From an optimization exercise on the open Yosys and OpenROAD flow, aimed at small area; shortcuts taken in it are not production practice. At most, simulation tests tie the RTL to the original design; equivalence was not proved. Not every run is shown, and edits may drop behaviour that the tests do not exercise. Only the layout flow was run in run 3; the RTL was not checked for function there.

**run.sh**
```bash
#!/bin/bash
# synth_recipe.tcl (not shown) runs the flow's synth.tcl, then flattens the netlist and writes it again
# the make line also repeats each setting of config.mk as NAME=value (left out here)
make -C /OpenROAD-flow-scripts/flow DESIGN_CONFIG=/design/flow/config.mk WORK_HOME=/design/flow/orfs CLKGATE_MAP_FILE= SYNTH_SCRIPT=/design/flow/synth_recipe.tcl finish
```
**config.mk**
```make
export PLATFORM = sky130hd
export DESIGN_NAME = ioTest
export DESIGN_NICKNAME = ioTest
export VERILOG_FILES = /design/flow/design.v
export SDC_FILE = /design/flow/constraint.sdc
export NUM_CORES = 4
export LEC_CHECK = 0
export CAP_MARGIN = 20
export CORE_MARGIN = 2
export CORE_UTILIZATION = 40
export SLEW_MARGIN = 20
```
**constraint.sdc**
```tcl
create_clock -name core_clock -period 10.0 [get_ports {M_CLOCK}]
set_input_delay 2.0000 -clock core_clock [delete_from_list [all_inputs] [get_ports {M_CLOCK}]]
set_output_delay 2.0000 -clock core_clock [all_outputs]
set_load 0.01 [all_outputs]
```
**design.v**
```verilog
module ioTest (input  M_CLOCK,         
               input  rst,             
               input  [3:0] IO_PB,     
               input  [7:0] IO_DSW,    
               output [3:0] F_LED,     
               output [7:0] IO_LED,    
               output [3:0] IO_SSEGD,  
               output reg [7:0] IO_SSEG,   
               output IO_SSEG_COL);    
  localparam S0 = 3'd0, S1 = 3'd1, S2 = 3'd2, S3 = 3'd3, S4 = 3'd4, S5 = 3'd5;
  function [13:0] inc14(input [13:0] a);
    integer n; reg c;
    begin c = 1'b1;
      for (n = 0; n < 14; n = n + 1) begin inc14[n] = a[n] ^ c; c = c & a[n]; end
    end
  endfunction
  function [5:0] inc6(input [5:0] a);
    integer n; reg c;
    begin c = 1'b1;
      for (n = 0; n < 6; n = n + 1) begin inc6[n] = a[n] ^ c; c = c & a[n]; end
    end
  endfunction
  function [3:0] inc4(input [3:0] a);
    integer n; reg c;
    begin c = 1'b1;
      for (n = 0; n < 4; n = n + 1) begin inc4[n] = a[n] ^ c; c = c & a[n]; end
    end
  endfunction
  function [2:0] inc3(input [2:0] a);
    integer n; reg c;
    begin c = 1'b1;
      for (n = 0; n < 3; n = n + 1) begin inc3[n] = a[n] ^ c; c = c & a[n]; end
    end
  endfunction
  function ge14(input [13:0] a, input [13:0] b);
    integer n; reg g, e;
    begin g = 1'b0; e = 1'b1;
      for (n = 13; n >= 0; n = n - 1) begin
        g = g | (e & a[n] & ~b[n]); e = e & ~(a[n] ^ b[n]);
      end
      ge14 = g | e;
    end
  endfunction
  reg  [2:0]  state;
  reg  [1:0]  rs;         
  reg  [3:0]  sc;         
  reg  [3:0]  scnt;       
  reg  [3:0]  lvl;        
  reg  [7:0]  x;          
  reg  [25:0] q;          
  reg  [5:0]  sc32;       
  reg  [13:0] r;          
  reg         z;          
  reg         fled;
  reg         lon;        
  reg  [1:0]  lval;       
  reg         blank;      
  assign IO_SSEG_COL = 1'b1;
  assign F_LED = {4{fled}};
  assign IO_LED = {lon & (lval == 2'd0), lon & (lval == 2'd1),
                   lon & (lval == 2'd2), lon & (lval == 2'd3), 4'b0000};
  assign IO_SSEGD = blank ? 4'b1111 :
                    (rs == 2'd1) ? 4'b1110 :
                    (rs == 2'd2) ? 4'b1101 :
                    (rs == 2'd3) ? 4'b1011 : 4'b0111;
  function [7:0] txt(input lose, input [4:0] j);
    begin
      txt = 8'b11111111;
      if ({lose, j} == 6'b0_00100) txt = 8'b10010000;
      if ({lose, j} == 6'b0_00101) txt = 8'b10101111;
      if ({lose, j} == 6'b0_00110) txt = 8'b10000110;
      if ({lose, j} == 6'b0_00111) txt = 8'b10000110;
      if ({lose, j} == 6'b0_01000) txt = 8'b10000111;
      if ({lose, j} == 6'b0_01001) txt = 8'b11101111;
      if ({lose, j} == 6'b0_01010) txt = 8'b10101011;
      if ({lose, j} == 6'b0_01011) txt = 8'b10010000;
      if ({lose, j} == 6'b0_01100) txt = 8'b10010010;
      if ({lose, j} == 6'b1_00100) txt = 8'b10010001;
      if ({lose, j} == 6'b1_00101) txt = 8'b11000000;
      if ({lose, j} == 6'b1_00110) txt = 8'b11000001;
      if ({lose, j} == 6'b1_01000) txt = 8'b11000111;
      if ({lose, j} == 6'b1_01001) txt = 8'b11000000;
      if ({lose, j} == 6'b1_01010) txt = 8'b10010010;
      if ({lose, j} == 6'b1_01011) txt = 8'b10000110;
    end
  endfunction
  function [12:0] halfm1(input [3:0] l);
    begin
      halfm1 = 13'b0;
      if (l == 4'd1) halfm1 = 13'd3999;
      if (l == 4'd2) halfm1 = 13'd3649;
      if (l == 4'd3) halfm1 = 13'd3299;
      if (l == 4'd4) halfm1 = 13'd2949;
      if (l == 4'd5) halfm1 = 13'd2599;
      if (l == 4'd6) halfm1 = 13'd2249;
      if (l == 4'd7) halfm1 = 13'd1899;
      if (l == 4'd8) halfm1 = 13'd1549;
      if (l == 4'd9) halfm1 = 13'd1199;
      if (l == 4'd10) halfm1 = 13'd849;
      if (l == 4'd11) halfm1 = 13'd499;
      if (l == 4'd12) halfm1 = 13'd149;
    end
  endfunction
  function [15:0] lev(input [3:0] l);
    begin
      lev = 16'b0;
      if (l == 4'd1) lev = {8'b11000000, 8'b11111001};
      if (l == 4'd2) lev = {8'b11000000, 8'b10100100};
      if (l == 4'd3) lev = {8'b11000000, 8'b10110000};
      if (l == 4'd4) lev = {8'b11000000, 8'b10011001};
      if (l == 4'd5) lev = {8'b11000000, 8'b10010010};
      if (l == 4'd6) lev = {8'b11000000, 8'b10000010};
      if (l == 4'd7) lev = {8'b11000000, 8'b11111000};
      if (l == 4'd8) lev = {8'b11000000, 8'b10000000};
      if (l == 4'd9) lev = {8'b11000000, 8'b10011000};
      if (l == 4'd10) lev = {8'b11111001, 8'b11000000};
      if (l == 4'd11) lev = {8'b11111001, 8'b11111001};
      if (l == 4'd12) lev = {8'b11111001, 8'b10100100};
      if (l == 4'd13) lev = {8'b11111001, 8'b10110000};
    end
  endfunction
  wire [4:0]  tj;
  wire        tc0 = sc[0] & rs[0];
  wire        tc1 = (sc[1] & rs[1]) | ((sc[1] ^ rs[1]) & tc0);
  assign tj = {sc[3] & sc[2] & tc1, sc[3] ^ (sc[2] & tc1), sc[2] ^ tc1, sc[1] ^ rs[1] ^ tc0, sc[0] ^ rs[0]};
  wire        tick   = sc32[5];
  wire [7:0]  tchar  = txt(state == S5, tj);
  wire [15:0] ldig   = lev(lvl);
  wire [7:0]  lchar  = (rs == 2'd0) ? 8'b01000111 :
                       (rs == 2'd1) ? 8'b10111111 :
                       (rs == 2'd2) ? ldig[15:8] : ldig[7:0];
  wire        done   = ~ge14({10'b0, lvl}, {10'b0, scnt});               
  wire        match  = (r[12:0] == halfm1(lvl)) && (lvl != 4'd13);
  wire [7:0]  xn     = {x[6:0], x[7] ^ x[5] ^ x[1]};
  wire [3:0]  pb     = {~IO_PB[0], ~IO_PB[1], ~IO_PB[2], ~IO_PB[3]};
  wire        single = (pb == 4'd1) || (pb == 4'd2) || (pb == 4'd4) || (pb == 4'd8);
  wire [1:0]  pv     = {~IO_PB[2] | ~IO_PB[3], ~IO_PB[1] | ~IO_PB[3]};
  wire        u0     = (r[10:0] == 11'd0);
  wire        ushow  = ge14({3'b0, r[10:0]}, 14'd1000);
  reg rot;            
  reg [1:0] rin;      
  always @(posedge M_CLOCK) begin
    if (rst) begin
      state <= S0; rs <= 2'd0; sc <= 4'd0; scnt <= 4'd0; lvl <= 4'd1;
      x <= 8'b11101001; sc32 <= 6'd1; r <= 14'd1; z <= 1'b1;
      fled <= 1'b0; lon <= 1'b0; blank <= 1'b1; IO_SSEG <= 8'hFF;
    end else begin
      rot = 1'b0;
      rin = q[1:0];
      sc32 <= tick ? sc32 : inc6(sc32);
      case (state)
        S0: begin
          lon <= 1'b0;
          r <= inc14(r);
          if (tick) begin
            sc32 <= 6'd2;
            if (ge14(r, 14'd4999)) begin
              r <= 14'd1;
              sc <= (sc == 4'd13) ? 4'd0 : inc4(sc);
            end
            IO_SSEG <= tchar; blank <= 1'b0; rs <= {rs[1]^rs[0], ~rs[0]};
          end
          if (~IO_DSW[7]) begin
            state <= S1; sc <= 4'd0; r <= {13'd0, ~z};
          end
        end
        S1: begin
          z <= 1'b0;
          r <= inc14(r);
          if (tick) begin
            sc32 <= 6'd2; IO_SSEG <= lchar; blank <= 1'b0; rs <= {rs[1]^rs[0], ~rs[0]};
          end
          if (match & r[13]) begin
            x <= xn;
            rot = 1'b1;
            if (lvl == 4'd1 || scnt == lvl) rin = xn[7:6];
            lon <= 1'b1; lval <= rin;
            scnt <= inc4(scnt);
            r <= 14'd1;
          end else begin
            if (done && scnt != 4'd13) begin rot = 1'b1; scnt <= inc4(scnt); end
            if (match) begin
              lon <= 1'b0;
              r <= 14'h2000;
              if (done) begin scnt <= 4'd0; state <= S2; end
            end
          end
        end
        S2: begin
          r <= 14'd0;
          if (tick) begin
            sc32 <= 6'd2; IO_SSEG <= lchar; blank <= 1'b0; rs <= {rs[1]^rs[0], ~rs[0]};
          end
          lon <= single; lval <= pv;
          if (single) begin
            if (q[1:0] == pv) begin
              rot = 1'b1; scnt <= inc4(scnt); state <= S4;
            end else state <= S3;
          end
        end
        S3: begin
          fled <= 1'b1;
          if (r[10:0] == 11'd1999) r <= {inc3(r[13:11]), 11'd0};
          else r <= inc14(r);
          if (!u0 && !ushow) blank <= 1'b1;
          if (ushow && tick) begin
            sc32 <= 6'd2; IO_SSEG <= lchar; blank <= 1'b0; rs <= {rs[1]^rs[0], ~rs[0]};
          end
          if (r == {3'd7, 11'd1998}) state <= S5;
        end
        S4: begin
          r <= inc14(r);
          if (tick) begin
            sc32 <= 6'd2; IO_SSEG <= lchar; blank <= 1'b0; rs <= {rs[1]^rs[0], ~rs[0]};
          end
          if (done && scnt != 4'd13) begin rot = 1'b1; scnt <= inc4(scnt); end
          if (ge14(r, 14'd1999)) lon <= 1'b0;
          if (r == 14'd3999) begin
            r <= 14'd1;
            if (done) begin lvl <= inc4(lvl); scnt <= 4'd0; state <= S1; end
            else state <= S2;
          end
        end
        S5: begin
          r <= inc14(r);
          if (tick) begin
            sc32 <= 6'd2;
            if (ge14(r, 14'd4999)) begin
              r <= 14'd1;
              sc <= inc4(sc);
              if (sc == 4'd12) begin
                sc <= 4'd0; fled <= 1'b0; state <= S0; lvl <= 4'd1; scnt <= 4'd0;
              end
            end
            IO_SSEG <= tchar; blank <= 1'b0; rs <= {rs[1]^rs[0], ~rs[0]};
          end
        end
        default: ;
      endcase
      if (rot) begin
        q <= {rin, q[25:2]};
      end
    end
  end
endmodule
```
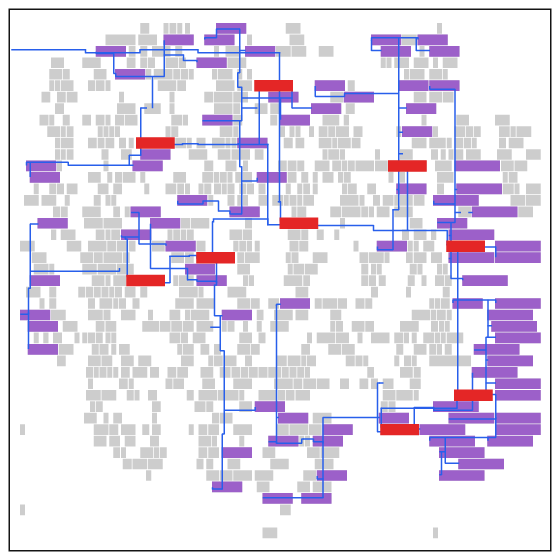
*Clock wires, drivers and flops, run 1*
Red marks cells driving clock nets, count 9. Blue marks clock wires, length 1210 µm. Purple marks flip-flops, count 85.
There are 10 routed clock nets.
Clock Latency Late Sink: 350 ps
skew final: 10.5 ps

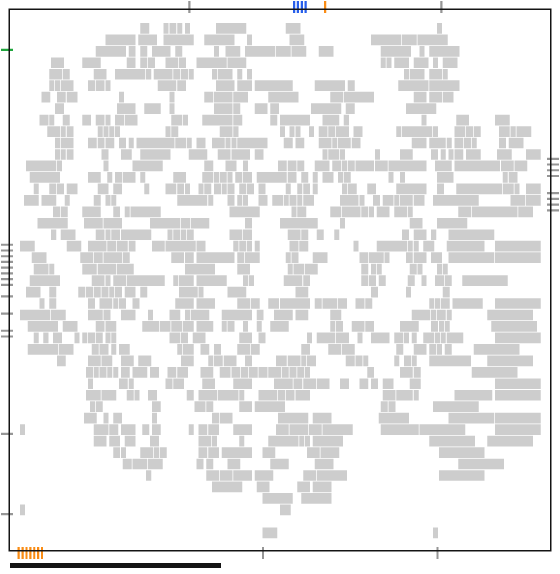
*I/O pins on the die edge, run 1*
Bar = 50 µm. Pins as bars across the die edge, other pins in gray.
Blue marks `F_LED`, pins 4, direction output, edge north. Orange marks `IO_DSW`, pins 8, direction input, edge 7 south, 1 north. Green marks `M_CLOCK`, pins 1, direction input, edge west.
All pins by edge: 15 west, 9 south, 8 east, 7 north.
floorplan die height: 128 µm
number of I/O port buffers: 26
die width: 128 µm

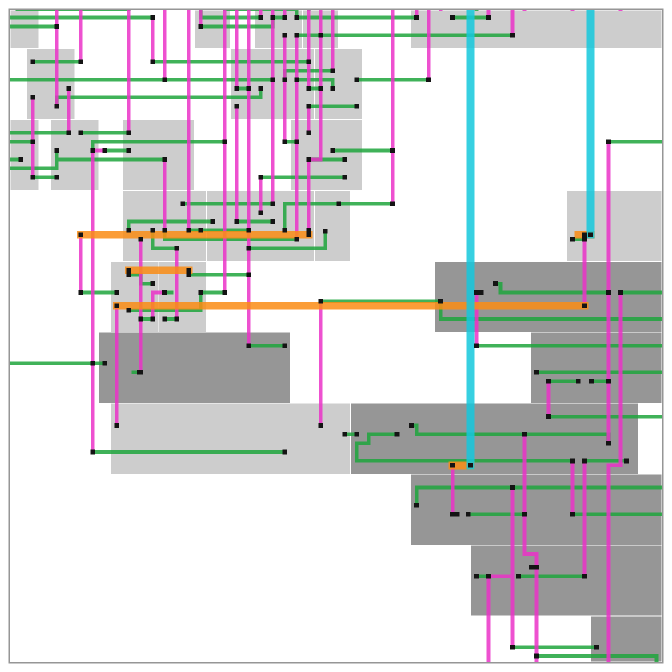
*Layout detail, run 1*
Window x 84 to 109, y 20 to 45 µm. Cells in gray, sequential cells in the stronger gray; small squares are vias.
Cyan marks met4. Orange marks met3. Magenta marks met2. Green marks met1.
Netlist names of flops here include `q` (4), `scnt` (1). Sequential cells in the window: 5. Most frequent: edfxtp_1 (4), a21oi_1 (3). 22 logic cells have their middle in the window.

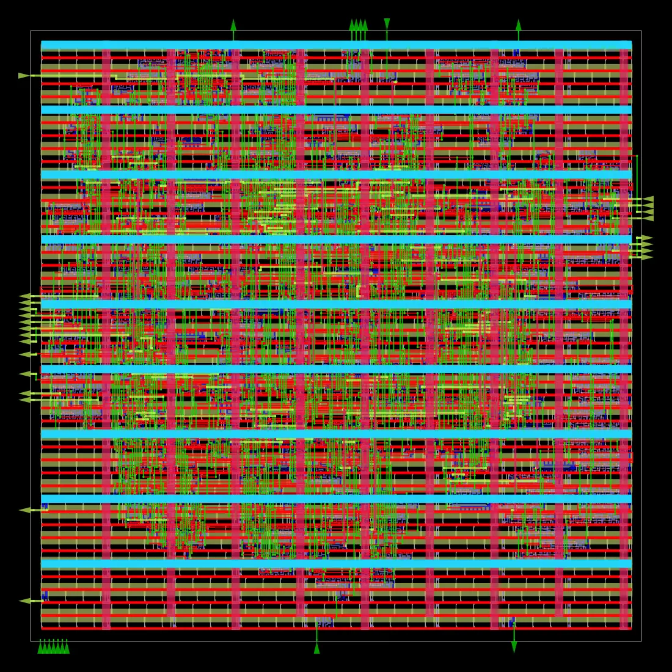
*The whole layout, all layers, run 1*
I/O Pins: 39
fin util: 0.443
final standard cell area without fillers: 6710 µm²

==> results.py, run 1 <==
metrics = {
    "timing": {
        "worst_slew_margin_rel": 0.306,
        "setup_viol": 0,
        "final_period_minus_worst_setup_slack_ps": 4670,
        "timing.setup.tns_ps": 0,
        "setup_ws_ps": 5330,
        "worst_tran_pin_value_ps": 1040,
        "finalHoldViolCount": 0,
        "fmax_mhz": 214,
        "report.final.slew_viol_count": 0,
        "final_min_period_over_clock_period": 0.467,
        "grt_setup_unrepaired": "no",
    },
    "final_layout": {
        "layout-drive-gt1-share": 0.0516,
        "nFillCells": 1443,
        "area_growth_pct": 8.93,
        "antennaDiodeCount": 0,
        "final_net_count": 791,
        "fin_cells": 925,
    },
    "synth": {
        "yosys.cell_types.count": 85,
        "yosysSeqAreaShare": 0.322,
        "synthArstFlopShare": 0,
        "synth_enable_flop_cells": 28,
        "synth-main-ff-cell": "sky130_fd_sc_hd__dfxtp_1",
        "synth_area_um2": 6160,
        "yosys_register_bits": 85,
        "total_of_warnings_raised_by_yosys": 1,
        "synth_cells": 741,
        "syn_area_per_cell_um2": 8.32,
    },
    "cts": {
        "post_cts_hold_buffer_count": 0,
        "cts_tree": "done",
        "root_buffer_master": "sky130_fd_sc_hd__clkbuf_16",
        "clk_transition_reported_paths_ps": 70,
        "tritoncts_num_sinks": 85,
        "setup_repair_bufs_after_cts": 0,
        "clock_path_buffers": 2,
        "cts-buffers-inserted": 9,
        "post_cts_resize_count": 0,
        "cts-htree-levels": 3,
    },
    "worst_setup_path": {
        "worst_ep_arrival_time_ps": 4690,
        "worst_setup_path_start_kind": "flop",
        "setup_slack_on_the_worst_flop_to_flop_path_ps": 5330,
        "worstPathMaxFanout": 28,
        "required_ps": 10020,
        "cp-end-kind": "flop",
        "worstSetupPathType": "reg -> reg",
    },
    "detailed_routing": {
        "drt_iter0_markers": 489,
        "viasPerCell": 6.15,
        "route.final.wire_length_um": 16900,
        "detail_route.first_pass.iterations": 5,
        "wire_per_inst_um": 18.3,
        "antenna_left": 0,
        "drc_errors": 0,
        "num_vias": 5687,
    },
    "global_routing": {
        "total_routing_usage_reported_by_global_routing": 0.213,
        "grt_max_degree": 33,
        "grt_pass1_vias": 5614,
        "grt_antenna_before_repair": 0,
        "grt_pass1_wl_um": 28000,
        "overflow": 0,
    },
    "placed_design": {
        "area_of_placed_instances_um2": 6420,
        "dpl_worst_slack_ps": 5340,
        "placedCellCount": 909,
        "placed_wire_length_estimate_after_detailed_placement_um": 12000,
        "routabilityCongestion": 0.895,
    },
    "flow_run": {
        "cap_viol_max_count": 0,
    },
    "outcome": {
        "outcome": "complete, no violations",
    },
    "floorplanning": {
        "initial_core_util": 0.407,
        "core_region_area_um2": 15100,
        "dieArea_um2": 16400,
        "floorplan.rows": 45,
    },
    "min_path": {
        "type_of_the_tightest_min_delay_check": "reg -> reg",
    },
}
## run 1: per-layer routing
| metal | GRT usage | up-vias | routed length, µm |
|---|---|---|---|
| li1 | - | 2730 | - |
| met1 | 0.269 | 2722 | 7500 |
| met2 | 0.346 | 196 | 7990 |
| met3 | 0.0447 | 39 | 879 |
| met4 | 0.106 | 0 | 569 |
| met5 | 0 | - | 0 |
## run 1: synth_stat cells (all sizes together), types with 8 or more instances
master	n	area share
nor3	9	0.0073
nand2	73	0.044
clkbuf	25	0.015
nor2	74	0.045
buf	26	0.028
nor4	10	0.010
mux2i	14	0.023
and3	15	0.016
a211oi	9	0.013
o21ai	36	0.029
ha	44	0.089
a21o	8	0.0097
a31oi	11	0.011
a21oi	56	0.045
a22o	11	0.016
nand3	28	0.023
nand2b	24	0.024
inv	29	0.018
o221ai	8	0.011
dfxtp	57	0.19
edfxtp	28	0.14
xnor2	11	0.016
## run 1: final timing paths
path	startpoint	to	cells after the start
setup / recovery	lvl[1]	q[9]	10
hold / removal	q[8]	q[6]	0
setup reg to reg	lvl[1]	q[9]	10
hold reg to reg	q[8]	q[6]	0
## run 1: registers in the layout (all words and copies together), names as in the netlist, 2 cells and up
register	flops
IO_SSEG	8
q	26
scnt	4
state	3
lval	2
sc32	6
lvl	4
rs	2
sc	4
x	8
r	14
## run 1: metrics by stage
step                hold WS (ps)
floorplan                    400
global placement             404
detailed placement           406
CTS                          435
global route                 436
finish                       428
## run 1: layout make-up
cell class	instances	area (µm²)	share of cell area
clock buffer	9	225	0.0336
sequential	85	1980	0.295
clock inverter	7	67.6	0.0101
inverter	30	113	0.0168
timing repair buffer	28	275	0.0410
multi-input combinational	578	3810	0.568
tap	188	235	0.0350
## run 1: critical path, stage by stage (launching register included)
cell	delay (ps)
sky130_fd_sc_hd__dfxtp_1	480
sky130_fd_sc_hd__ha_1	820
sky130_fd_sc_hd__inv_1	300
sky130_fd_sc_hd__and3_1	240
sky130_fd_sc_hd__or4_1	470
sky130_fd_sc_hd__a22oi_1	200
sky130_fd_sc_hd__and3_1	550
sky130_fd_sc_hd__nand4_2	510
sky130_fd_sc_hd__o2bb2ai_1	300
sky130_fd_sc_hd__a21oi_2	150
sky130_fd_sc_hd__buf_4	310
## run 1: cells by family after synthesis
family                     after synthesis  share of synthesized area
DFF                                     85                      0.322
buffers and inverters                   81                     0.0617
other                                    2                    0.00122
and+or+nand+nor                        280                      0.230
xor gates and xnor gates                16                     0.0227
adders and majority gates               46                     0.0942
muxes                                   17                     0.0282
AOI/OAI and AO/OA                      214                      0.240
## run 1: layout by cell type (no fill, tap or decap), drive strengths merged, types with 5 or more instances in the layout
cell type      Yosys  layout
nor2              74      74
nand2             73      73
dfxtp             57      57
a21oi             56      56
ha                44      44
o21ai             36      36
inv               29      32
nand3             28      28
edfxtp            28      28
clkdlybuf4s50      0      26
nand2b            24      24
and3              15      15
mux2i             14      14
xnor2             11      11
a31oi             11      11
a22o              11      11
nor4              10      10
nor3               9       9
clkbuf            25       9
a211oi             9       9
a21o               8       8
o221ai             8       8
o22ai              7       7
a311oi             7       7
a221oi             7       7
or2                7       7
o211ai             6       6
nand4              6       6
xor2               5       5
nor2b              5       5
conb               2       5
### Selected gate families, run 1

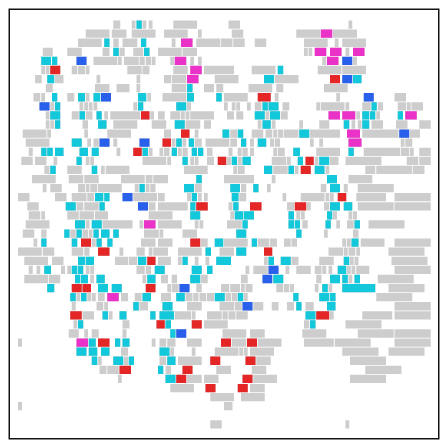

==> inputs of run 2 (changes only) <==
--- a/config.mk
+++ b/config.mk
@@ -10,2 +10,3 @@
 export CORE_UTILIZATION = 40
+export CTS_BUF_LIST = sky130_fd_sc_hd__clkbuf_8
 export SLEW_MARGIN = 20
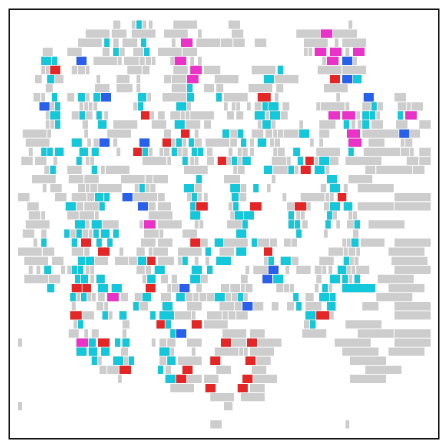
*Selected gate families, run 2*
Blue marks XOR/XNOR gates, cells 16, most used xnor2_1. Magenta marks multiplexers, cells 17, most used mux2i_1. Red marks AND-OR and OR-AND gates, cells 37, most used a22o_1. Cyan marks inverting AOI/OAI gates, cells 177, most used a21oi_1.
fraction of area in multi-input gates: 0.577
number of standard cells in the layout, taps in and fillers out: 925

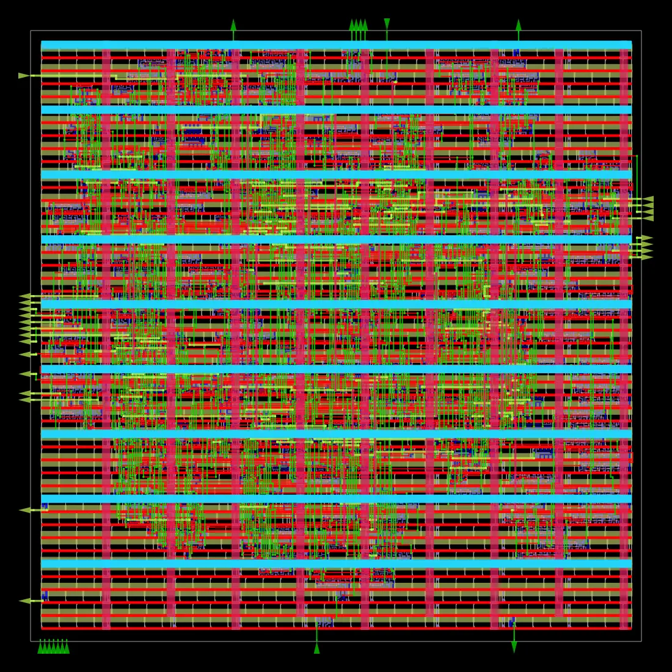
*The whole layout, all layers, run 2*
Die Footprint: 16400 µm²
fin util: 0.437
final standard cell area without fillers: 6610 µm²
floorplan row count: 45

==> results.py, run 2 <==
metrics = {
    "final_layout": {
        "final_net_count": 791,
        "sequential_cell_area_um2": 1980,
        "nFillCells": 1460,
        "layout-drive-gt1-share": 0.0516,
        "largest_registers": "q (26), r (14)",
        "antennaDiodeCount": 0,
        "multi_input_area_um2": 3810,
        "max_ffs_per_register": 26,
        "mostFrequentLayoutCells": "sky130_fd_sc_hd__nand2_1, sky130_fd_sc_hd__nor2_1, sky130_fd_sc_hd__dfxtp_1, sky130_fd_sc_hd__a21oi_1, sky130_fd_sc_hd__ha_1",
        "area_growth_pct": 7.29,
        "largest-register": "q",
    },
    "detailed_routing": {
        "drt_iter0_markers": 473,
        "route.final.wire_length_um": 17000,
        "viasPerCell": 6.20,
        "detail_route.first_pass.iterations": 5,
        "wire_per_inst_um": 18.4,
        "antenna_left": 0,
        "drc_errors": 0,
        "num_vias": 5731,
    },
    "floorplanning": {
        "chipWidth_um": 128,
        "initial_core_util": 0.407,
        "boundaryPins": 39,
        "chipHeight_um": 128,
        "core_region_area_um2": 15100,
    },
    "global_routing": {
        "gr-max-usage-layer": "met2",
        "globalRouteMet1Util": 0.269,
        "grt.met2_usage": 0.347,
        "grt_pass1_wl_um": 28100,
        "grt_pass1_vias": 5627,
        "globalRouteMet3Util": 0.0518,
        "grt_antenna_before_repair": 0,
        "total_routing_usage_reported_by_global_routing": 0.214,
        "overflow": 0,
        "grt_max_degree": 33,
    },
    "synth": {
        "post_synth_and_or_nand_nor_area_fraction": 0.230,
        "synthArstFlopShare": 0,
        "largest_family_of_logic_cells_by_synthesized_area": "compound AO/OA/AOI/OAI gates",
        "yosys.cell_types.count": 85,
        "synthXorXnorAreaFrac": 0.0227,
        "synth_enable_flop_cells": 28,
        "syn_area_per_cell_um2": 8.32,
        "synthTopCellsByArea": "sky130_fd_sc_hd__dfxtp_1, sky130_fd_sc_hd__edfxtp_1, sky130_fd_sc_hd__ha_1",
        "post-synth-top-area-fraction": 0.185,
        "synth_cells": 741,
        "muxShareOfSynthArea": 0.0282,
        "post_synthesis_cell_type_with_the_largest_combined_area": "sky130_fd_sc_hd__dfxtp_1",
        "yosysSeqAreaShare": 0.322,
        "synth_commonest_cells": "sky130_fd_sc_hd__nand2_1, sky130_fd_sc_hd__nor2_1, sky130_fd_sc_hd__dfxtp_1, sky130_fd_sc_hd__a21oi_1, sky130_fd_sc_hd__ha_1",
        "synth_area_um2": 6160,
        "total_of_warnings_raised_by_yosys": 1,
        "synth-main-ff-cell": "sky130_fd_sc_hd__dfxtp_1",
        "synth_compound_gate_area_share": 0.240,
        "yosys_register_bits": 85,
        "synth_adder_area_share": 0.0942,
    },
    "placed_design": {
        "buffer_ports.inserted": 26,
        "routabilityCongestion": 0.895,
        "dpl_worst_slack_ps": 5340,
        "area_of_placed_instances_um2": 6420,
        "placed_wire_length_estimate_after_detailed_placement_um": 12000,
    },
    "cts": {
        "post_cts_hold_buffer_count": 0,
        "post_cts_resize_count": 0,
        "setup_repair_bufs_after_cts": 0,
        "cts_tree": "done",
        "clock_path_buffers": 2,
        "tritoncts_num_sinks": 85,
        "clk_transition_reported_paths_ps": 100,
        "cts-buffers-inserted": 9,
        "clock_latency_late_sink_ps": 390,
        "root_buffer_master": "sky130_fd_sc_hd__clkbuf_8",
        "cts-htree-levels": 3,
    },
    "timing": {
        "worst_tran_pin_value_ps": 1050,
        "timing.setup.tns_ps": 0,
        "worst_slew_margin_rel": 0.301,
        "grt_setup_unrepaired": "no",
        "final_min_period_over_clock_period": 0.469,
        "final_period_minus_worst_setup_slack_ps": 4690,
        "setup_viol": 0,
        "whs_ps": 432,
        "finalHoldViolCount": 0,
        "setup_ws_ps": 5310,
        "fmax_mhz": 213,
        "report.final.slew_viol_count": 0,
    },
    "worst_setup_path": {
        "cp-end-kind": "flop",
        "reg2reg_capture_point": "q[13]",
        "launch_point_of_the_worst_reg_to_reg_path": "lvl[1]",
        "worst_ep_arrival_time_ps": 4760,
        "timing.critical_path.from": "lvl[1]",
        "setup_slack_on_the_worst_flop_to_flop_path_ps": 5310,
        "worst_setup_path_start_kind": "flop",
        "worst_r2r_path_depth": 10,
        "worstSetupPathType": "reg -> reg",
        "worstPathMaxFanout": 28,
        "required_ps": 10070,
    },
    "min_path": {
        "min_from": "q[14]",
        "worst_hold_end": "q[12]",
        "type_of_the_tightest_min_delay_check": "reg -> reg",
        "hold-path-cell-count": 0,
    },
    "flow_run": {
        "cap_viol_max_count": 0,
    },
    "outcome": {
        "outcome": "complete, no violations",
    },
}
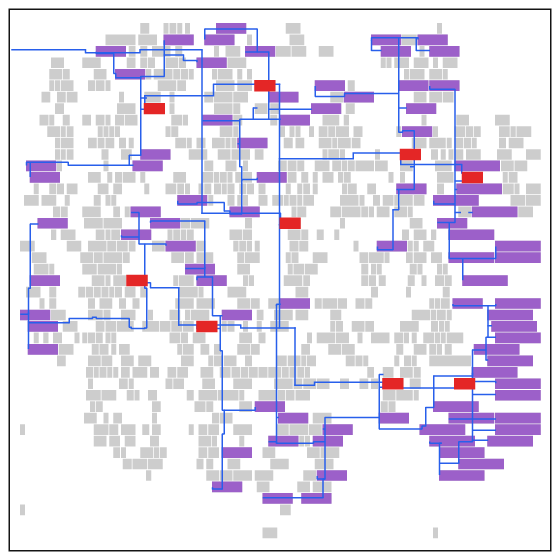
*Clock wires, drivers and flops, run 2*
Blue marks clock wires, length 1250 µm. Purple marks flip-flops, count 85. Red marks cells driving clock nets, count 9.
Position of the flops: widely spread. There are 10 routed clock nets.
skew final: 13.7 ps

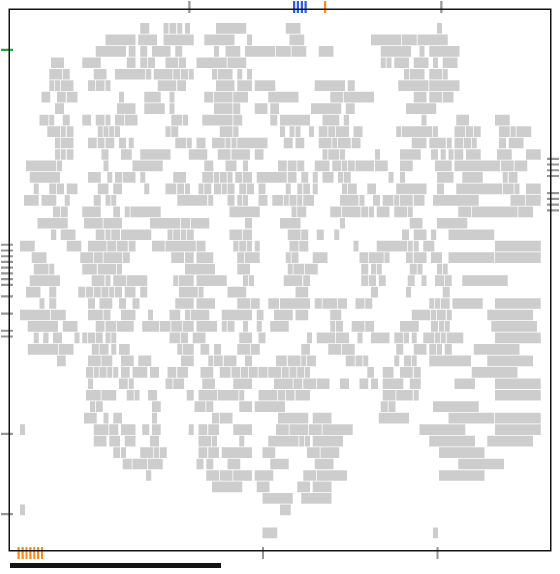
*I/O pins on the die edge, run 2*
Bar = 50 µm. Pins as bars across the die edge, other pins in gray.
Blue marks `F_LED`, pins 4, direction output, edge north. Orange marks `IO_DSW`, pins 8, direction input, edge 7 south, 1 north. Green marks `M_CLOCK`, pins 1, direction input, edge west.

run 2: cell type report:
| class | count | area share |
|---|---|---|
| multi-input cells | 578 | 0.577 |
| clock inverters | 7 | 0.0102 |
| flip-flops and latches | 85 | 0.300 |
| inverters | 30 | 0.0170 |
| repair buffers | 28 | 0.0416 |
| clock buffers | 9 | 0.0187 |
| well taps | 188 | 0.0356 |
run 2: kinds of logic after synthesis:
logic type                 after synthesis
adders and majority gates               46
other                                    2
and+or+nand+nor                        280
xor gates and xnor gates                16
muxes                                   17
AOI/OAI and AO/OA                      214
buffers and inverters                   81
DFF                                     85
run 2: worst max-delay path by stage:
stage | to | slack (ps) | depth (start not counted)
floorplan | q[0] | 5720 | 6
global placement | q[25] | 5440 | 10
detailed placement | q[19] | 5340 | 10
CTS | q[19] | 5350 | 10
global route | q[3] | 4900 | 10
finish | q[13] | 5310 | 10
run 2: per-layer routing:
layer	up-vias	wire length, µm
met5	-	0
met4	0	573
met3	40	1070
met2	239	7950
met1	2726	7450
li1	2726	-
run 2: per-stage QoR:
stage | utilization | std cells
2_1_floorplan | - | 744
5_1_grt | 0.437 | 925
6_report | 0.437 | 925
3_3_place_gp | 0.424 | 909
3_5_place_dp | 0.424 | 909
4_1_cts | 0.437 | 925
run 2: worst max-delay path: stages (launching register included):
cell and delay, ps:
sky130_fd_sc_hd__dfxtp_1 480, sky130_fd_sc_hd__ha_1 820, sky130_fd_sc_hd__inv_1 300, sky130_fd_sc_hd__and3_1 250
sky130_fd_sc_hd__or4_1 470, sky130_fd_sc_hd__a22oi_1 210, sky130_fd_sc_hd__and3_1 560, sky130_fd_sc_hd__nand4_2 500
sky130_fd_sc_hd__o2bb2ai_1 300, sky130_fd_sc_hd__a21oi_2 150, sky130_fd_sc_hd__buf_4 310
### Layout detail, run 2

Window x 84 to 109, y 20 to 45 µm. Cells in gray, sequential cells in the stronger gray; small squares are vias.
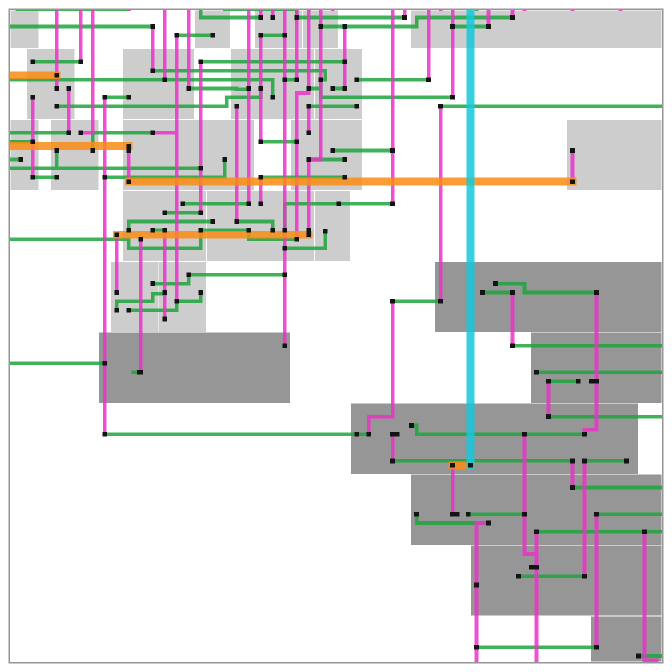

==> inputs of run 3 (changes only) <==
--- a/design.v
+++ b/design.v
@@ -48,4 +48,3 @@
   reg  [3:0]  lvl;        
-  reg  [7:0]  x;          
-  reg  [25:0] q;          
+  reg  [3:0]  g;          
   reg  [5:0]  sc32;       
@@ -86,2 +85,40 @@
   endfunction
+  function [3:0] pos(input [3:0] k);
+    begin
+      pos = 4'd0;
+      if (k == 4'd0) pos = 4'd1;
+      if (k == 4'd1) pos = 4'd2;
+      if (k == 4'd2) pos = 4'd5;
+      if (k == 4'd3) pos = 4'd9;
+      if (k == 4'd4) pos = 4'd2;
+      if (k == 4'd5) pos = 4'd8;
+      if (k == 4'd6) pos = 4'd3;
+      if (k == 4'd7) pos = 4'd11;
+      if (k == 4'd8) pos = 4'd8;
+      if (k == 4'd9) pos = 4'd6;
+      if (k == 4'd10) pos = 4'd5;
+      if (k == 4'd11) pos = 4'd5;
+      if (k == 4'd12) pos = 4'd6;
+    end
+  endfunction
+  function [1:0] val(input [3:0] p);
+    begin
+      val = 2'd0;
+      if (p == 4'd0) val = 2'd3;
+      if (p == 4'd1) val = 2'd3;
+      if (p == 4'd2) val = 2'd2;
+      if (p == 4'd3) val = 2'd1;
+      if (p == 4'd4) val = 2'd2;
+      if (p == 4'd6) val = 2'd1;
+      if (p == 4'd7) val = 2'd2;
+      if (p == 4'd11) val = 2'd1;
+    end
+  endfunction
+  function [3:0] add12(input [3:0] a, input [3:0] b);
+    reg [4:0] t;
+    begin
+      t = {1'b0, a} + {1'b0, b};
+      add12 = (t >= 5'd12) ? t[3:0] - 4'd12 : t[3:0];
+    end
+  endfunction
   function [12:0] halfm1(input [3:0] l);
@@ -133,3 +170,2 @@
   wire        match  = (r[12:0] == halfm1(lvl)) && (lvl != 4'd13);
-  wire [7:0]  xn     = {x[6:0], x[7] ^ x[5] ^ x[1]};
   wire [3:0]  pb     = {~IO_PB[0], ~IO_PB[1], ~IO_PB[2], ~IO_PB[3]};
@@ -137,6 +173,8 @@
   wire [1:0]  pv     = {~IO_PB[2] | ~IO_PB[3], ~IO_PB[1] | ~IO_PB[3]};
-  wire        u0     = (r[10:0] == 11'd0);
-  wire        ushow  = ge14({3'b0, r[10:0]}, 14'd1000);
-  reg rot;            
-  reg [1:0] rin;      
+  wire        u1     = (r[10:0] == 11'd1);
+  wire        ushow  = ge14({3'b0, r[10:0]}, 14'd1001);
+  wire        step   = (state == S1) & match & r[13];
+  wire [3:0]  kk     = (state == S5) ? lvl : scnt;
+  wire [3:0]  gk     = add12(g, pos(kk));
+  wire [1:0]  sv     = val(gk);
   always @(posedge M_CLOCK) begin
@@ -144,7 +182,5 @@
       state <= S0; rs <= 2'd0; sc <= 4'd0; scnt <= 4'd0; lvl <= 4'd1;
-      x <= 8'b11101001; sc32 <= 6'd1; r <= 14'd1; z <= 1'b1;
+      g <= 4'd0; sc32 <= 6'd1; r <= 14'd1; z <= 1'b1;
       fled <= 1'b0; lon <= 1'b0; blank <= 1'b1; IO_SSEG <= 8'hFF;
     end else begin
-      rot = 1'b0;
-      rin = q[1:0];
       sc32 <= tick ? sc32 : inc6(sc32);
@@ -172,16 +208,10 @@
           end
-          if (match & r[13]) begin
-            x <= xn;
-            rot = 1'b1;
-            if (lvl == 4'd1 || scnt == lvl) rin = xn[7:6];
-            lon <= 1'b1; lval <= rin;
+          if (step) begin
+            lon <= 1'b1; lval <= sv;
             scnt <= inc4(scnt);
             r <= 14'd1;
-          end else begin
-            if (done && scnt != 4'd13) begin rot = 1'b1; scnt <= inc4(scnt); end
-            if (match) begin
-              lon <= 1'b0;
-              r <= 14'h2000;
-              if (done) begin scnt <= 4'd0; state <= S2; end
-            end
+          end else if (match) begin
+            lon <= 1'b0;
+            r <= 14'h2000;
+            if (done) begin scnt <= 4'd0; state <= S2; end
           end
@@ -189,3 +219,3 @@
         S2: begin
-          r <= 14'd0;
+          r <= 14'd1;
           if (tick) begin
@@ -195,4 +225,4 @@
           if (single) begin
-            if (q[1:0] == pv) begin
-              rot = 1'b1; scnt <= inc4(scnt); state <= S4;
+            if (sv == pv) begin
+              scnt <= inc4(scnt); state <= S4;
             end else state <= S3;
@@ -202,5 +232,5 @@
           fled <= 1'b1;
-          if (r[10:0] == 11'd1999) r <= {inc3(r[13:11]), 11'd0};
+          if (r[10:0] == 11'd2000) r <= {inc3(r[13:11]), 11'd1};
           else r <= inc14(r);
-          if (!u0 && !ushow) blank <= 1'b1;
+          if (!u1 && !ushow) blank <= 1'b1;
           if (ushow && tick) begin
@@ -208,3 +238,3 @@
           end
-          if (r == {3'd7, 11'd1998}) state <= S5;
+          if (r == {3'd7, 11'd1999}) state <= S5;
         end
@@ -215,5 +245,4 @@
           end
-          if (done && scnt != 4'd13) begin rot = 1'b1; scnt <= inc4(scnt); end
-          if (ge14(r, 14'd1999)) lon <= 1'b0;
-          if (r == 14'd3999) begin
+          if (ge14(r, 14'd2000)) lon <= 1'b0;
+          if (r == 14'd4000) begin
             r <= 14'd1;
@@ -232,2 +261,3 @@
                 sc <= 4'd0; fled <= 1'b0; state <= S0; lvl <= 4'd1; scnt <= 4'd0;
+                g <= gk;   
               end
@@ -239,5 +269,2 @@
       endcase
-      if (rot) begin
-        q <= {rin, q[25:2]};
-      end
     end
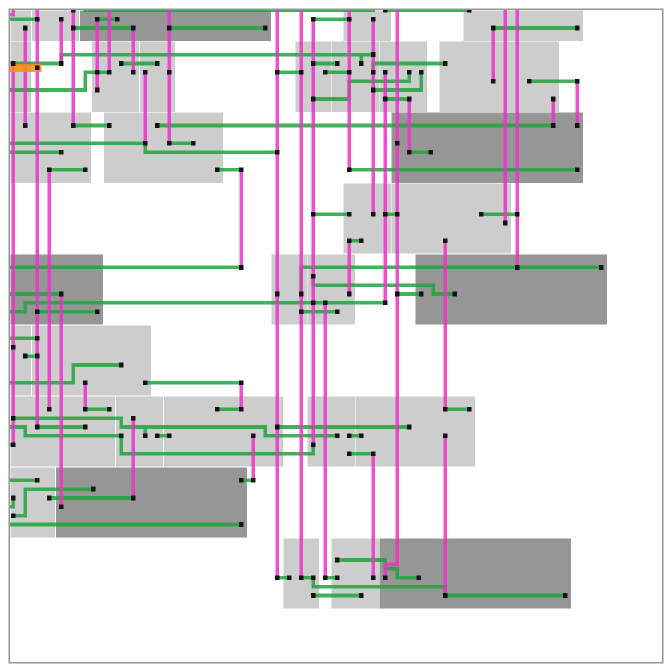
*Layout detail, run 3*
Window x 76 to 101, y 17 to 42 µm. Cells in gray, sequential cells in the stronger gray; small squares are vias.
Magenta marks met2. Green marks met1. Orange marks met3.
Sequential cells in the window: 4. 25 logic cells have their middle in the window. Netlist names of flops here include `r` (4). Most frequent: ha_1 (8), a21oi_1 (5).

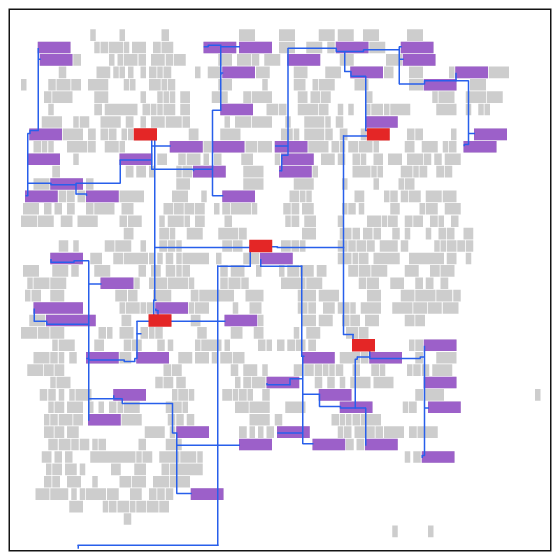
*Clock wires, drivers and flops, run 3*
Purple marks flip-flops, count 55. Blue marks clock wires, length 828 µm. Red marks cells driving clock nets, count 5.
There are 6 routed clock nets.
Clock Latency Late Sink: 330 ps
skew final: 9.61 ps

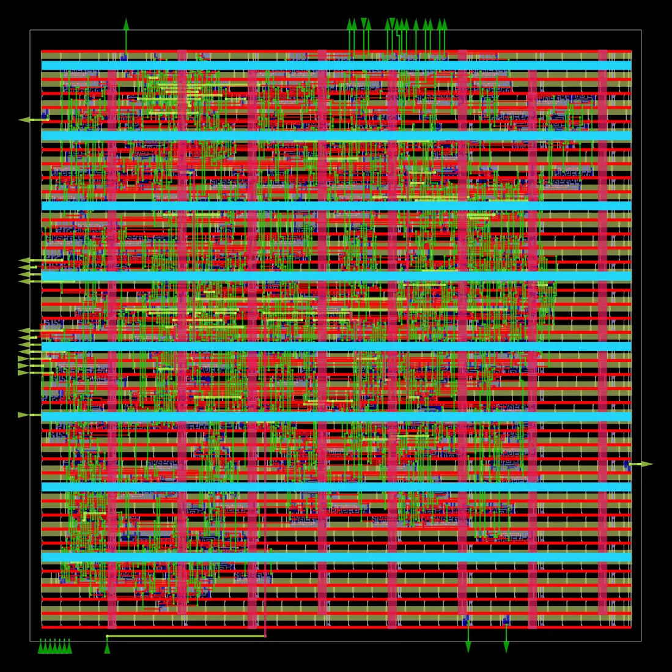
*The whole layout, all layers, run 3*
die width: 118 µm
total wirelength of the detailed-routed design: 13500 µm
floorplan die height: 118 µm
Die Footprint: 14000 µm²

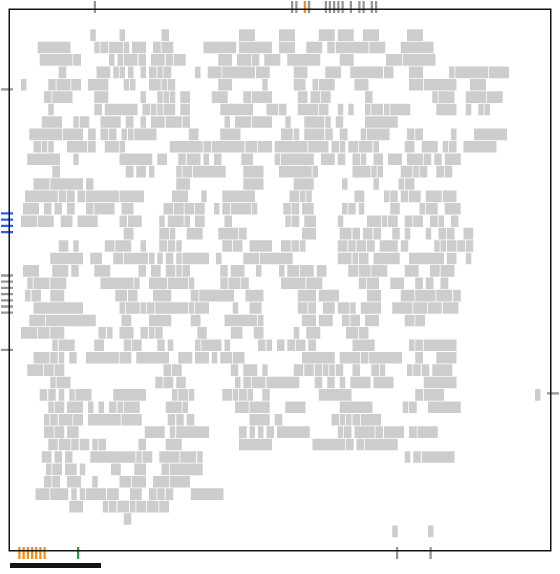
*I/O pins on the die edge, run 3*
Bar = 20 µm. Pins as bars across the die edge, other pins in gray.
Orange marks `IO_DSW`, pins 8, direction input, edge 7 south, 1 north. Blue marks `F_LED`, pins 4, direction output, edge west. Green marks `M_CLOCK`, pins 1, direction input, edge south.

==> results.py, run 3 <==
metrics = {
    "worst_setup_path": {
        "worstSetupPathType": "reg -> reg",
        "cpMostUsedCell": "sky130_fd_sc_hd__ha_1",
        "critPathMaxStageDelay_ps": 840,
        "worst_ep_arrival_time_ps": 6770,
        "path_cells": "clkinv_1 -> nor2_2 -> mux2i_1 -> o21ai_0 -> ha_1 -> fa_1 -> xnor2_1 -> inv_1 -> ha_1 -> nor3b_1 -> or2_1 -> o41ai_4 -> and3_1 -> a211oi_1 -> o22ai_1 -> a22o_2 -> a21oi_2 -> a311oi_2",
        "required_ps": 10240,
        "critPathSlowestCell": "sky130_fd_sc_hd__dfxtp_1",
        "worstPathMaxFanout": 23,
        "cp-end-kind": "flop",
        "worst_setup_path_start_kind": "flop",
    },
    "timing": {
        "final_period_minus_worst_setup_slack_ps": 6530,
        "final_min_period_over_clock_period": 0.653,
        "fmax_mhz": 153,
        "setup_viol": 0,
        "timing.setup.tns_ps": 0,
        "grt_setup_unrepaired": "no",
        "worst_slew_margin_rel": 0.335,
        "report.final.slew_viol_count": 0,
        "finalHoldViolCount": 0,
        "worst_tran_pin_value_ps": 997,
    },
    "synth": {
        "post_synthesis_cell_type_with_the_largest_combined_area": "sky130_fd_sc_hd__dfxtp_1",
        "yosysSeqAreaShare": 0.214,
        "yosys_register_bits": 55,
        "synth_enable_flop_cells": 2,
        "synth_area_um2": 5230,
        "syn_area_per_cell_um2": 7.56,
        "synthArstFlopShare": 0,
        "synthTopCellsByArea": "sky130_fd_sc_hd__dfxtp_1, sky130_fd_sc_hd__ha_1, sky130_fd_sc_hd__a21oi_1",
        "synth_commonest_cells": "sky130_fd_sc_hd__nor2_1, sky130_fd_sc_hd__a21oi_1, sky130_fd_sc_hd__nand2_1, sky130_fd_sc_hd__dfxtp_1",
        "post-synth-top-area-fraction": 0.203,
        "yosys.cell_types.count": 81,
        "synth_most_common_cell": "sky130_fd_sc_hd__nor2_1",
        "total_of_warnings_raised_by_yosys": 1,
        "synth-main-ff-cell": "sky130_fd_sc_hd__dfxtp_1",
    },
    "cts": {
        "cts-buffers-inserted": 5,
        "cts_tree": "done",
        "tritoncts_num_sinks": 55,
        "root_buffer_master": "sky130_fd_sc_hd__clkbuf_8",
        "cts-htree-levels": 2,
        "setup_repair_bufs_after_cts": 0,
        "clk_transition_reported_paths_ps": 110,
        "post_cts_resize_count": 0,
        "post_cts_hold_buffer_count": 0,
    },
    "global_routing": {
        "grt_pass1_vias": 4580,
        "grt_antenna_before_repair": 0,
        "total_routing_usage_reported_by_global_routing": 0.192,
        "overflow": 0,
        "grt_max_degree": 51,
    },
    "detailed_routing": {
        "viasPerCell": 5.84,
        "detail_route.first_pass.iterations": 4,
        "drc_errors": 0,
        "num_vias": 4955,
        "antenna_left": 0,
        "drt_iter0_markers": 354,
        "wire_per_inst_um": 15.9,
    },
    "placed_design": {
        "placed_wire_length_estimate_after_detailed_placement_um": 9820,
        "buffer_ports.inserted": 26,
        "routabilityCongestion": 0.827,
    },
    "final_layout": {
        "largest_registers": "r (14), IO_SSEG (8), sc32 (6)",
        "layout-drive-gt1-share": 0.0547,
        "mostFrequentLayoutCells": "sky130_fd_sc_hd__nor2_1, sky130_fd_sc_hd__a21oi_1, sky130_fd_sc_hd__nand2_1, sky130_fd_sc_hd__dfxtp_1",
        "most_common_cell_after_layout_fill_and_taps_aside": "sky130_fd_sc_hd__nor2_1",
        "area_growth_pct": 5.69,
        "largest-register": "r",
        "max_ffs_per_register": 14,
        "antennaDiodeCount": 0,
        "final_net_count": 736,
    },
    "flow_run": {
        "cap_viol_max_count": 0,
    },
    "floorplanning": {
        "core_region_area_um2": 12700,
        "floorplan.rows": 41,
        "boundaryPins": 39,
        "initial_core_util": 0.411,
    },
    "min_path": {
        "type_of_the_tightest_min_delay_check": "reg -> reg",
    },
    "outcome": {
        "outcome": "complete, no violations",
    },
}
## run 3: cell types whose count changed after synthesis, sizes merged, moves of 7 or more
cell    previous run  this run
nand2             73        60
a21oi             56        70
a211o              2         9
o21ai             36        45
a22o              11         1
nor2b              5        13
edfxtp            28         2
## run 3: cell type report
class                      instances  area (µm²)
tap                              172         215
multi-input combinational        560        3750
clock inverter                     3        15.0
fill                            1340        7190
timing repair buffer              28         270
clock buffer                       5        68.8
sequential                        55        1120
inverter                          25        93.8
## run 3: path summary, 6_finish.rpt
| path | startpoint | end | slack, ps | cells after the start |
|---|---|---|---|---|
| setup / recovery | state[0] | scnt[3] | 3470 | 18 |
| hold / removal | IO_SSEG[2] | IO_SSEG[2] | 470 | 1 |
| setup reg to reg | state[0] | scnt[3] | 3470 | 18 |
| hold reg to reg | IO_SSEG[2] | IO_SSEG[2] | 470 | 1 |
## run 3: logic make-up after synthesis
family / after synthesis / share of synthesized area
muxes: 18 / 0.0349
and+or+nand+nor: 259 / 0.256
adders and majority gates: 49 / 0.119
AOI/OAI and AO/OA: 213 / 0.275
buffers and inverters: 80 / 0.0724
DFF: 55 / 0.214
xor gates and xnor gates: 16 / 0.0268
other: 2 / 0.00143
## run 3: metal layers
metal,up-vias,GRT usage,part of all wire
met4,0,0.0551,0.014
met2,110,0.313,0.47
met1,2355,0.263,0.48
met3,16,0.0261,0.037
li1,2474,-,-
met5,-,0,0
## run 3: metrics by stage
step / std cells / instance area (µm²) / worst slack [ps] / hold slack, ps / utilization
4_1_cts: 848 / 5530 / 3200 / 473 / 0.435
6_report: 848 / 5530 / 3470 / 468 / 0.435
3_5_place_dp: 840 / 5450 / 3280 / 446 / 0.428
5_1_grt: 848 / 5530 / 2900 / 500 / 0.435
2_1_floorplan: 695 / 5250 / 4910 / 423 / -
3_3_place_gp: 840 / 5450 / 3370 / 442 / 0.428
## run 3: critical path, delay by kind of cell (launching register included)
family / cells / cell delay, ps
simple gates: 4 / 1340
compound gates: 7 / 1800
mux: 1 / 560
buf+inv: 2 / 630
xor+xnor: 1 / 340
fa+ha+maj: 3 / 910
flops: 1 / 840
### Selected gate families, run 3

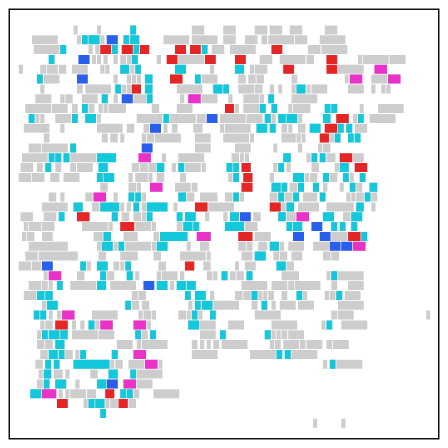

==> inputs of run 4 (changes only) <==
--- a/design.v
+++ b/design.v
@@ -22,2 +22,8 @@
   endfunction
+  function [7:0] inc8c(input [7:0] a, input ci);
+    integer n; reg c;
+    begin c = ci;
+      for (n = 0; n < 8; n = n + 1) begin inc8c[n] = a[n] ^ c; c = c & a[n]; end
+    end
+  endfunction
   function [3:0] inc4(input [3:0] a);
@@ -50,3 +56,3 @@
   reg  [5:0]  sc32;       
-  reg  [13:0] r;          
+  reg  [13:0] r;
   reg         z;          
@@ -123,17 +129,17 @@
   endfunction
-  function [12:0] halfm1(input [3:0] l);
-    begin
-      halfm1 = 13'b0;
-      if (l == 4'd1) halfm1 = 13'd3999;
-      if (l == 4'd2) halfm1 = 13'd3649;
-      if (l == 4'd3) halfm1 = 13'd3299;
-      if (l == 4'd4) halfm1 = 13'd2949;
-      if (l == 4'd5) halfm1 = 13'd2599;
-      if (l == 4'd6) halfm1 = 13'd2249;
-      if (l == 4'd7) halfm1 = 13'd1899;
-      if (l == 4'd8) halfm1 = 13'd1549;
-      if (l == 4'd9) halfm1 = 13'd1199;
-      if (l == 4'd10) halfm1 = 13'd849;
-      if (l == 4'd11) halfm1 = 13'd499;
-      if (l == 4'd12) halfm1 = 13'd149;
+  function [6:0] halfq(input [3:0] l);
+    begin
+      halfq = 7'd0;
+      if (l == 4'd1) halfq = 7'd79;
+      if (l == 4'd2) halfq = 7'd72;
+      if (l == 4'd3) halfq = 7'd65;
+      if (l == 4'd4) halfq = 7'd58;
+      if (l == 4'd5) halfq = 7'd51;
+      if (l == 4'd6) halfq = 7'd44;
+      if (l == 4'd7) halfq = 7'd37;
+      if (l == 4'd8) halfq = 7'd30;
+      if (l == 4'd9) halfq = 7'd23;
+      if (l == 4'd10) halfq = 7'd16;
+      if (l == 4'd11) halfq = 7'd9;
+      if (l == 4'd12) halfq = 7'd2;
     end
@@ -169,3 +175,11 @@
   wire        done   = ~ge14({10'b0, lvl}, {10'b0, scnt});               
-  wire        match  = (r[12:0] == halfm1(lvl)) && (lvl != 4'd13);
+  wire [7:0]  rq     = r[13:6];
+  wire [5:0]  rp     = r[5:0];
+  wire        pw     = (rp == 6'd49);
+  wire [13:0] rinc   = {inc8c(rq, pw), pw ? 6'd0 : inc6(rp)};
+  wire        match  = pw && (rq[6:0] == halfq(lvl)) && (lvl != 4'd13);
+  wire        q100   = rq[7] | (rq[6] & rq[5] & (rq[4] | rq[3] | rq[2]));    
+  wire        q40    = rq[6] | (rq[5] & (rq[4] | rq[3]));                    
+  wire        q20    = rq[5] | (rq[4] & (rq[3] | rq[2]));                    
+  wire        q39    = (rq == 8'd39);
   wire [3:0]  pb     = {~IO_PB[0], ~IO_PB[1], ~IO_PB[2], ~IO_PB[3]};
@@ -173,4 +187,2 @@
   wire [1:0]  pv     = {~IO_PB[2] | ~IO_PB[3], ~IO_PB[1] | ~IO_PB[3]};
-  wire        u1     = (r[10:0] == 11'd1);
-  wire        ushow  = ge14({3'b0, r[10:0]}, 14'd1001);
   wire        step   = (state == S1) & match & r[13];
@@ -182,3 +194,3 @@
       state <= S0; rs <= 2'd0; sc <= 4'd0; scnt <= 4'd0; lvl <= 4'd1;
-      g <= 4'd0; sc32 <= 6'd1; r <= 14'd1; z <= 1'b1;
+      g <= 4'd0; sc32 <= 6'd1; r <= 14'd2; z <= 1'b1;
       fled <= 1'b0; lon <= 1'b0; blank <= 1'b1; IO_SSEG <= 8'hFF;
@@ -189,7 +201,7 @@
           lon <= 1'b0;
-          r <= inc14(r);
+          r <= rinc;
           if (tick) begin
             sc32 <= 6'd2;
-            if (ge14(r, 14'd4999)) begin
-              r <= 14'd1;
+            if (q100) begin
+              r <= 14'd2;
               sc <= (sc == 4'd13) ? 4'd0 : inc4(sc);
@@ -204,3 +216,3 @@
           z <= 1'b0;
-          r <= inc14(r);
+          r <= rinc;
           if (tick) begin
@@ -219,3 +231,3 @@
         S2: begin
-          r <= 14'd1;
+          r <= {13'd0, sv == pv};
           if (tick) begin
@@ -227,3 +239,5 @@
               scnt <= inc4(scnt); state <= S4;
-            end else state <= S3;
+            end else begin
+              scnt <= 4'd0; state <= S3;
+            end
           end
@@ -232,17 +246,17 @@
           fled <= 1'b1;
-          if (r[10:0] == 11'd2000) r <= {inc3(r[13:11]), 11'd1};
-          else r <= inc14(r);
-          if (!u1 && !ushow) blank <= 1'b1;
-          if (ushow && tick) begin
-            sc32 <= 6'd2; IO_SSEG <= lchar; blank <= 1'b0; rs <= {rs[1]^rs[0], ~rs[0]};
-          end
-          if (r == {3'd7, 11'd1999}) state <= S5;
+          r <= rinc;
+          if (q39 & pw) begin r <= 14'd0; scnt <= inc4(scnt); end
+          if (!q20 && r != 14'd0) blank <= 1'b1;
+          if (q20 && tick) begin
+            sc32 <= 6'd2; IO_SSEG <= lchar; blank <= 1'b0; rs <= {rs[1]^rs[0], ~rs[0]};
+          end
+          if (scnt == 4'd7 && q39 && rp == 6'd48) begin state <= S5; r <= {8'd128, 6'd0}; end
         end
         S4: begin
-          r <= inc14(r);
-          if (tick) begin
-            sc32 <= 6'd2; IO_SSEG <= lchar; blank <= 1'b0; rs <= {rs[1]^rs[0], ~rs[0]};
-          end
-          if (ge14(r, 14'd2000)) lon <= 1'b0;
-          if (r == 14'd4000) begin
+          r <= rinc;
+          if (tick) begin
+            sc32 <= 6'd2; IO_SSEG <= lchar; blank <= 1'b0; rs <= {rs[1]^rs[0], ~rs[0]};
+          end
+          if (q40) lon <= 1'b0;
+          if (rq == 8'd80 && rp == 6'd0) begin
             r <= 14'd1;
@@ -253,7 +267,7 @@
         S5: begin
-          r <= inc14(r);
+          r <= rinc;
           if (tick) begin
             sc32 <= 6'd2;
-            if (ge14(r, 14'd4999)) begin
-              r <= 14'd1;
+            if (q100) begin
+              r <= 14'd2;
               sc <= inc4(sc);
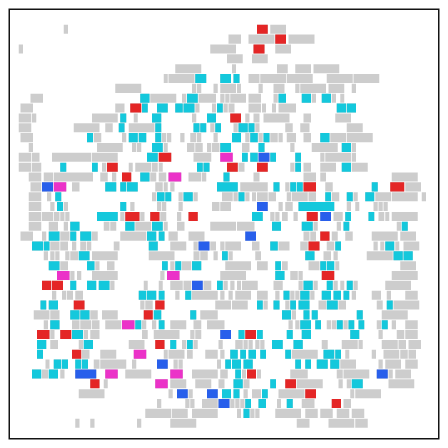
*Selected gate families, run 4*
Cyan marks inverting AOI/OAI gates, cells 190, most used a21oi_1. Red marks AND-OR and OR-AND gates, cells 34. Magenta marks multiplexers, cells 10, most used mux2i_1. Blue marks XOR/XNOR gates, cells 14, most used xnor2_1.
number of standard cells in the layout, taps in and fillers out: 877
fraction of area in multi-input gates: 0.674

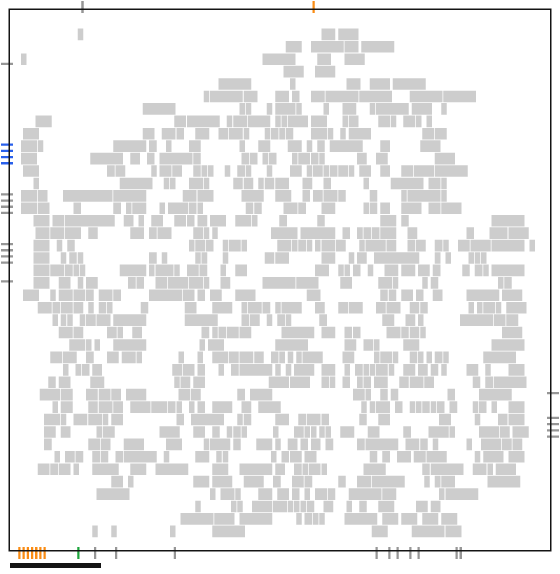
*I/O pins on the die edge, run 4*
Bar = 20 µm. Pins as bars across the die edge, other pins in gray.
Orange marks `IO_DSW`, pins 8, direction input, edge 7 south, 1 north. Blue marks `F_LED`, pins 4, direction output, edge west. Green marks `M_CLOCK`, pins 1, direction input, edge south.
floorplan die height: 118 µm
die width: 118 µm

==> results.py, run 4 <==
metrics = {
    "worst_setup_path": {
        "worst_ep_arrival_time_ps": 6840,
        "launch_point_of_the_worst_reg_to_reg_path": "state[2]",
        "path_cells": "clkinv_1 -> nor2_1 -> nand2_1 -> nor2_1 -> a21oi_1 -> a21boi_0 -> o22ai_1 -> ha_1 -> fa_1 -> xnor2_2 -> inv_1 -> ha_1 -> nor3b_1 -> a211oi_1 -> o21ai_0 -> and3_1 -> a311oi_1 -> nand3_1 -> a2111oi_0 -> o41ai_1",
        "critPathMaxStageDelay_ps": 740,
        "reg2reg_capture_point": "scnt[2]",
        "worst_setup_path_start_kind": "flop",
        "required_ps": 10210,
        "setup_slack_on_the_worst_flop_to_flop_path_ps": 3370,
        "worst_r2r_path_depth": 20,
        "cp-end-kind": "flop",
        "worstSetupPathType": "reg -> reg",
    },
    "timing": {
        "setup_viol": 0,
        "worst_slew_margin_rel": 0.393,
        "final_min_period_over_clock_period": 0.663,
        "fmax_mhz": 151,
        "worst_tran_pin_value_ps": 910,
        "timing.setup.tns_ps": 0,
        "finalHoldViolCount": 0,
        "final_period_minus_worst_setup_slack_ps": 6630,
    },
    "floorplanning": {
        "boundaryPins": 39,
        "dieArea_um2": 14000,
        "core_region_area_um2": 12700,
        "initial_core_util": 0.412,
    },
    "detailed_routing": {
        "viasPerCell": 6.09,
        "wire_per_inst_um": 16.5,
        "antenna_left": 0,
        "num_vias": 5338,
        "drt_iter0_markers": 301,
    },
    "synth": {
        "synth_cells": 711,
        "synthTopCellsByArea": "sky130_fd_sc_hd__dfxtp_1, sky130_fd_sc_hd__ha_1, sky130_fd_sc_hd__nor2_1",
        "yosys.cell_types.count": 74,
        "yosysSeqAreaShare": 0.215,
        "synth_area_um2": 5220,
        "synth-main-ff-cell": "sky130_fd_sc_hd__dfxtp_1",
        "syn_area_per_cell_um2": 7.34,
        "synth_most_common_cell": "sky130_fd_sc_hd__nor2_1",
        "total_of_warnings_raised_by_yosys": 1,
        "synthArstFlopShare": 0,
    },
    "cts": {
        "cts-htree-levels": 2,
        "cts-buffers-inserted": 5,
        "root_buffer_master": "sky130_fd_sc_hd__clkbuf_8",
        "post_cts_hold_buffer_count": 0,
        "clk_transition_reported_paths_ps": 100,
        "setup_repair_bufs_after_cts": 0,
        "post_cts_resize_count": 0,
        "tritoncts_num_sinks": 55,
    },
    "min_path": {
        "min_from": "z",
        "hold-path-cell-count": 2,
        "worst_hold_end": "z",
    },
    "flow_run": {
        "cap_viol_max_count": 0,
    },
    "final_layout": {
        "max_ffs_per_register": 14,
        "largest-register": "r",
        "mostFrequentLayoutCells": "sky130_fd_sc_hd__nor2_1, sky130_fd_sc_hd__nand2_1, sky130_fd_sc_hd__dfxtp_1, sky130_fd_sc_hd__a21oi_1, sky130_fd_sc_hd__ha_1",
    },
    "placed_design": {
        "routabilityCongestion": 0.910,
        "placed_wire_length_estimate_after_detailed_placement_um": 10600,
        "area_of_placed_instances_um2": 5520,
        "buffer_ports.inserted": 26,
    },
    "outcome": {
        "outcome": "complete, no violations",
    },
    "global_routing": {
        "total_routing_usage_reported_by_global_routing": 0.208,
        "grt_antenna_before_repair": 0,
        "grt_pass1_wl_um": 24500,
    },
}
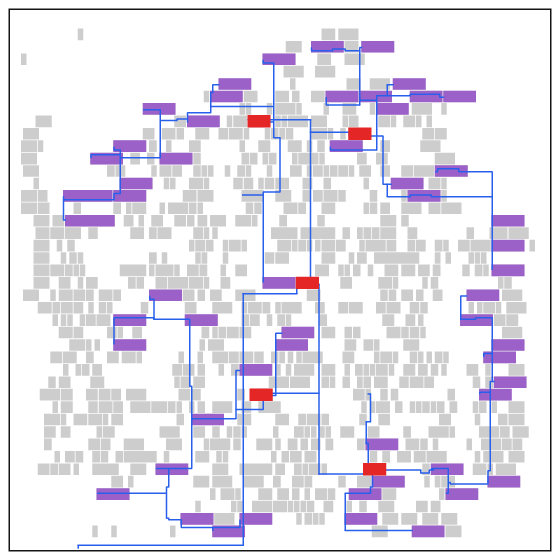
*Clock wires, drivers and flops, run 4*
Red marks cells driving clock nets, count 5. Purple marks flip-flops, count 55. Blue marks clock wires, length 861 µm.
Position of the flops: widely spread. There are 6 routed clock nets.
skew final: 7.29 ps

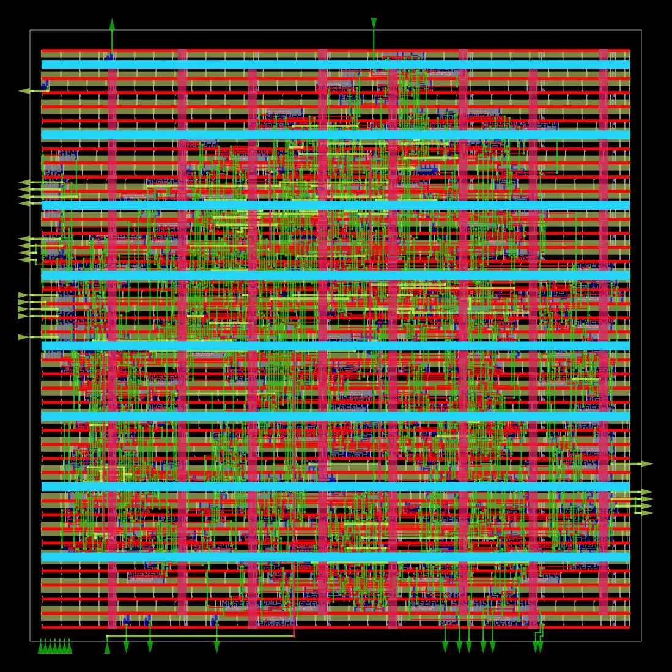
*The whole layout, all layers, run 4*
total wirelength of the detailed-routed design: 14500 µm
floorplan row count: 41
fin util: 0.444
final standard cell area without fillers: 5620 µm²

run 4: per-stage QoR:
stage	utilization	hold WS, ps	std cells	worst slack (ps)
floorplan	-	423	714	4880
global placement	0.436	438	869	3670
detailed placement	0.436	445	869	3550
CTS	0.444	462	877	3500
global route	0.444	488	877	2810
finish	0.444	462	877	3370
run 4: how the worst max path moves through the flow:
stage	startpoint	endpoint	cells past startpoint
CTS	state[2]	scnt[2]	20
detailed placement	state[2]	scnt[2]	20
finish	state[2]	scnt[2]	20
global route	state[2]	scnt[2]	20
global placement	state[2]	scnt[2]	20
floorplan	state[0]	scnt[2]	20
run 4: kinds of logic (layout without fill, tap and decap cells):
group	Yosys count	in the layout	synth area share
XOR/XNOR	14	14	0.0249
buffers and inverters	75	66	0.0611
flip-flops	55	55	0.215
multiplexers	10	10	0.0192
AND/OR/NAND/NOR	284	284	0.270
other	2	5	0.00144
adder cells (fa/ha/maj)	47	47	0.115
AO/OA/AOI/OAI	224	224	0.294
run 4: worst max-delay path: cells and delay by family, from the launching register on:
family	cells	cell delay (ps)
xor+xnor	1	420
compound gates	8	2060
flops	1	740
simple gates	6	1690
fa+ha+maj	3	930
buf+inv	2	640
run 4: area by class of cell:
| cell class | count | share of cell area |
|---|---|---|
| Timing Repair Buffer | 31 | 0.0529 |
| Clock inverter | 1 | 0.000667 |
| Inverter | 27 | 0.0180 |
| Multi-Input combinational cell | 584 | 0.674 |
| Tap cell | 172 | 0.0383 |
| Clock buffer | 7 | 0.0171 |
| Sequential cell | 55 | 0.199 |
run 4: routing by layer:
metal	up-vias	GRT usage	wire, µm	part of all wire
li1	2607	-	-	-
met1	2574	0.276	6640	0.46
met2	143	0.355	6890	0.48
met3	14	0.0236	731	0.051
met4	0	0.0595	206	0.014
met5	-	0	0	0
### Layout detail, run 4

Window x 76 to 101, y 17 to 42 µm. Cells in gray, sequential cells in the stronger gray; small squares are vias.
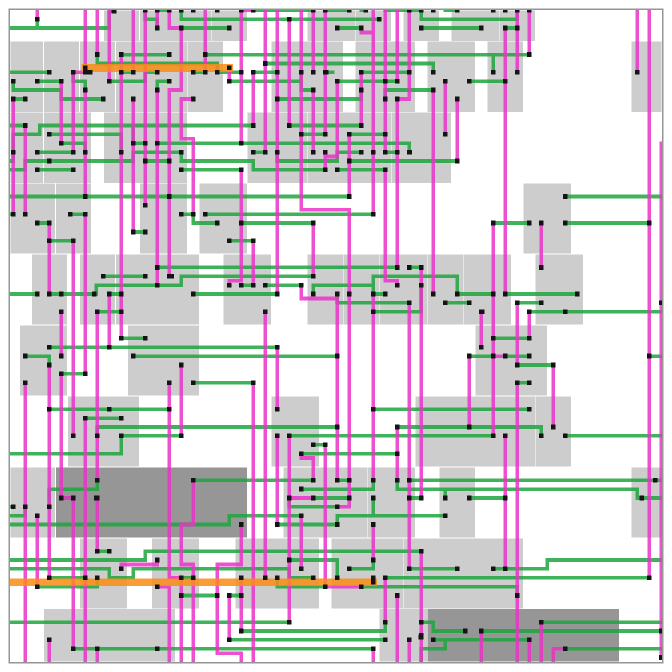

==> inputs of run 5 (changes only) <==
==> flow/run.sh (new file) <==
#!/bin/bash
# Own flow: the standard synthesis, then the logic between its flip-flops re-mapped
# for area (flip-flops untouched), then the standard layout from floorplan to finish.
# Each tool's output goes to a log file of its own in the work folder.
set -euo pipefail
W=$PWD
PLAT=${FLOW_PLATFORM:-sky130hd}
YOSYS=$FLOW_HOME/../tools/install/yosys/bin/yosys
[[ -x $YOSYS ]] || YOSYS=yosys
LIB=$FLOW_HOME/platforms/$PLAT/lib/sky130_fd_sc_hd__tt_025C_1v80.lib
RES=$W/orfs/results/$PLAT/ioTest/base
LOGS=$W/orfs/logs/$PLAT/ioTest/base

bash standard.sh synth > $W/synth_std.log 2>&1
cp $RES/1_2_yosys.v $W/std_1_2_yosys.v

# the cells the standard synthesis may not use
DONTUSE=$(grep -o -- '-dont_use [A-Za-z0-9_]*' $LOGS/1_2_yosys.log | sort -u | tr '\n' ' ')
sed -e "s#{LIB}#$LIB#g" -e "s#{STD}#$W/std_1_2_yosys.v#g" -e "s#{ABC}#$W/flow/area.abc#g" \
    -e "s#{DONTUSE}#$DONTUSE#g" -e "s#{OUT}#$W/resyn_1_2_yosys.v#g" flow/resyn.ys > $W/resyn.ys
sed -e "s#{LIB}#$LIB#g" -e "s#{STD}#$W/std_1_2_yosys.v#g" -e "s#{NEW}#$W/resyn_1_2_yosys.v#g" \
    flow/equiv.ys > $W/equiv.ys
if $YOSYS -s $W/resyn.ys > $W/resyn.log 2>&1 && \
   $YOSYS -s $W/equiv.ys > $W/equiv.log 2>&1; then
  cp $W/resyn_1_2_yosys.v $RES/1_2_yosys.v
  touch $RES/1_2_yosys.v
  echo "re-mapped netlist in use" > $W/resyn_status.txt
else
  echo "re-mapping failed or not proven equivalent: standard netlist kept" > $W/resyn_status.txt
fi

bash standard.sh "BUFFER_PORTS_ARGS=-buffer_cell sky130_fd_sc_hd__buf_1" finish > $W/layout.log 2>&1
==> flow/area.abc (new file) <==
strash
&get -n
&deepsyn -T 30
&put
dch -f
amap
topo
==> flow/equiv.ys (new file) <==
read_liberty -ignore_miss_func {LIB}
read_verilog {STD}
rename ioTest gold
read_verilog {NEW}
rename ioTest gate
flatten gold gate
opt_clean
equiv_make gold gate equiv
hierarchy -top equiv
equiv_simple -undef
equiv_induct -undef
equiv_status -assert
==> flow/resyn.ys (new file) <==
# Re-map the combinational logic of the standard synthesis's netlist for area.
# The flip-flops (and tie cells) stay as they are, with their names and cell types.
read_liberty -ignore_miss_func {LIB}
blackbox sky130_fd_sc_hd__*df* sky130_fd_sc_hd__*dl* sky130_fd_sc_hd__conb_1
read_verilog {STD}
hierarchy -top ioTest
flatten
opt_clean
techmap
opt -fast
abc -script {ABC} -liberty {LIB} {DONTUSE}
opt_clean -purge
hilomap -singleton -hicell sky130_fd_sc_hd__conb_1 HI -locell sky130_fd_sc_hd__conb_1 LO
splitnets
opt_clean -purge
insbuf -buf sky130_fd_sc_hd__buf_1 A X
read_liberty -lib -overwrite {LIB}
tee -o {OUT}.stat stat -liberty {LIB}
write_verilog -noattr -nohex -nodec {OUT}
==> standard.sh (new file) <==
#!/bin/bash
# synth_recipe.tcl (not shown) runs the flow's synth.tcl, then flattens the netlist and writes it again
# the make line also repeats each setting of config.mk as NAME=value (left out here)
make -C /OpenROAD-flow-scripts/flow DESIGN_CONFIG=/design/flow/config.mk WORK_HOME=/design/flow/orfs CLKGATE_MAP_FILE= SYNTH_SCRIPT=/design/flow/synth_recipe.tcl "${@:-finish}"
removed: run.sh
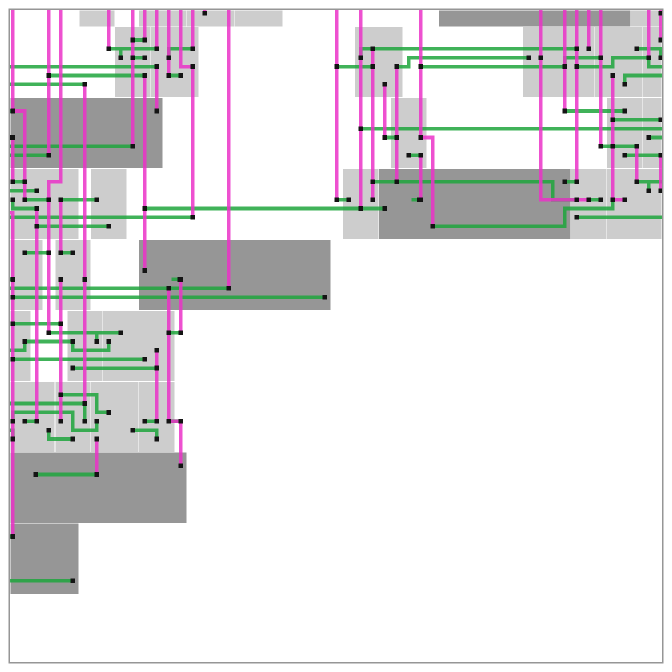
*Layout detail, run 5*
Window x 59 to 84, y 11 to 36 µm. Cells in gray, sequential cells in the stronger gray; small squares are vias.
Green marks met1. Magenta marks met2.
27 logic cells have their middle in the window. Most frequent: nor2_1 (8), clkinv_1 (4), dfxtp_1 (4). Netlist names of flops here include `r` (3), `sc` (1). Sequential cells in the window: 4.

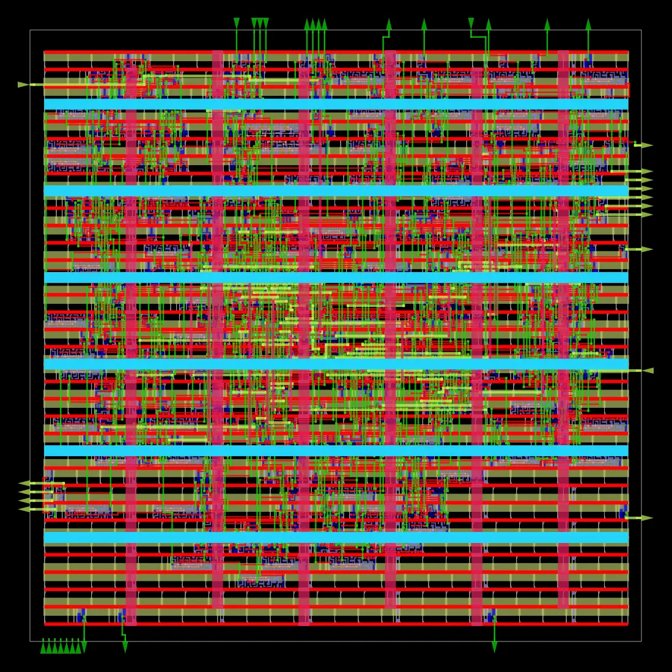
*The whole layout, all layers, run 5*
floorplan row count: 33
die width: 96.0 µm

==> results.py, run 5 <==
metrics = {
    "global_routing": {
        "grt_pass1_wl_um": 14900,
        "grt_antenna_before_repair": 0,
        "grt_max_degree": 19,
        "total_routing_usage_reported_by_global_routing": 0.206,
        "overflow": 0,
        "grt_pass1_vias": 3241,
    },
    "worst_setup_path": {
        "required_ps": 10240,
        "worst_ep_arrival_time_ps": 5760,
        "worst_setup_path_start_kind": "flop",
        "worstPathMaxFanout": 9,
        "worstSetupPathType": "reg -> reg",
        "cp-end-kind": "flop",
    },
    "detailed_routing": {
        "viasPerCell": 5.75,
        "drc_errors": 0,
        "wire_per_inst_um": 14.3,
        "drt_iter0_markers": 273,
        "route.final.wire_length_um": 9230,
        "detail_route.first_pass.iterations": 5,
        "antenna_left": 0,
        "num_vias": 3706,
    },
    "cts": {
        "post_cts_hold_buffer_count": 0,
        "cts-htree-levels": 2,
        "tritoncts_num_sinks": 55,
        "clock_path_buffers": 2,
        "setup_repair_bufs_after_cts": 0,
        "clock_latency_late_sink_ps": 320,
        "post_cts_resize_count": 0,
        "cts-buffers-inserted": 5,
        "root_buffer_master": "sky130_fd_sc_hd__clkbuf_8",
        "cts_tree": "done",
        "clk_transition_reported_paths_ps": 100,
    },
    "floorplanning": {
        "dieArea_um2": 9210,
        "initial_core_util": 0.412,
        "core_region_area_um2": 8220,
        "boundaryPins": 39,
    },
    "synth": {
        "total_of_warnings_raised_by_yosys": 1,
        "synth_cells": 518,
        "synth_area_um2": 3380,
        "syn_area_per_cell_um2": 6.53,
    },
    "timing": {
        "worst_slew_margin_rel": 0.502,
        "worst_tran_pin_value_ps": 747,
        "finalHoldViolCount": 0,
        "setup_viol": 0,
        "timing.setup.tns_ps": 0,
        "final_min_period_over_clock_period": 0.551,
        "report.final.slew_viol_count": 0,
        "fmax_mhz": 181,
        "grt_setup_unrepaired": "no",
        "setup_ws_ps": 4490,
        "final_period_minus_worst_setup_slack_ps": 5510,
    },
    "final_layout": {
        "area_growth_pct": 8.28,
        "antennaDiodeCount": 0,
        "final_net_count": 553,
        "layout-drive-gt1-share": 0.0167,
        "max_ffs_per_register": 14,
        "mostFrequentLayoutCells": "sky130_fd_sc_hd__nor2_1, sky130_fd_sc_hd__clkinv_1, sky130_fd_sc_hd__dfxtp_1, sky130_fd_sc_hd__nand2_1, sky130_fd_sc_hd__o21ai_0",
        "most_common_cell_after_layout_fill_and_taps_aside": "sky130_fd_sc_hd__nor2_1",
        "largest-register": "r",
        "largest_registers": "r (14), IO_SSEG (8), sc32 (6)",
    },
    "placed_design": {
        "routabilityCongestion": 0.967,
        "dpl_worst_slack_ps": 4610,
        "placed_wire_length_estimate_after_detailed_placement_um": 7200,
        "buffer_ports.inserted": 26,
    },
    "min_path": {
        "type_of_the_tightest_min_delay_check": "reg -> reg",
    },
    "outcome": {
        "outcome": "complete, no violations",
    },
    "flow_run": {
        "cap_viol_max_count": 0,
    },
}
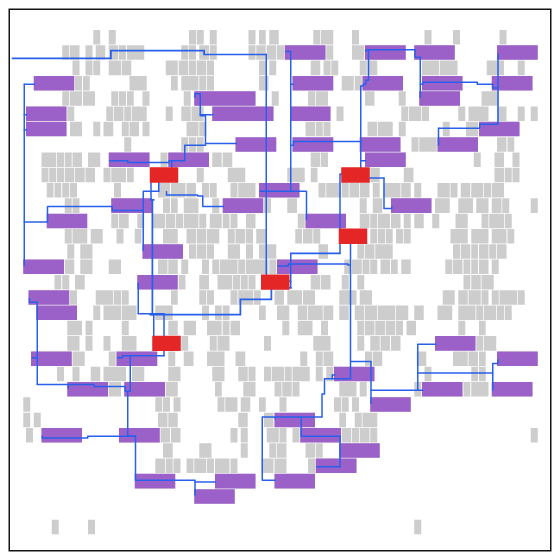
*Clock wires, drivers and flops, run 5*
Red marks cells driving clock nets, count 5. Purple marks flip-flops, count 55. Blue marks clock wires, length 733 µm.
Position of the flops: widely spread.
skew final: 9.86 ps

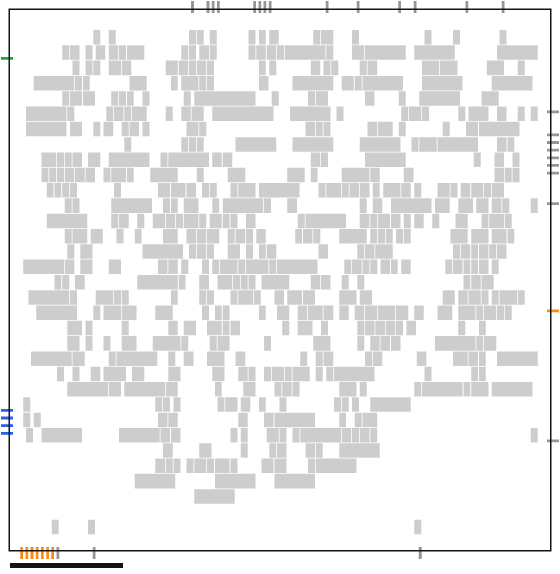
*I/O pins on the die edge, run 5*
Bar = 20 µm. Pins as bars across the die edge, other pins in gray.
Blue marks `F_LED`, pins 4, direction output, edge west. Green marks `M_CLOCK`, pins 1, direction input, edge west. Orange marks `IO_DSW`, pins 8, direction input, edge 7 south, 1 east.
floorplan die height: 96.0 µm

[run 5: layer usage]
| layer | vias to the layer above | track usage | part of all wire |
|---|---|---|---|
| li1 | 1868 | - | - |
| met1 | 1671 | 0.270 | 0.46 |
| met2 | 141 | 0.333 | 0.45 |
| met3 | 26 | 0.0384 | 0.065 |
| met4 | 0 | 0.0881 | 0.027 |
| met5 | - | 0 | 0 |
[run 5: worst max-delay path, stage by stage, from the launching register on]
cell and delay [ps]:
sky130_fd_sc_hd__dfxtp_1 510, sky130_fd_sc_hd__clkinv_1 320, sky130_fd_sc_hd__nor3_1 350, sky130_fd_sc_hd__clkinv_1 190, sky130_fd_sc_hd__o22ai_1 280, sky130_fd_sc_hd__clkinv_1 130, sky130_fd_sc_hd__nor2_1 190, sky130_fd_sc_hd__nor2_1 80
sky130_fd_sc_hd__nor2_1 100, sky130_fd_sc_hd__a21oi_1 60, sky130_fd_sc_hd__o21ai_0 300, sky130_fd_sc_hd__nor2_1 130, sky130_fd_sc_hd__clkinv_1 80, sky130_fd_sc_hd__nand2_1 80, sky130_fd_sc_hd__o21ai_0 430, sky130_fd_sc_hd__nor2_1 100
sky130_fd_sc_hd__a211oi_1 300, sky130_fd_sc_hd__clkinv_1 170, sky130_fd_sc_hd__a221oi_1 410, sky130_fd_sc_hd__clkinv_1 160, sky130_fd_sc_hd__a211oi_1 620, sky130_fd_sc_hd__o22ai_1 250, sky130_fd_sc_hd__o22ai_1 190
[run 5: layout make-up]
type,instances,area (µm²)
fill,872,4550
multi-input combinational,372,1920
sequential,55,1120
inverter,78,293
tap,105,131
timing repair buffer,27,105
clock buffer,5,68.8
clock inverter,3,23.8
[run 5: path summary, 6_finish.rpt]
path | start | to | slack, ps | cells past startpoint
setup / recovery | state[0] | scnt[3] | 4490 | 22
hold / removal | r[3] | r[3] | 470 | 2
setup reg to reg | state[0] | scnt[3] | 4490 | 22
hold reg to reg | r[3] | r[3] | 470 | 2
[run 5: per-stage QoR]
stage / instance area [µm²] / cells / util / hold WS (ps)
after floorplan: 3390 / 521 / - / 430
after global placement: 3570 / 637 / 0.435 / 447
after detailed placement: 3570 / 637 / 0.435 / 451
after CTS: 3660 / 645 / 0.446 / 475
after global routing: 3660 / 645 / 0.446 / 513
final: 3660 / 645 / 0.446 / 470
### Selected gate families, run 5

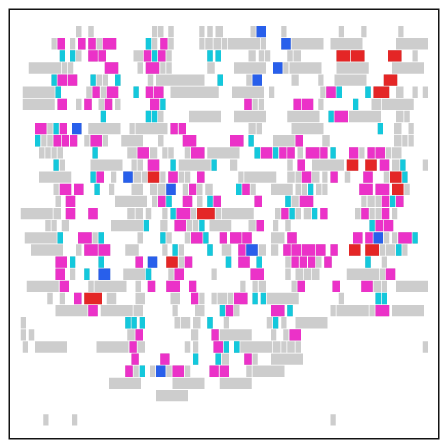

==> inputs of run 6 (changes only) <==
--- a/flow/run.sh
+++ b/flow/run.sh
@@ -31,2 +31,2 @@
 
-bash standard.sh "BUFFER_PORTS_ARGS=-buffer_cell sky130_fd_sc_hd__buf_1" finish > $W/layout.log 2>&1
+bash standard.sh > $W/layout.log 2>&1
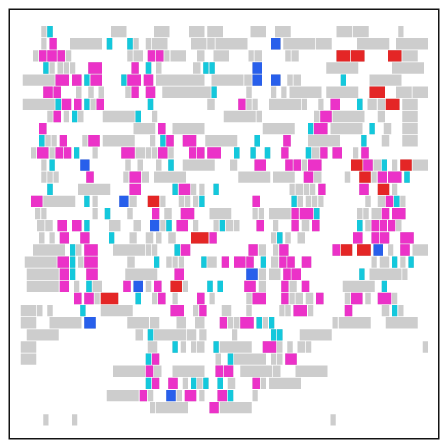
*Selected gate families, run 6*
Magenta marks inverting AOI/OAI gates, cells 136, most used o21ai_0. Red marks AND-OR and OR-AND gates, cells 15, most used o21a_1. Blue marks AND and OR gates, cells 12. Cyan marks inverters, cells 78, most used clkinv_1, where widely spread.
fraction of area in multi-input gates: 0.503
number of standard cells in the layout, taps in and fillers out: 645
most common cell after layout, fill and taps aside: sky130_fd_sc_hd__nor2_1

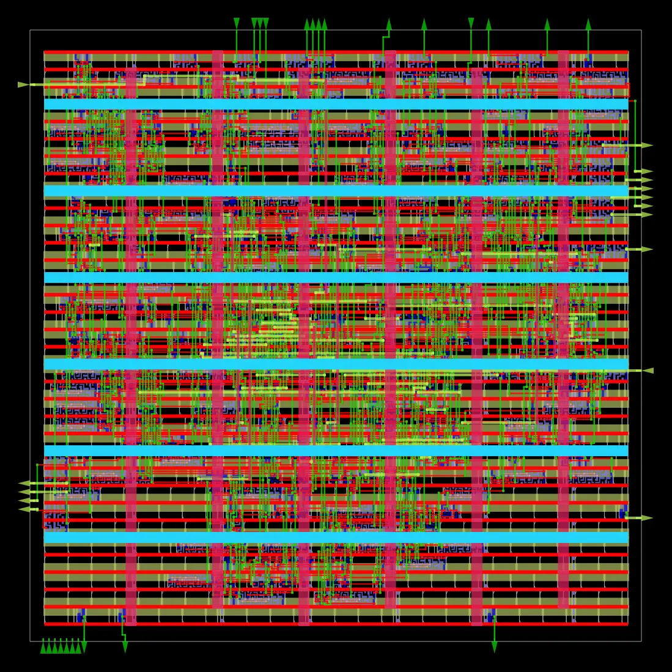
*The whole layout, all layers, run 6*
Die Footprint: 9210 µm²
fin util: 0.465
final standard cell area without fillers: 3820 µm²
total wirelength of the detailed-routed design: 9520 µm

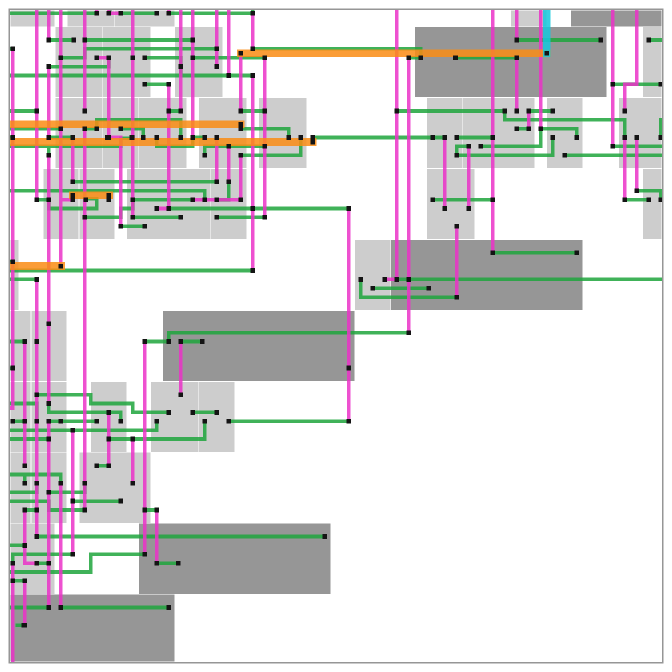
*Layout detail, run 6*
Window x 59 to 84, y 11 to 36 µm. Cells in gray, sequential cells in the stronger gray; small squares are vias.
Orange marks met3. Magenta marks met2. Cyan marks met4. Green marks met1.
34 logic cells have their middle in the window. Netlist names of flops here include `r` (3), `sc` (2). Most frequent: nor2_1 (9), dfxtp_1 (5), nor3_1 (4). Sequential cells in the window: 5.

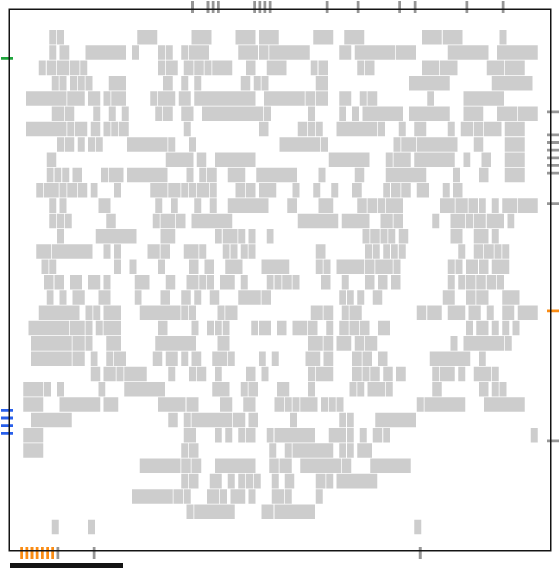
*I/O pins on the die edge, run 6*
Bar = 20 µm. Pins as bars across the die edge, other pins in gray.
Orange marks `IO_DSW`, pins 8, direction input, edge 7 south, 1 east. Green marks `M_CLOCK`, pins 1, direction input, edge west. Blue marks `F_LED`, pins 4, direction output, edge west.

==> results.py, run 6 <==
metrics = {
    "outcome": {
        "outcome": "complete, no violations",
    },
    "flow_run": {
        "cap_viol_max_count": 0,
    },
    "detailed_routing": {
        "detailroute.wirelength.met2_um": 4450,
        "dr.max_layer_used": "met4",
        "wire_per_inst_um": 14.8,
        "num_vias": 3706,
        "viasPerCell": 5.75,
        "antenna_left": 0,
        "drt-met1-wl_um": 4300,
        "drc_errors": 0,
        "detail_route.first_pass.iterations": 5,
        "drt_iter0_markers": 187,
        "wl_met3_um": 578,
    },
    "timing": {
        "worst_slew_margin_rel": 0.588,
        "fmax_mhz": 179,
        "grt_setup_unrepaired": "no",
        "final_min_period_over_clock_period": 0.558,
        "timing.setup.tns_ps": 0,
        "worst_tran_pin_value_ps": 616,
        "report.final.slew_viol_count": 0,
        "final_period_minus_worst_setup_slack_ps": 5580,
        "setup_viol": 0,
        "whs_ps": 476,
        "finalHoldViolCount": 0,
        "worst_clock_skew_ps": 8.62,
    },
    "placed_design": {
        "routabilityCongestion": 0.963,
        "buffer_ports.inserted": 26,
        "placed_wire_length_estimate_after_detailed_placement_um": 7380,
    },
    "final_layout": {
        "antennaDiodeCount": 0,
        "area_growth_pct": 12.9,
        "final_net_count": 553,
        "layout-drive-gt1-share": 0.0167,
        "max_ffs_per_register": 14,
        "mostFrequentLayoutCells": "sky130_fd_sc_hd__nor2_1, sky130_fd_sc_hd__clkinv_1, sky130_fd_sc_hd__dfxtp_1, sky130_fd_sc_hd__nand2_1, sky130_fd_sc_hd__o21ai_0",
        "largest-register": "r",
        "largest_registers": "r (14), IO_SSEG (8), sc32 (6)",
    },
    "global_routing": {
        "overflow": 0,
        "total_routing_usage_reported_by_global_routing": 0.214,
        "grt_max_degree": 18,
        "grt_pass1_wl_um": 15500,
        "grt_antenna_before_repair": 0,
        "grt_pass1_vias": 3340,
    },
    "synth": {
        "synth_cells": 518,
        "total_of_warnings_raised_by_yosys": 1,
        "syn_area_per_cell_um2": 6.53,
        "synth_area_um2": 3380,
    },
    "worst_setup_path": {
        "worst_r2r_path_depth": 22,
        "required_ps": 10230,
        "worstSetupPathType": "reg -> reg",
        "setup_slack_on_the_worst_flop_to_flop_path_ps": 4420,
        "cp-end-kind": "flop",
        "path_cells": "clkinv_1 -> nor3_1 -> clkinv_1 -> o22ai_1 -> clkinv_1 -> nor2_1 -> nor2_1 -> nor2_1 -> a21oi_1 -> o21ai_0 -> nor2_1 -> clkinv_1 -> nand2_1 -> o21ai_0 -> nor2_1 -> a211oi_1 -> clkinv_1 -> a221oi_1 -> clkinv_1 -> a211oi_1 -> nor2_1 -> a311oi_1",
        "critical_path_buf_inv_count": 6,
        "worst_ep_arrival_time_ps": 5810,
        "worstPathMaxFanout": 9,
        "worst_setup_path_start_kind": "flop",
        "critical-path-top-delay-family": "compound AO/OA/AOI/OAI gates",
        "launch_point_of_the_worst_reg_to_reg_path": "state[0]",
        "reg2reg_capture_point": "state[0]",
        "critPathMaxStageDelay_ps": 550,
        "critPathSlowestCell": "sky130_fd_sc_hd__dfxtp_1",
    },
    "min_path": {
        "worst_hold_end": "g[1]",
        "min_from": "g[1]",
        "hold-path-cell-count": 2,
        "type_of_the_tightest_min_delay_check": "reg -> reg",
    },
    "floorplanning": {
        "boundaryPins": 39,
        "chipWidth_um": 96.0,
        "initial_core_util": 0.412,
        "chipHeight_um": 96.0,
        "core_region_area_um2": 8220,
        "floorplan.rows": 33,
    },
    "cts": {
        "post_cts_resize_count": 0,
        "setup_repair_bufs_after_cts": 0,
        "tritoncts_num_sinks": 55,
        "cts-buffers-inserted": 5,
        "clk_transition_reported_paths_ps": 100,
        "post_cts_hold_buffer_count": 0,
        "cts_tree": "done",
        "clock_path_buffers": 2,
        "root_buffer_master": "sky130_fd_sc_hd__clkbuf_8",
        "cts-htree-levels": 2,
        "clock_latency_late_sink_ps": 320,
    },
}
[run 6: cell count changes in the layout (fill, tap and decap cells not counted), sizes merged]
cell,before,now
buf,27,1
clkdlybuf4s50,0,26
clkinv,80,79
clkinvlp,0,1
[run 6: worst register-to-register path, stage by stage, from the launching register on]
cell and delay, ps:
sky130_fd_sc_hd__dfxtp_1 550, sky130_fd_sc_hd__clkinv_1 380, sky130_fd_sc_hd__nor3_1 360, sky130_fd_sc_hd__clkinv_1 180, sky130_fd_sc_hd__o22ai_1 260, sky130_fd_sc_hd__clkinv_1 150
sky130_fd_sc_hd__nor2_1 200, sky130_fd_sc_hd__nor2_1 90, sky130_fd_sc_hd__nor2_1 90, sky130_fd_sc_hd__a21oi_1 60, sky130_fd_sc_hd__o21ai_0 310, sky130_fd_sc_hd__nor2_1 130
sky130_fd_sc_hd__clkinv_1 80, sky130_fd_sc_hd__nand2_1 80, sky130_fd_sc_hd__o21ai_0 480, sky130_fd_sc_hd__nor2_1 110, sky130_fd_sc_hd__a211oi_1 320, sky130_fd_sc_hd__clkinv_1 160
sky130_fd_sc_hd__a221oi_1 400, sky130_fd_sc_hd__clkinv_1 170, sky130_fd_sc_hd__a211oi_1 540, sky130_fd_sc_hd__nor2_1 110, sky130_fd_sc_hd__a311oi_1 290
[run 6: worst max path at each step]
stage | cells after the start | slack, ps | endpoint | from
final | 22 | 4420 | state[0] | state[0]
after global routing | 22 | 3610 | state[0] | state[0]
after CTS | 22 | 4440 | state[0] | state[0]
after detailed placement | 22 | 4500 | state[0] | state[0]
after global placement | 22 | 4680 | state[0] | state[0]
after floorplan | 22 | 5030 | state[0] | state[0]
[run 6: metrics by stage]
step / instances / area [µm²] / util / setup WS (ps)
after global routing: 645 / 3820 / 0.465 / 3610
after detailed placement: 637 / 3730 / 0.454 / 4500
after global placement: 637 / 3730 / 0.454 / 4680
after floorplan: 521 / 3390 / - / 5030
after CTS: 645 / 3820 / 0.465 / 4440
final: 645 / 3820 / 0.465 / 4420
[run 6: area by class of cell]
type                            count  area, µm²
Tap cell                          105        131
Clock buffer                        5       68.8
Fill cell                         892       4400
Sequential cell                    55       1120
Multi-Input combinational cell    372       1920
Timing Repair Buffer               27        268
Clock inverter                      3       18.8
Inverter                           78        293
[run 6: layer usage]
metal  vias to the layer above  global-route usage
met3                        17              0.0329
met1                      1717               0.280
met5                         -                   0
li1                       1868                   -
met2                       104               0.358
met4                         0              0.0726
### Clock wires, drivers and flops, run 6

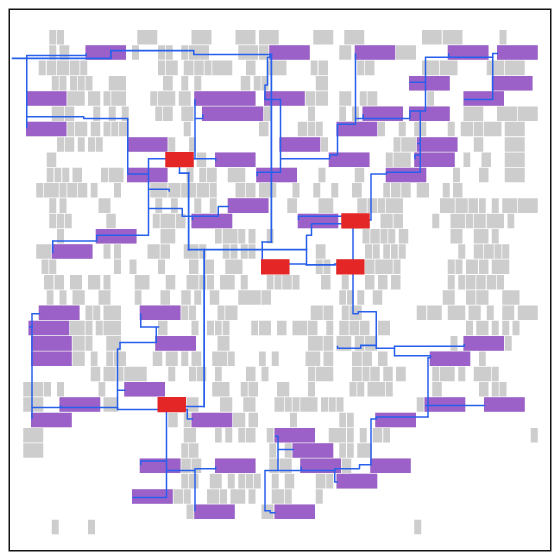

==> run 7: too many edits to list; what changed since run 6 <==
design.v: 286 -> 311 lines; modules unchanged: 0
  ioTest: edited, 286 -> 311 lines
==> flow/run.sh (replaced) <==
#!/bin/bash
# Own flow: the standard synthesis; then the logic between its flip-flops is
# re-mapped for area with ABC (flip-flops untouched, four ABC seeds tried, the
# smallest result that yosys proves equivalent to the standard netlist is kept);
# then the standard layout from floorplan to finish, with buf_1 as the port buffer.
# Each tool's output goes to a log file of its own in the work folder.
set -euo pipefail
W=$PWD
PLAT=${FLOW_PLATFORM:-sky130hd}
YOSYS=$FLOW_HOME/../tools/install/yosys/bin/yosys
[[ -x $YOSYS ]] || YOSYS=yosys
LIB=$FLOW_HOME/platforms/$PLAT/lib/sky130_fd_sc_hd__tt_025C_1v80.lib
RES=$W/orfs/results/$PLAT/ioTest/base
LOGS=$W/orfs/logs/$PLAT/ioTest/base

bash standard.sh synth > $W/synth_std.log 2>&1
cp $RES/1_2_yosys.v $W/std_1_2_yosys.v

# the cells the standard synthesis may not use
DONTUSE=$(grep -o -- '-dont_use [A-Za-z0-9_]*' $LOGS/1_2_yosys.log | sort -u | tr '\n' ' ')
for S in 0 1 2 3; do
  sed -e "s#{SEED}#$S#" flow/area.abc > $W/area_$S.abc
  sed -e "s#{LIB}#$LIB#g" -e "s#{STD}#$W/std_1_2_yosys.v#g" -e "s#{ABC}#$W/area_$S.abc#g" \
      -e "s#{DONTUSE}#$DONTUSE#g" -e "s#{OUT}#$W/resyn_$S.v#g" flow/resyn.ys > $W/resyn_$S.ys
  ( $YOSYS -s $W/resyn_$S.ys > $W/resyn_$S.log 2>&1 || true ) &
done
wait
# candidates, smallest area first
: > $W/resyn_status.txt
for S in 0 1 2 3; do
  if [[ -f $W/resyn_$S.v.stat ]]; then
    echo "$(grep 'Chip area' $W/resyn_$S.v.stat | awk '{print $NF}') $S" >> $W/resyn_areas.txt
  fi
done
USED=""
if [[ -f $W/resyn_areas.txt ]]; then
  for S in $(sort -g $W/resyn_areas.txt | awk '{print $2}'); do
    sed -e "s#{LIB}#$LIB#g" -e "s#{STD}#$W/std_1_2_yosys.v#g" -e "s#{NEW}#$W/resyn_$S.v#g" \
        flow/equiv.ys > $W/equiv_$S.ys
    if $YOSYS -s $W/equiv_$S.ys > $W/equiv_$S.log 2>&1; then USED=$S; break; fi
  done
fi
if [[ -n $USED ]]; then
  cp $W/resyn_$USED.v $RES/1_2_yosys.v
  touch $RES/1_2_yosys.v
  echo "re-mapped netlist (seed $USED) in use" >> $W/resyn_status.txt
else
  echo "no re-mapped netlist proven equivalent: standard netlist kept" >> $W/resyn_status.txt
fi

bash standard.sh "BUFFER_PORTS_ARGS=-buffer_cell sky130_fd_sc_hd__buf_1" finish > $W/layout.log 2>&1
==> flow/area.abc (replaced) <==
strash
&get -n
&deepsyn -T 30 -S {SEED}
&put
dch -f
amap
topo
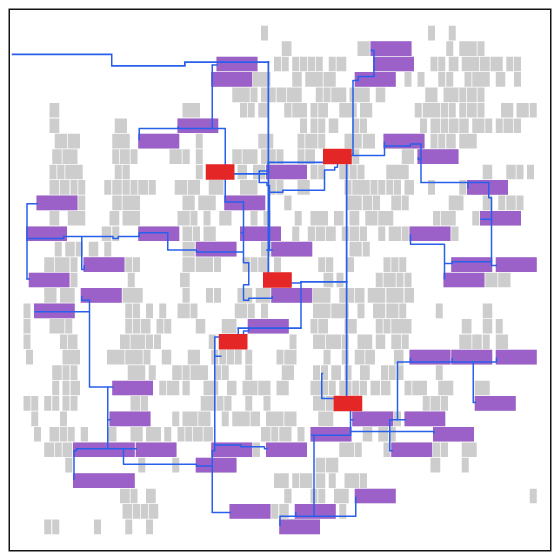
*Clock wires, drivers and flops, run 7*
Blue marks clock wires, length 724 µm. Red marks cells driving clock nets, count 5. Purple marks flip-flops, count 50.
There are 6 routed clock nets.
Clock Latency Late Sink: 310 ps
skew final: 6.62 ps

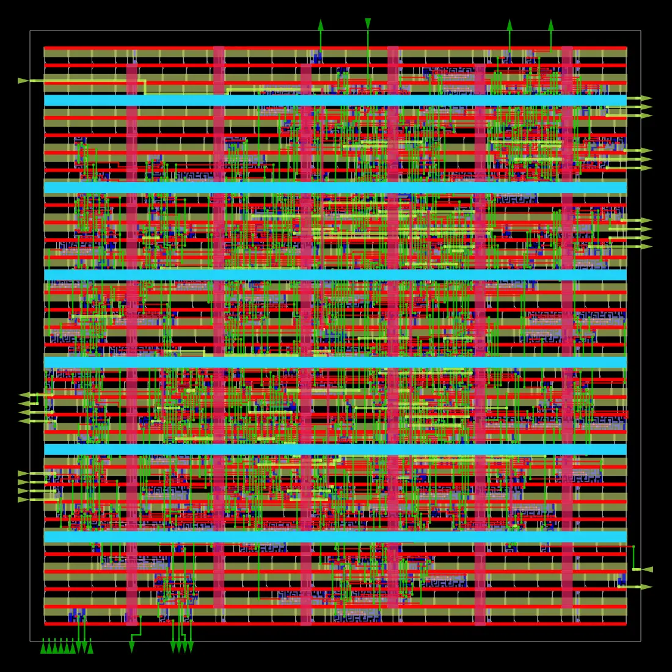
*The whole layout, all layers, run 7*
die width: 95.2 µm
number of standard cells in the layout, taps in and fillers out: 642
Die Footprint: 9060 µm²

==> results.py, run 7 <==
metrics = {
    "floorplanning": {
        "boundaryPins": 39,
        "floorplan.rows": 33,
        "initial_core_util": 0.409,
        "core_region_area_um2": 8130,
    },
    "cts": {
        "cts_tree": "done",
        "setup_repair_bufs_after_cts": 0,
        "post_cts_resize_count": 0,
        "cts-htree-levels": 2,
        "post_cts_hold_buffer_count": 0,
        "root_buffer_master": "sky130_fd_sc_hd__clkbuf_8",
        "clock_path_buffers": 2,
        "cts-buffers-inserted": 5,
        "tritoncts_num_sinks": 50,
        "clk_transition_reported_paths_ps": 90,
    },
    "worst_setup_path": {
        "worstSetupPathType": "reg -> reg",
        "critPathMaxStageDelay_ps": 510,
        "worstPathMaxFanout": 8,
        "required_ps": 10250,
        "worst_setup_path_start_kind": "flop",
        "cpMostUsedCell": "sky130_fd_sc_hd__nor2_1",
        "worst_ep_arrival_time_ps": 6200,
        "critPathSlowestCell": "sky130_fd_sc_hd__dfxtp_1",
        "cp-end-kind": "flop",
    },
    "detailed_routing": {
        "wire_per_inst_um": 14.3,
        "drc_errors": 0,
        "antenna_left": 0,
        "detail_route.first_pass.iterations": 5,
        "viasPerCell": 5.82,
        "drt_iter0_markers": 202,
        "num_vias": 3739,
        "route.final.wire_length_um": 9170,
    },
    "final_layout": {
        "mostFrequentLayoutCells": "sky130_fd_sc_hd__nor2_1, sky130_fd_sc_hd__clkinv_1, sky130_fd_sc_hd__nand2_1, sky130_fd_sc_hd__dfxtp_1, sky130_fd_sc_hd__o21ai_0",
        "postLayoutCellArea_um2": 3620,
        "most_common_cell_after_layout_fill_and_taps_aside": "sky130_fd_sc_hd__nor2_1",
        "area_growth_pct": 8.84,
        "final_net_count": 551,
        "antennaDiodeCount": 0,
        "largest-register": "r",
        "layout-drive-gt1-share": 0.0112,
        "max_ffs_per_register": 14,
        "largest_registers": "r (14), sc5 (5), sym (5)",
    },
    "timing": {
        "final_min_period_over_clock_period": 0.595,
        "setup_ws_ps": 4050,
        "worst_slew_margin_rel": 0.457,
        "fmax_mhz": 168,
        "worst_tran_pin_value_ps": 805,
        "final_period_minus_worst_setup_slack_ps": 5950,
        "setup_viol": 0,
        "grt_setup_unrepaired": "no",
        "timing.setup.tns_ps": 0,
        "report.final.slew_viol_count": 0,
        "finalHoldViolCount": 0,
    },
    "flow_run": {
        "cap_viol_max_count": 0,
    },
    "placed_design": {
        "dpl_worst_slack_ps": 4140,
        "area_of_placed_instances_um2": 3540,
        "placed_wire_length_estimate_after_detailed_placement_um": 7030,
        "buffer_ports.inserted": 26,
        "routabilityCongestion": 0.898,
    },
    "global_routing": {
        "grt_max_degree": 18,
        "overflow": 0,
        "grt_antenna_before_repair": 0,
        "grt_pass1_vias": 3283,
        "grt_pass1_wl_um": 15200,
        "total_routing_usage_reported_by_global_routing": 0.209,
    },
    "synth": {
        "total_of_warnings_raised_by_yosys": 1,
        "synth_cells": 508,
        "syn_area_per_cell_um2": 6.55,
        "synth_area_um2": 3330,
    },
    "min_path": {
        "type_of_the_tightest_min_delay_check": "reg -> reg",
    },
    "outcome": {
        "outcome": "complete, no violations",
    },
}
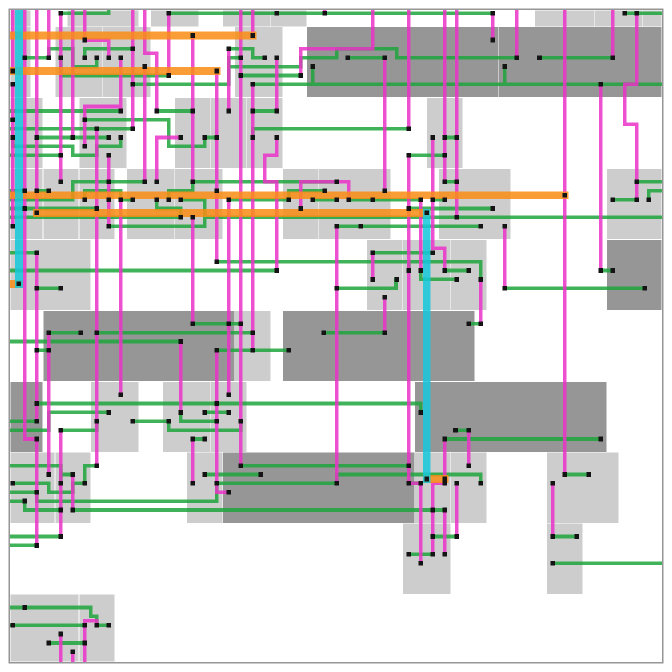
*Layout detail, run 7*
Window x 59 to 84, y 11 to 36 µm. Cells in gray, sequential cells in the stronger gray; small squares are vias.
Orange marks met3. Magenta marks met2. Cyan marks met4. Green marks met1.
Netlist names of flops here include `r` (5), `sc5` (1). Most frequent: nor2_1 (9), nand2_1 (6), dfxtp_1 (6). 43 logic cells have their middle in the window. Sequential cells in the window: 6.

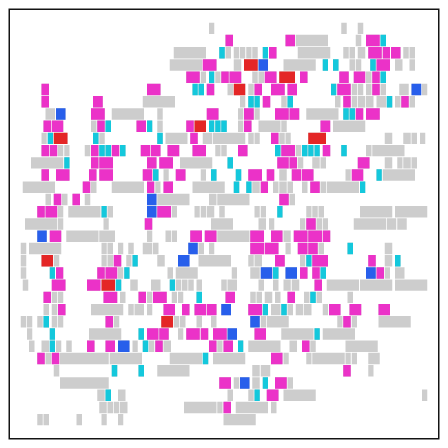
*Selected gate families, run 7*
Cyan marks inverters, cells 71, most used clkinv_1. Blue marks AND and OR gates, cells 16, most used or2_0. Red marks AND-OR and OR-AND gates, cells 9, most used o21a_1. Magenta marks inverting AOI/OAI gates, cells 150, most used o21ai_0.
fraction of area in multi-input gates: 0.558

run 7: area by class of cell:
class	instances	area (µm²)
multi-input combinational	382	2020
sequential	50	1020
inverter	71	267
tap	105	131
clock inverter	2	7.51
fill	846	4510
clock buffer	5	68.8
timing repair buffer	27	105
run 7: worst paths after layout:
path	start	to	slack [ps]	depth (start not counted)
max reg2reg	state[1]	lvl[3]	4050	30
min reg2reg	sc5[3]	sc5[4]	470	1
max	state[1]	lvl[3]	4050	30
min	sc5[3]	sc5[4]	470	1
run 7: metal layers:
metal  global-route usage  routed length (µm)  up-vias
met5                    0                   0        -
met4               0.0556                 132        0
met3               0.0356                 549       13
met2                0.354                4270      118
met1                0.274                4220     1723
li1                     -                   -     1885
run 7: metrics by stage:
step	hold slack, ps	std cells	utilization
after CTS	473	642	0.445
after global placement	455	635	0.436
after detailed placement	459	635	0.436
after global routing	492	642	0.445
after floorplan	433	511	-
final	471	642	0.445
run 7: worst max-delay path, delay by kind of cell, from the launching register on:
| family | cells | cell delay (ps) |
|---|---|---|
| buf+inv | 5 | 890 |
| flops | 1 | 510 |
| simple gates | 11 | 1690 |
| compound gates | 14 | 2810 |
### I/O pins on the die edge, run 7

Bar = 20 µm. Pins as bars across the die edge, other pins in gray.
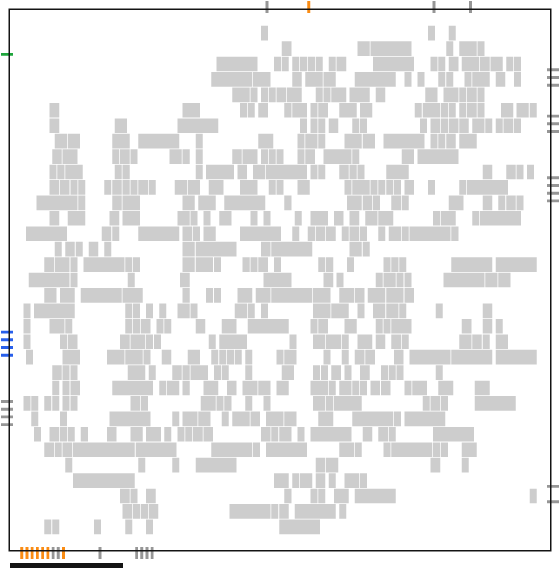

==> inputs of run 8 (changes only) <==
==> flow/area.abc (replaced) <==
strash
&get -n
&deepsyn -T 90 -S {SEED}
&put
dch -f
amap
topo
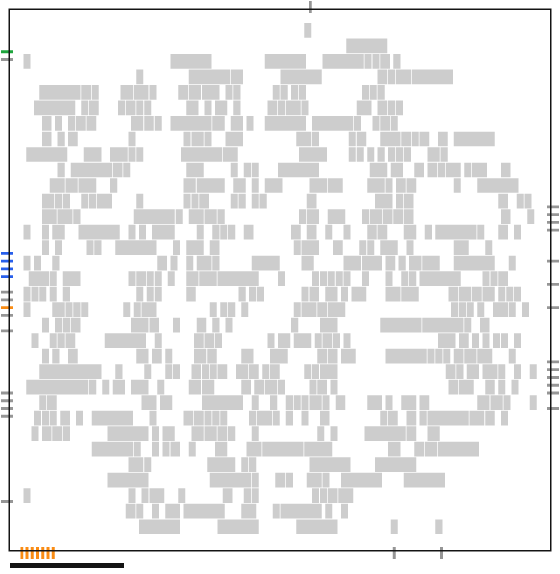
*I/O pins on the die edge, run 8*
Bar = 20 µm. Pins as bars across the die edge, other pins in gray.
Orange marks `IO_DSW`, pins 8, direction input, edge 7 south, 1 west. Green marks `M_CLOCK`, pins 1, direction input, edge west. Blue marks `F_LED`, pins 4, direction output, edge west.
All pins by edge: 16 west, 13 east, 9 south, 1 north.
floorplan die height: 94.7 µm
die width: 94.7 µm

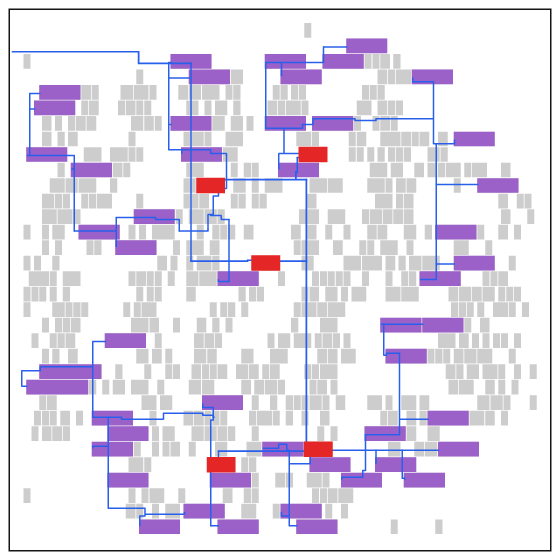
*Clock wires, drivers and flops, run 8*
Purple marks flip-flops, count 50. Blue marks clock wires, length 677 µm. Red marks cells driving clock nets, count 5.
Position of the flops: widely spread. There are 6 routed clock nets.
skew final: 6.84 ps

==> results.py, run 8 <==
metrics = {
    "worst_setup_path": {
        "critical-path-top-delay-family": "compound AO/OA/AOI/OAI gates",
        "critPathSlowestCell": "sky130_fd_sc_hd__dfxtp_1",
        "critical_path_buf_inv_count": 4,
        "critPathMaxStageDelay_ps": 470,
        "worst_setup_path_start_kind": "flop",
        "worstSetupPathType": "reg -> reg",
        "worst_ep_arrival_time_ps": 5780,
        "required_ps": 10220,
        "cpMostUsedCell": "sky130_fd_sc_hd__nor2_1",
        "worstPathMaxFanout": 9,
        "cp-end-kind": "flop",
    },
    "floorplanning": {
        "initial_core_util": 0.407,
        "floorplan.rows": 33,
        "core_region_area_um2": 8090,
        "boundaryPins": 39,
    },
    "cts": {
        "cts_tree": "done",
        "root_buffer_master": "sky130_fd_sc_hd__clkbuf_8",
        "post_cts_resize_count": 0,
        "cts-htree-levels": 2,
        "clk_transition_reported_paths_ps": 90,
        "setup_repair_bufs_after_cts": 0,
        "cts-buffers-inserted": 5,
        "clock_latency_late_sink_ps": 310,
        "clock_path_buffers": 2,
        "tritoncts_num_sinks": 50,
    },
    "final_layout": {
        "largest-register": "r",
        "most_common_cell_after_layout_fill_and_taps_aside": "sky130_fd_sc_hd__nor2_1",
        "max_ffs_per_register": 14,
        "antennaDiodeCount": 0,
        "largest_registers": "r (14), sc5 (5), sym (5)",
        "nFillCells": 906,
        "final_net_count": 553,
        "layout-drive-gt1-share": 0.0111,
        "mostFrequentLayoutCells": "sky130_fd_sc_hd__nor2_1, sky130_fd_sc_hd__clkinv_1, sky130_fd_sc_hd__dfxtp_1, sky130_fd_sc_hd__nand2_1, sky130_fd_sc_hd__o21ai_0",
        "area_growth_pct": 8.94,
    },
    "detailed_routing": {
        "viasPerCell": 5.67,
        "wire_per_inst_um": 13.9,
        "drt_iter0_markers": 165,
        "drc_errors": 0,
        "num_vias": 3654,
        "antenna_left": 0,
        "detail_route.first_pass.iterations": 4,
    },
    "synth": {
        "total_of_warnings_raised_by_yosys": 1,
        "synth_cells": 510,
        "synth_area_um2": 3290,
        "syn_area_per_cell_um2": 6.45,
    },
    "global_routing": {
        "grt_antenna_before_repair": 0,
        "grt_pass1_wl_um": 14800,
        "grt_max_degree": 18,
        "total_routing_usage_reported_by_global_routing": 0.205,
        "overflow": 0,
        "grt_pass1_vias": 3303,
    },
    "timing": {
        "worst_slew_margin_rel": 0.409,
        "final_min_period_over_clock_period": 0.556,
        "grt_setup_unrepaired": "no",
        "worst_tran_pin_value_ps": 865,
        "whs_ps": 470,
        "fmax_mhz": 180,
        "setup_viol": 0,
        "timing.setup.tns_ps": 0,
        "final_period_minus_worst_setup_slack_ps": 5560,
        "report.final.slew_viol_count": 0,
    },
    "placed_design": {
        "placed_wire_length_estimate_after_detailed_placement_um": 7010,
        "buffer_ports.inserted": 26,
        "routabilityCongestion": 0.916,
    },
    "outcome": {
        "outcome": "complete, no violations",
    },
    "min_path": {
        "type_of_the_tightest_min_delay_check": "reg -> reg",
    },
    "flow_run": {
        "cap_viol_max_count": 0,
    },
}
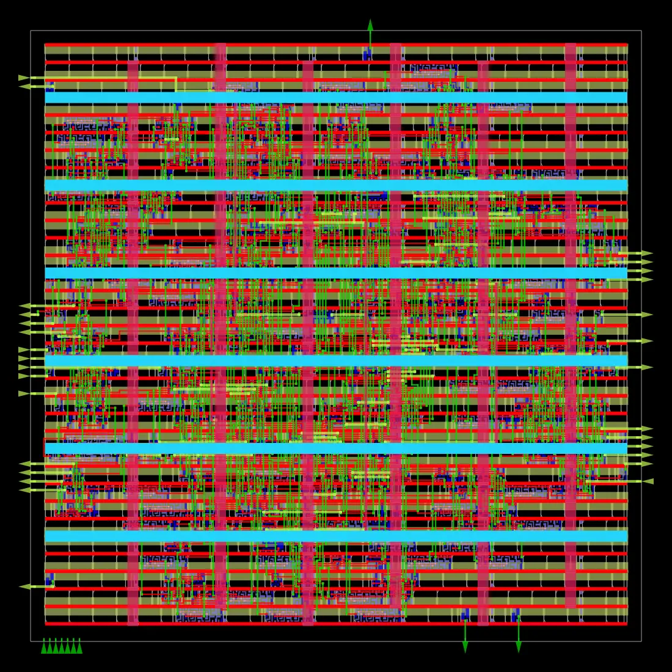
*The whole layout, all layers, run 8*
fin util: 0.443
total wirelength of the detailed-routed design: 8980 µm
Die Footprint: 8970 µm²

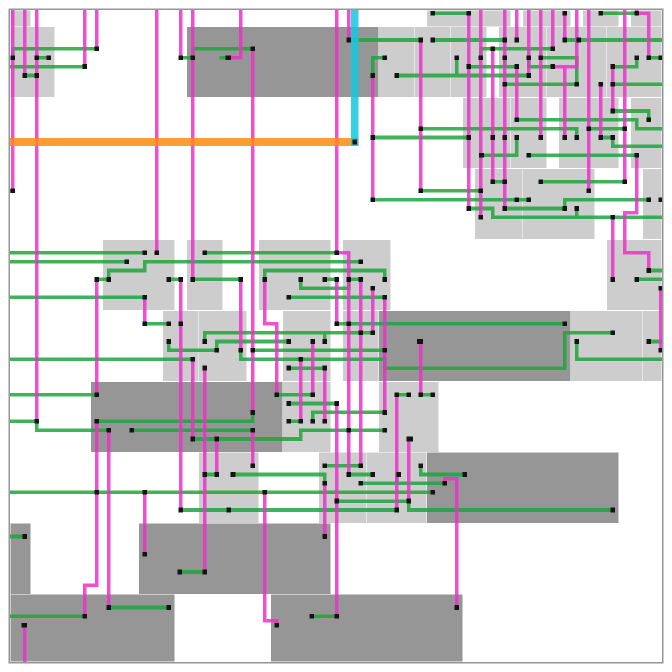
*Layout detail, run 8*
Window x 59 to 84, y 11 to 36 µm. Cells in gray, sequential cells in the stronger gray; small squares are vias.
Cyan marks met4. Orange marks met3. Green marks met1. Magenta marks met2.
Most frequent: dfxtp_1 (7), clkinv_1 (5). Netlist names of flops here include `sc5` (5). 34 logic cells have their middle in the window. Sequential cells in the window: 7.

==> run 8: cell type report <==
type / count / area (µm²) / area share
inverter: 79 / 297 / 0.0827
timing repair buffer: 27 / 105 / 0.0293
tap: 105 / 131 / 0.0366
multi-input combinational: 376 / 1950 / 0.545
sequential: 50 / 1020 / 0.285
clock inverter: 2 / 7.51 / 0.00209
clock buffer: 5 / 68.8 / 0.0192
==> run 8: stage by stage <==
stage	utilization	area, µm²	worst slack, ps	instances
CTS	0.443	3580	4530	644
finish	0.443	3580	4440	644
floorplan	-	3300	5570	513
global route	0.443	3580	3720	644
detailed placement	0.434	3510	4590	637
global placement	0.434	3510	4710	637
==> run 8: routing by layer <==
| layer | part of all wire | GRT usage |
|---|---|---|
| met5 | 0 | 0 |
| met4 | 0.014 | 0.0604 |
| met3 | 0.051 | 0.0327 |
| met2 | 0.47 | 0.362 |
| met1 | 0.46 | 0.255 |
==> run 8: final timing paths <==
check / startpoint / endpoint / slack, ps / cells after the start
hold reg to reg: sc5[2] / sc5[3] / 470 / 2
setup / recovery: state[2] / lvl[2] / 4440 / 28
setup reg to reg: state[2] / lvl[2] / 4440 / 28
hold / removal: sc5[2] / sc5[3] / 470 / 2
==> run 8: worst reg2reg max path, delay by kind of cell (launching register included) <==
kind,cells,cell delay (ps)
flops,1,470
simple gates,10,1160
buf+inv,4,790
compound gates,14,3030

## afterwards: timing with drivers on the ports
No port has a modelled driver above. Below, the same layouts with a new extraction and two added sets of constraints. Step 1: set_driving_cell puts a clkbuf_16 on M_CLOCK and a buf_2 on each other input, an assumption about the parent block. Step 2 also shifts input and output timing later by t, the mid clock arrival at the registers, as if the neighbouring blocks saw the same clock. Three values: ideal ports, drivers, drivers and shift; two values: the first two.
run	t, ns	setup slack, ns	hold WS [ns]	worst data-port slew with drivers (ns)
run 1	0.386	5.334 / 5.334 / 5.334	0.428 / 0.428 / 0.428	0.04
run 2	0.419	5.310 / 5.310 / 5.310	0.432 / 0.432 / 0.432	0.04
run 3	0.364	3.471 / 3.471 / 3.471	0.468 / 0.468 / 0.468	0.03
run 4	0.357	3.373 / 3.373 / 3.373	0.462 / 0.462 / 0.462	0.03
run 5	0.346	4.486 / 4.486 / 4.486	0.470 / 0.470 / 0.470	0.03
run 6	0.350	4.419 / 4.419 / 4.419	0.476 / 0.476 / 0.476	0.03
run 7	0.343	4.048 / 4.048 / 4.048	0.471 / 0.471 / 0.471	0.03
run 8	0.334	4.441 / 4.441 / 4.441	0.470 / 0.470 / 0.470	0.04
After both steps setup and hold are still met in every run listed.
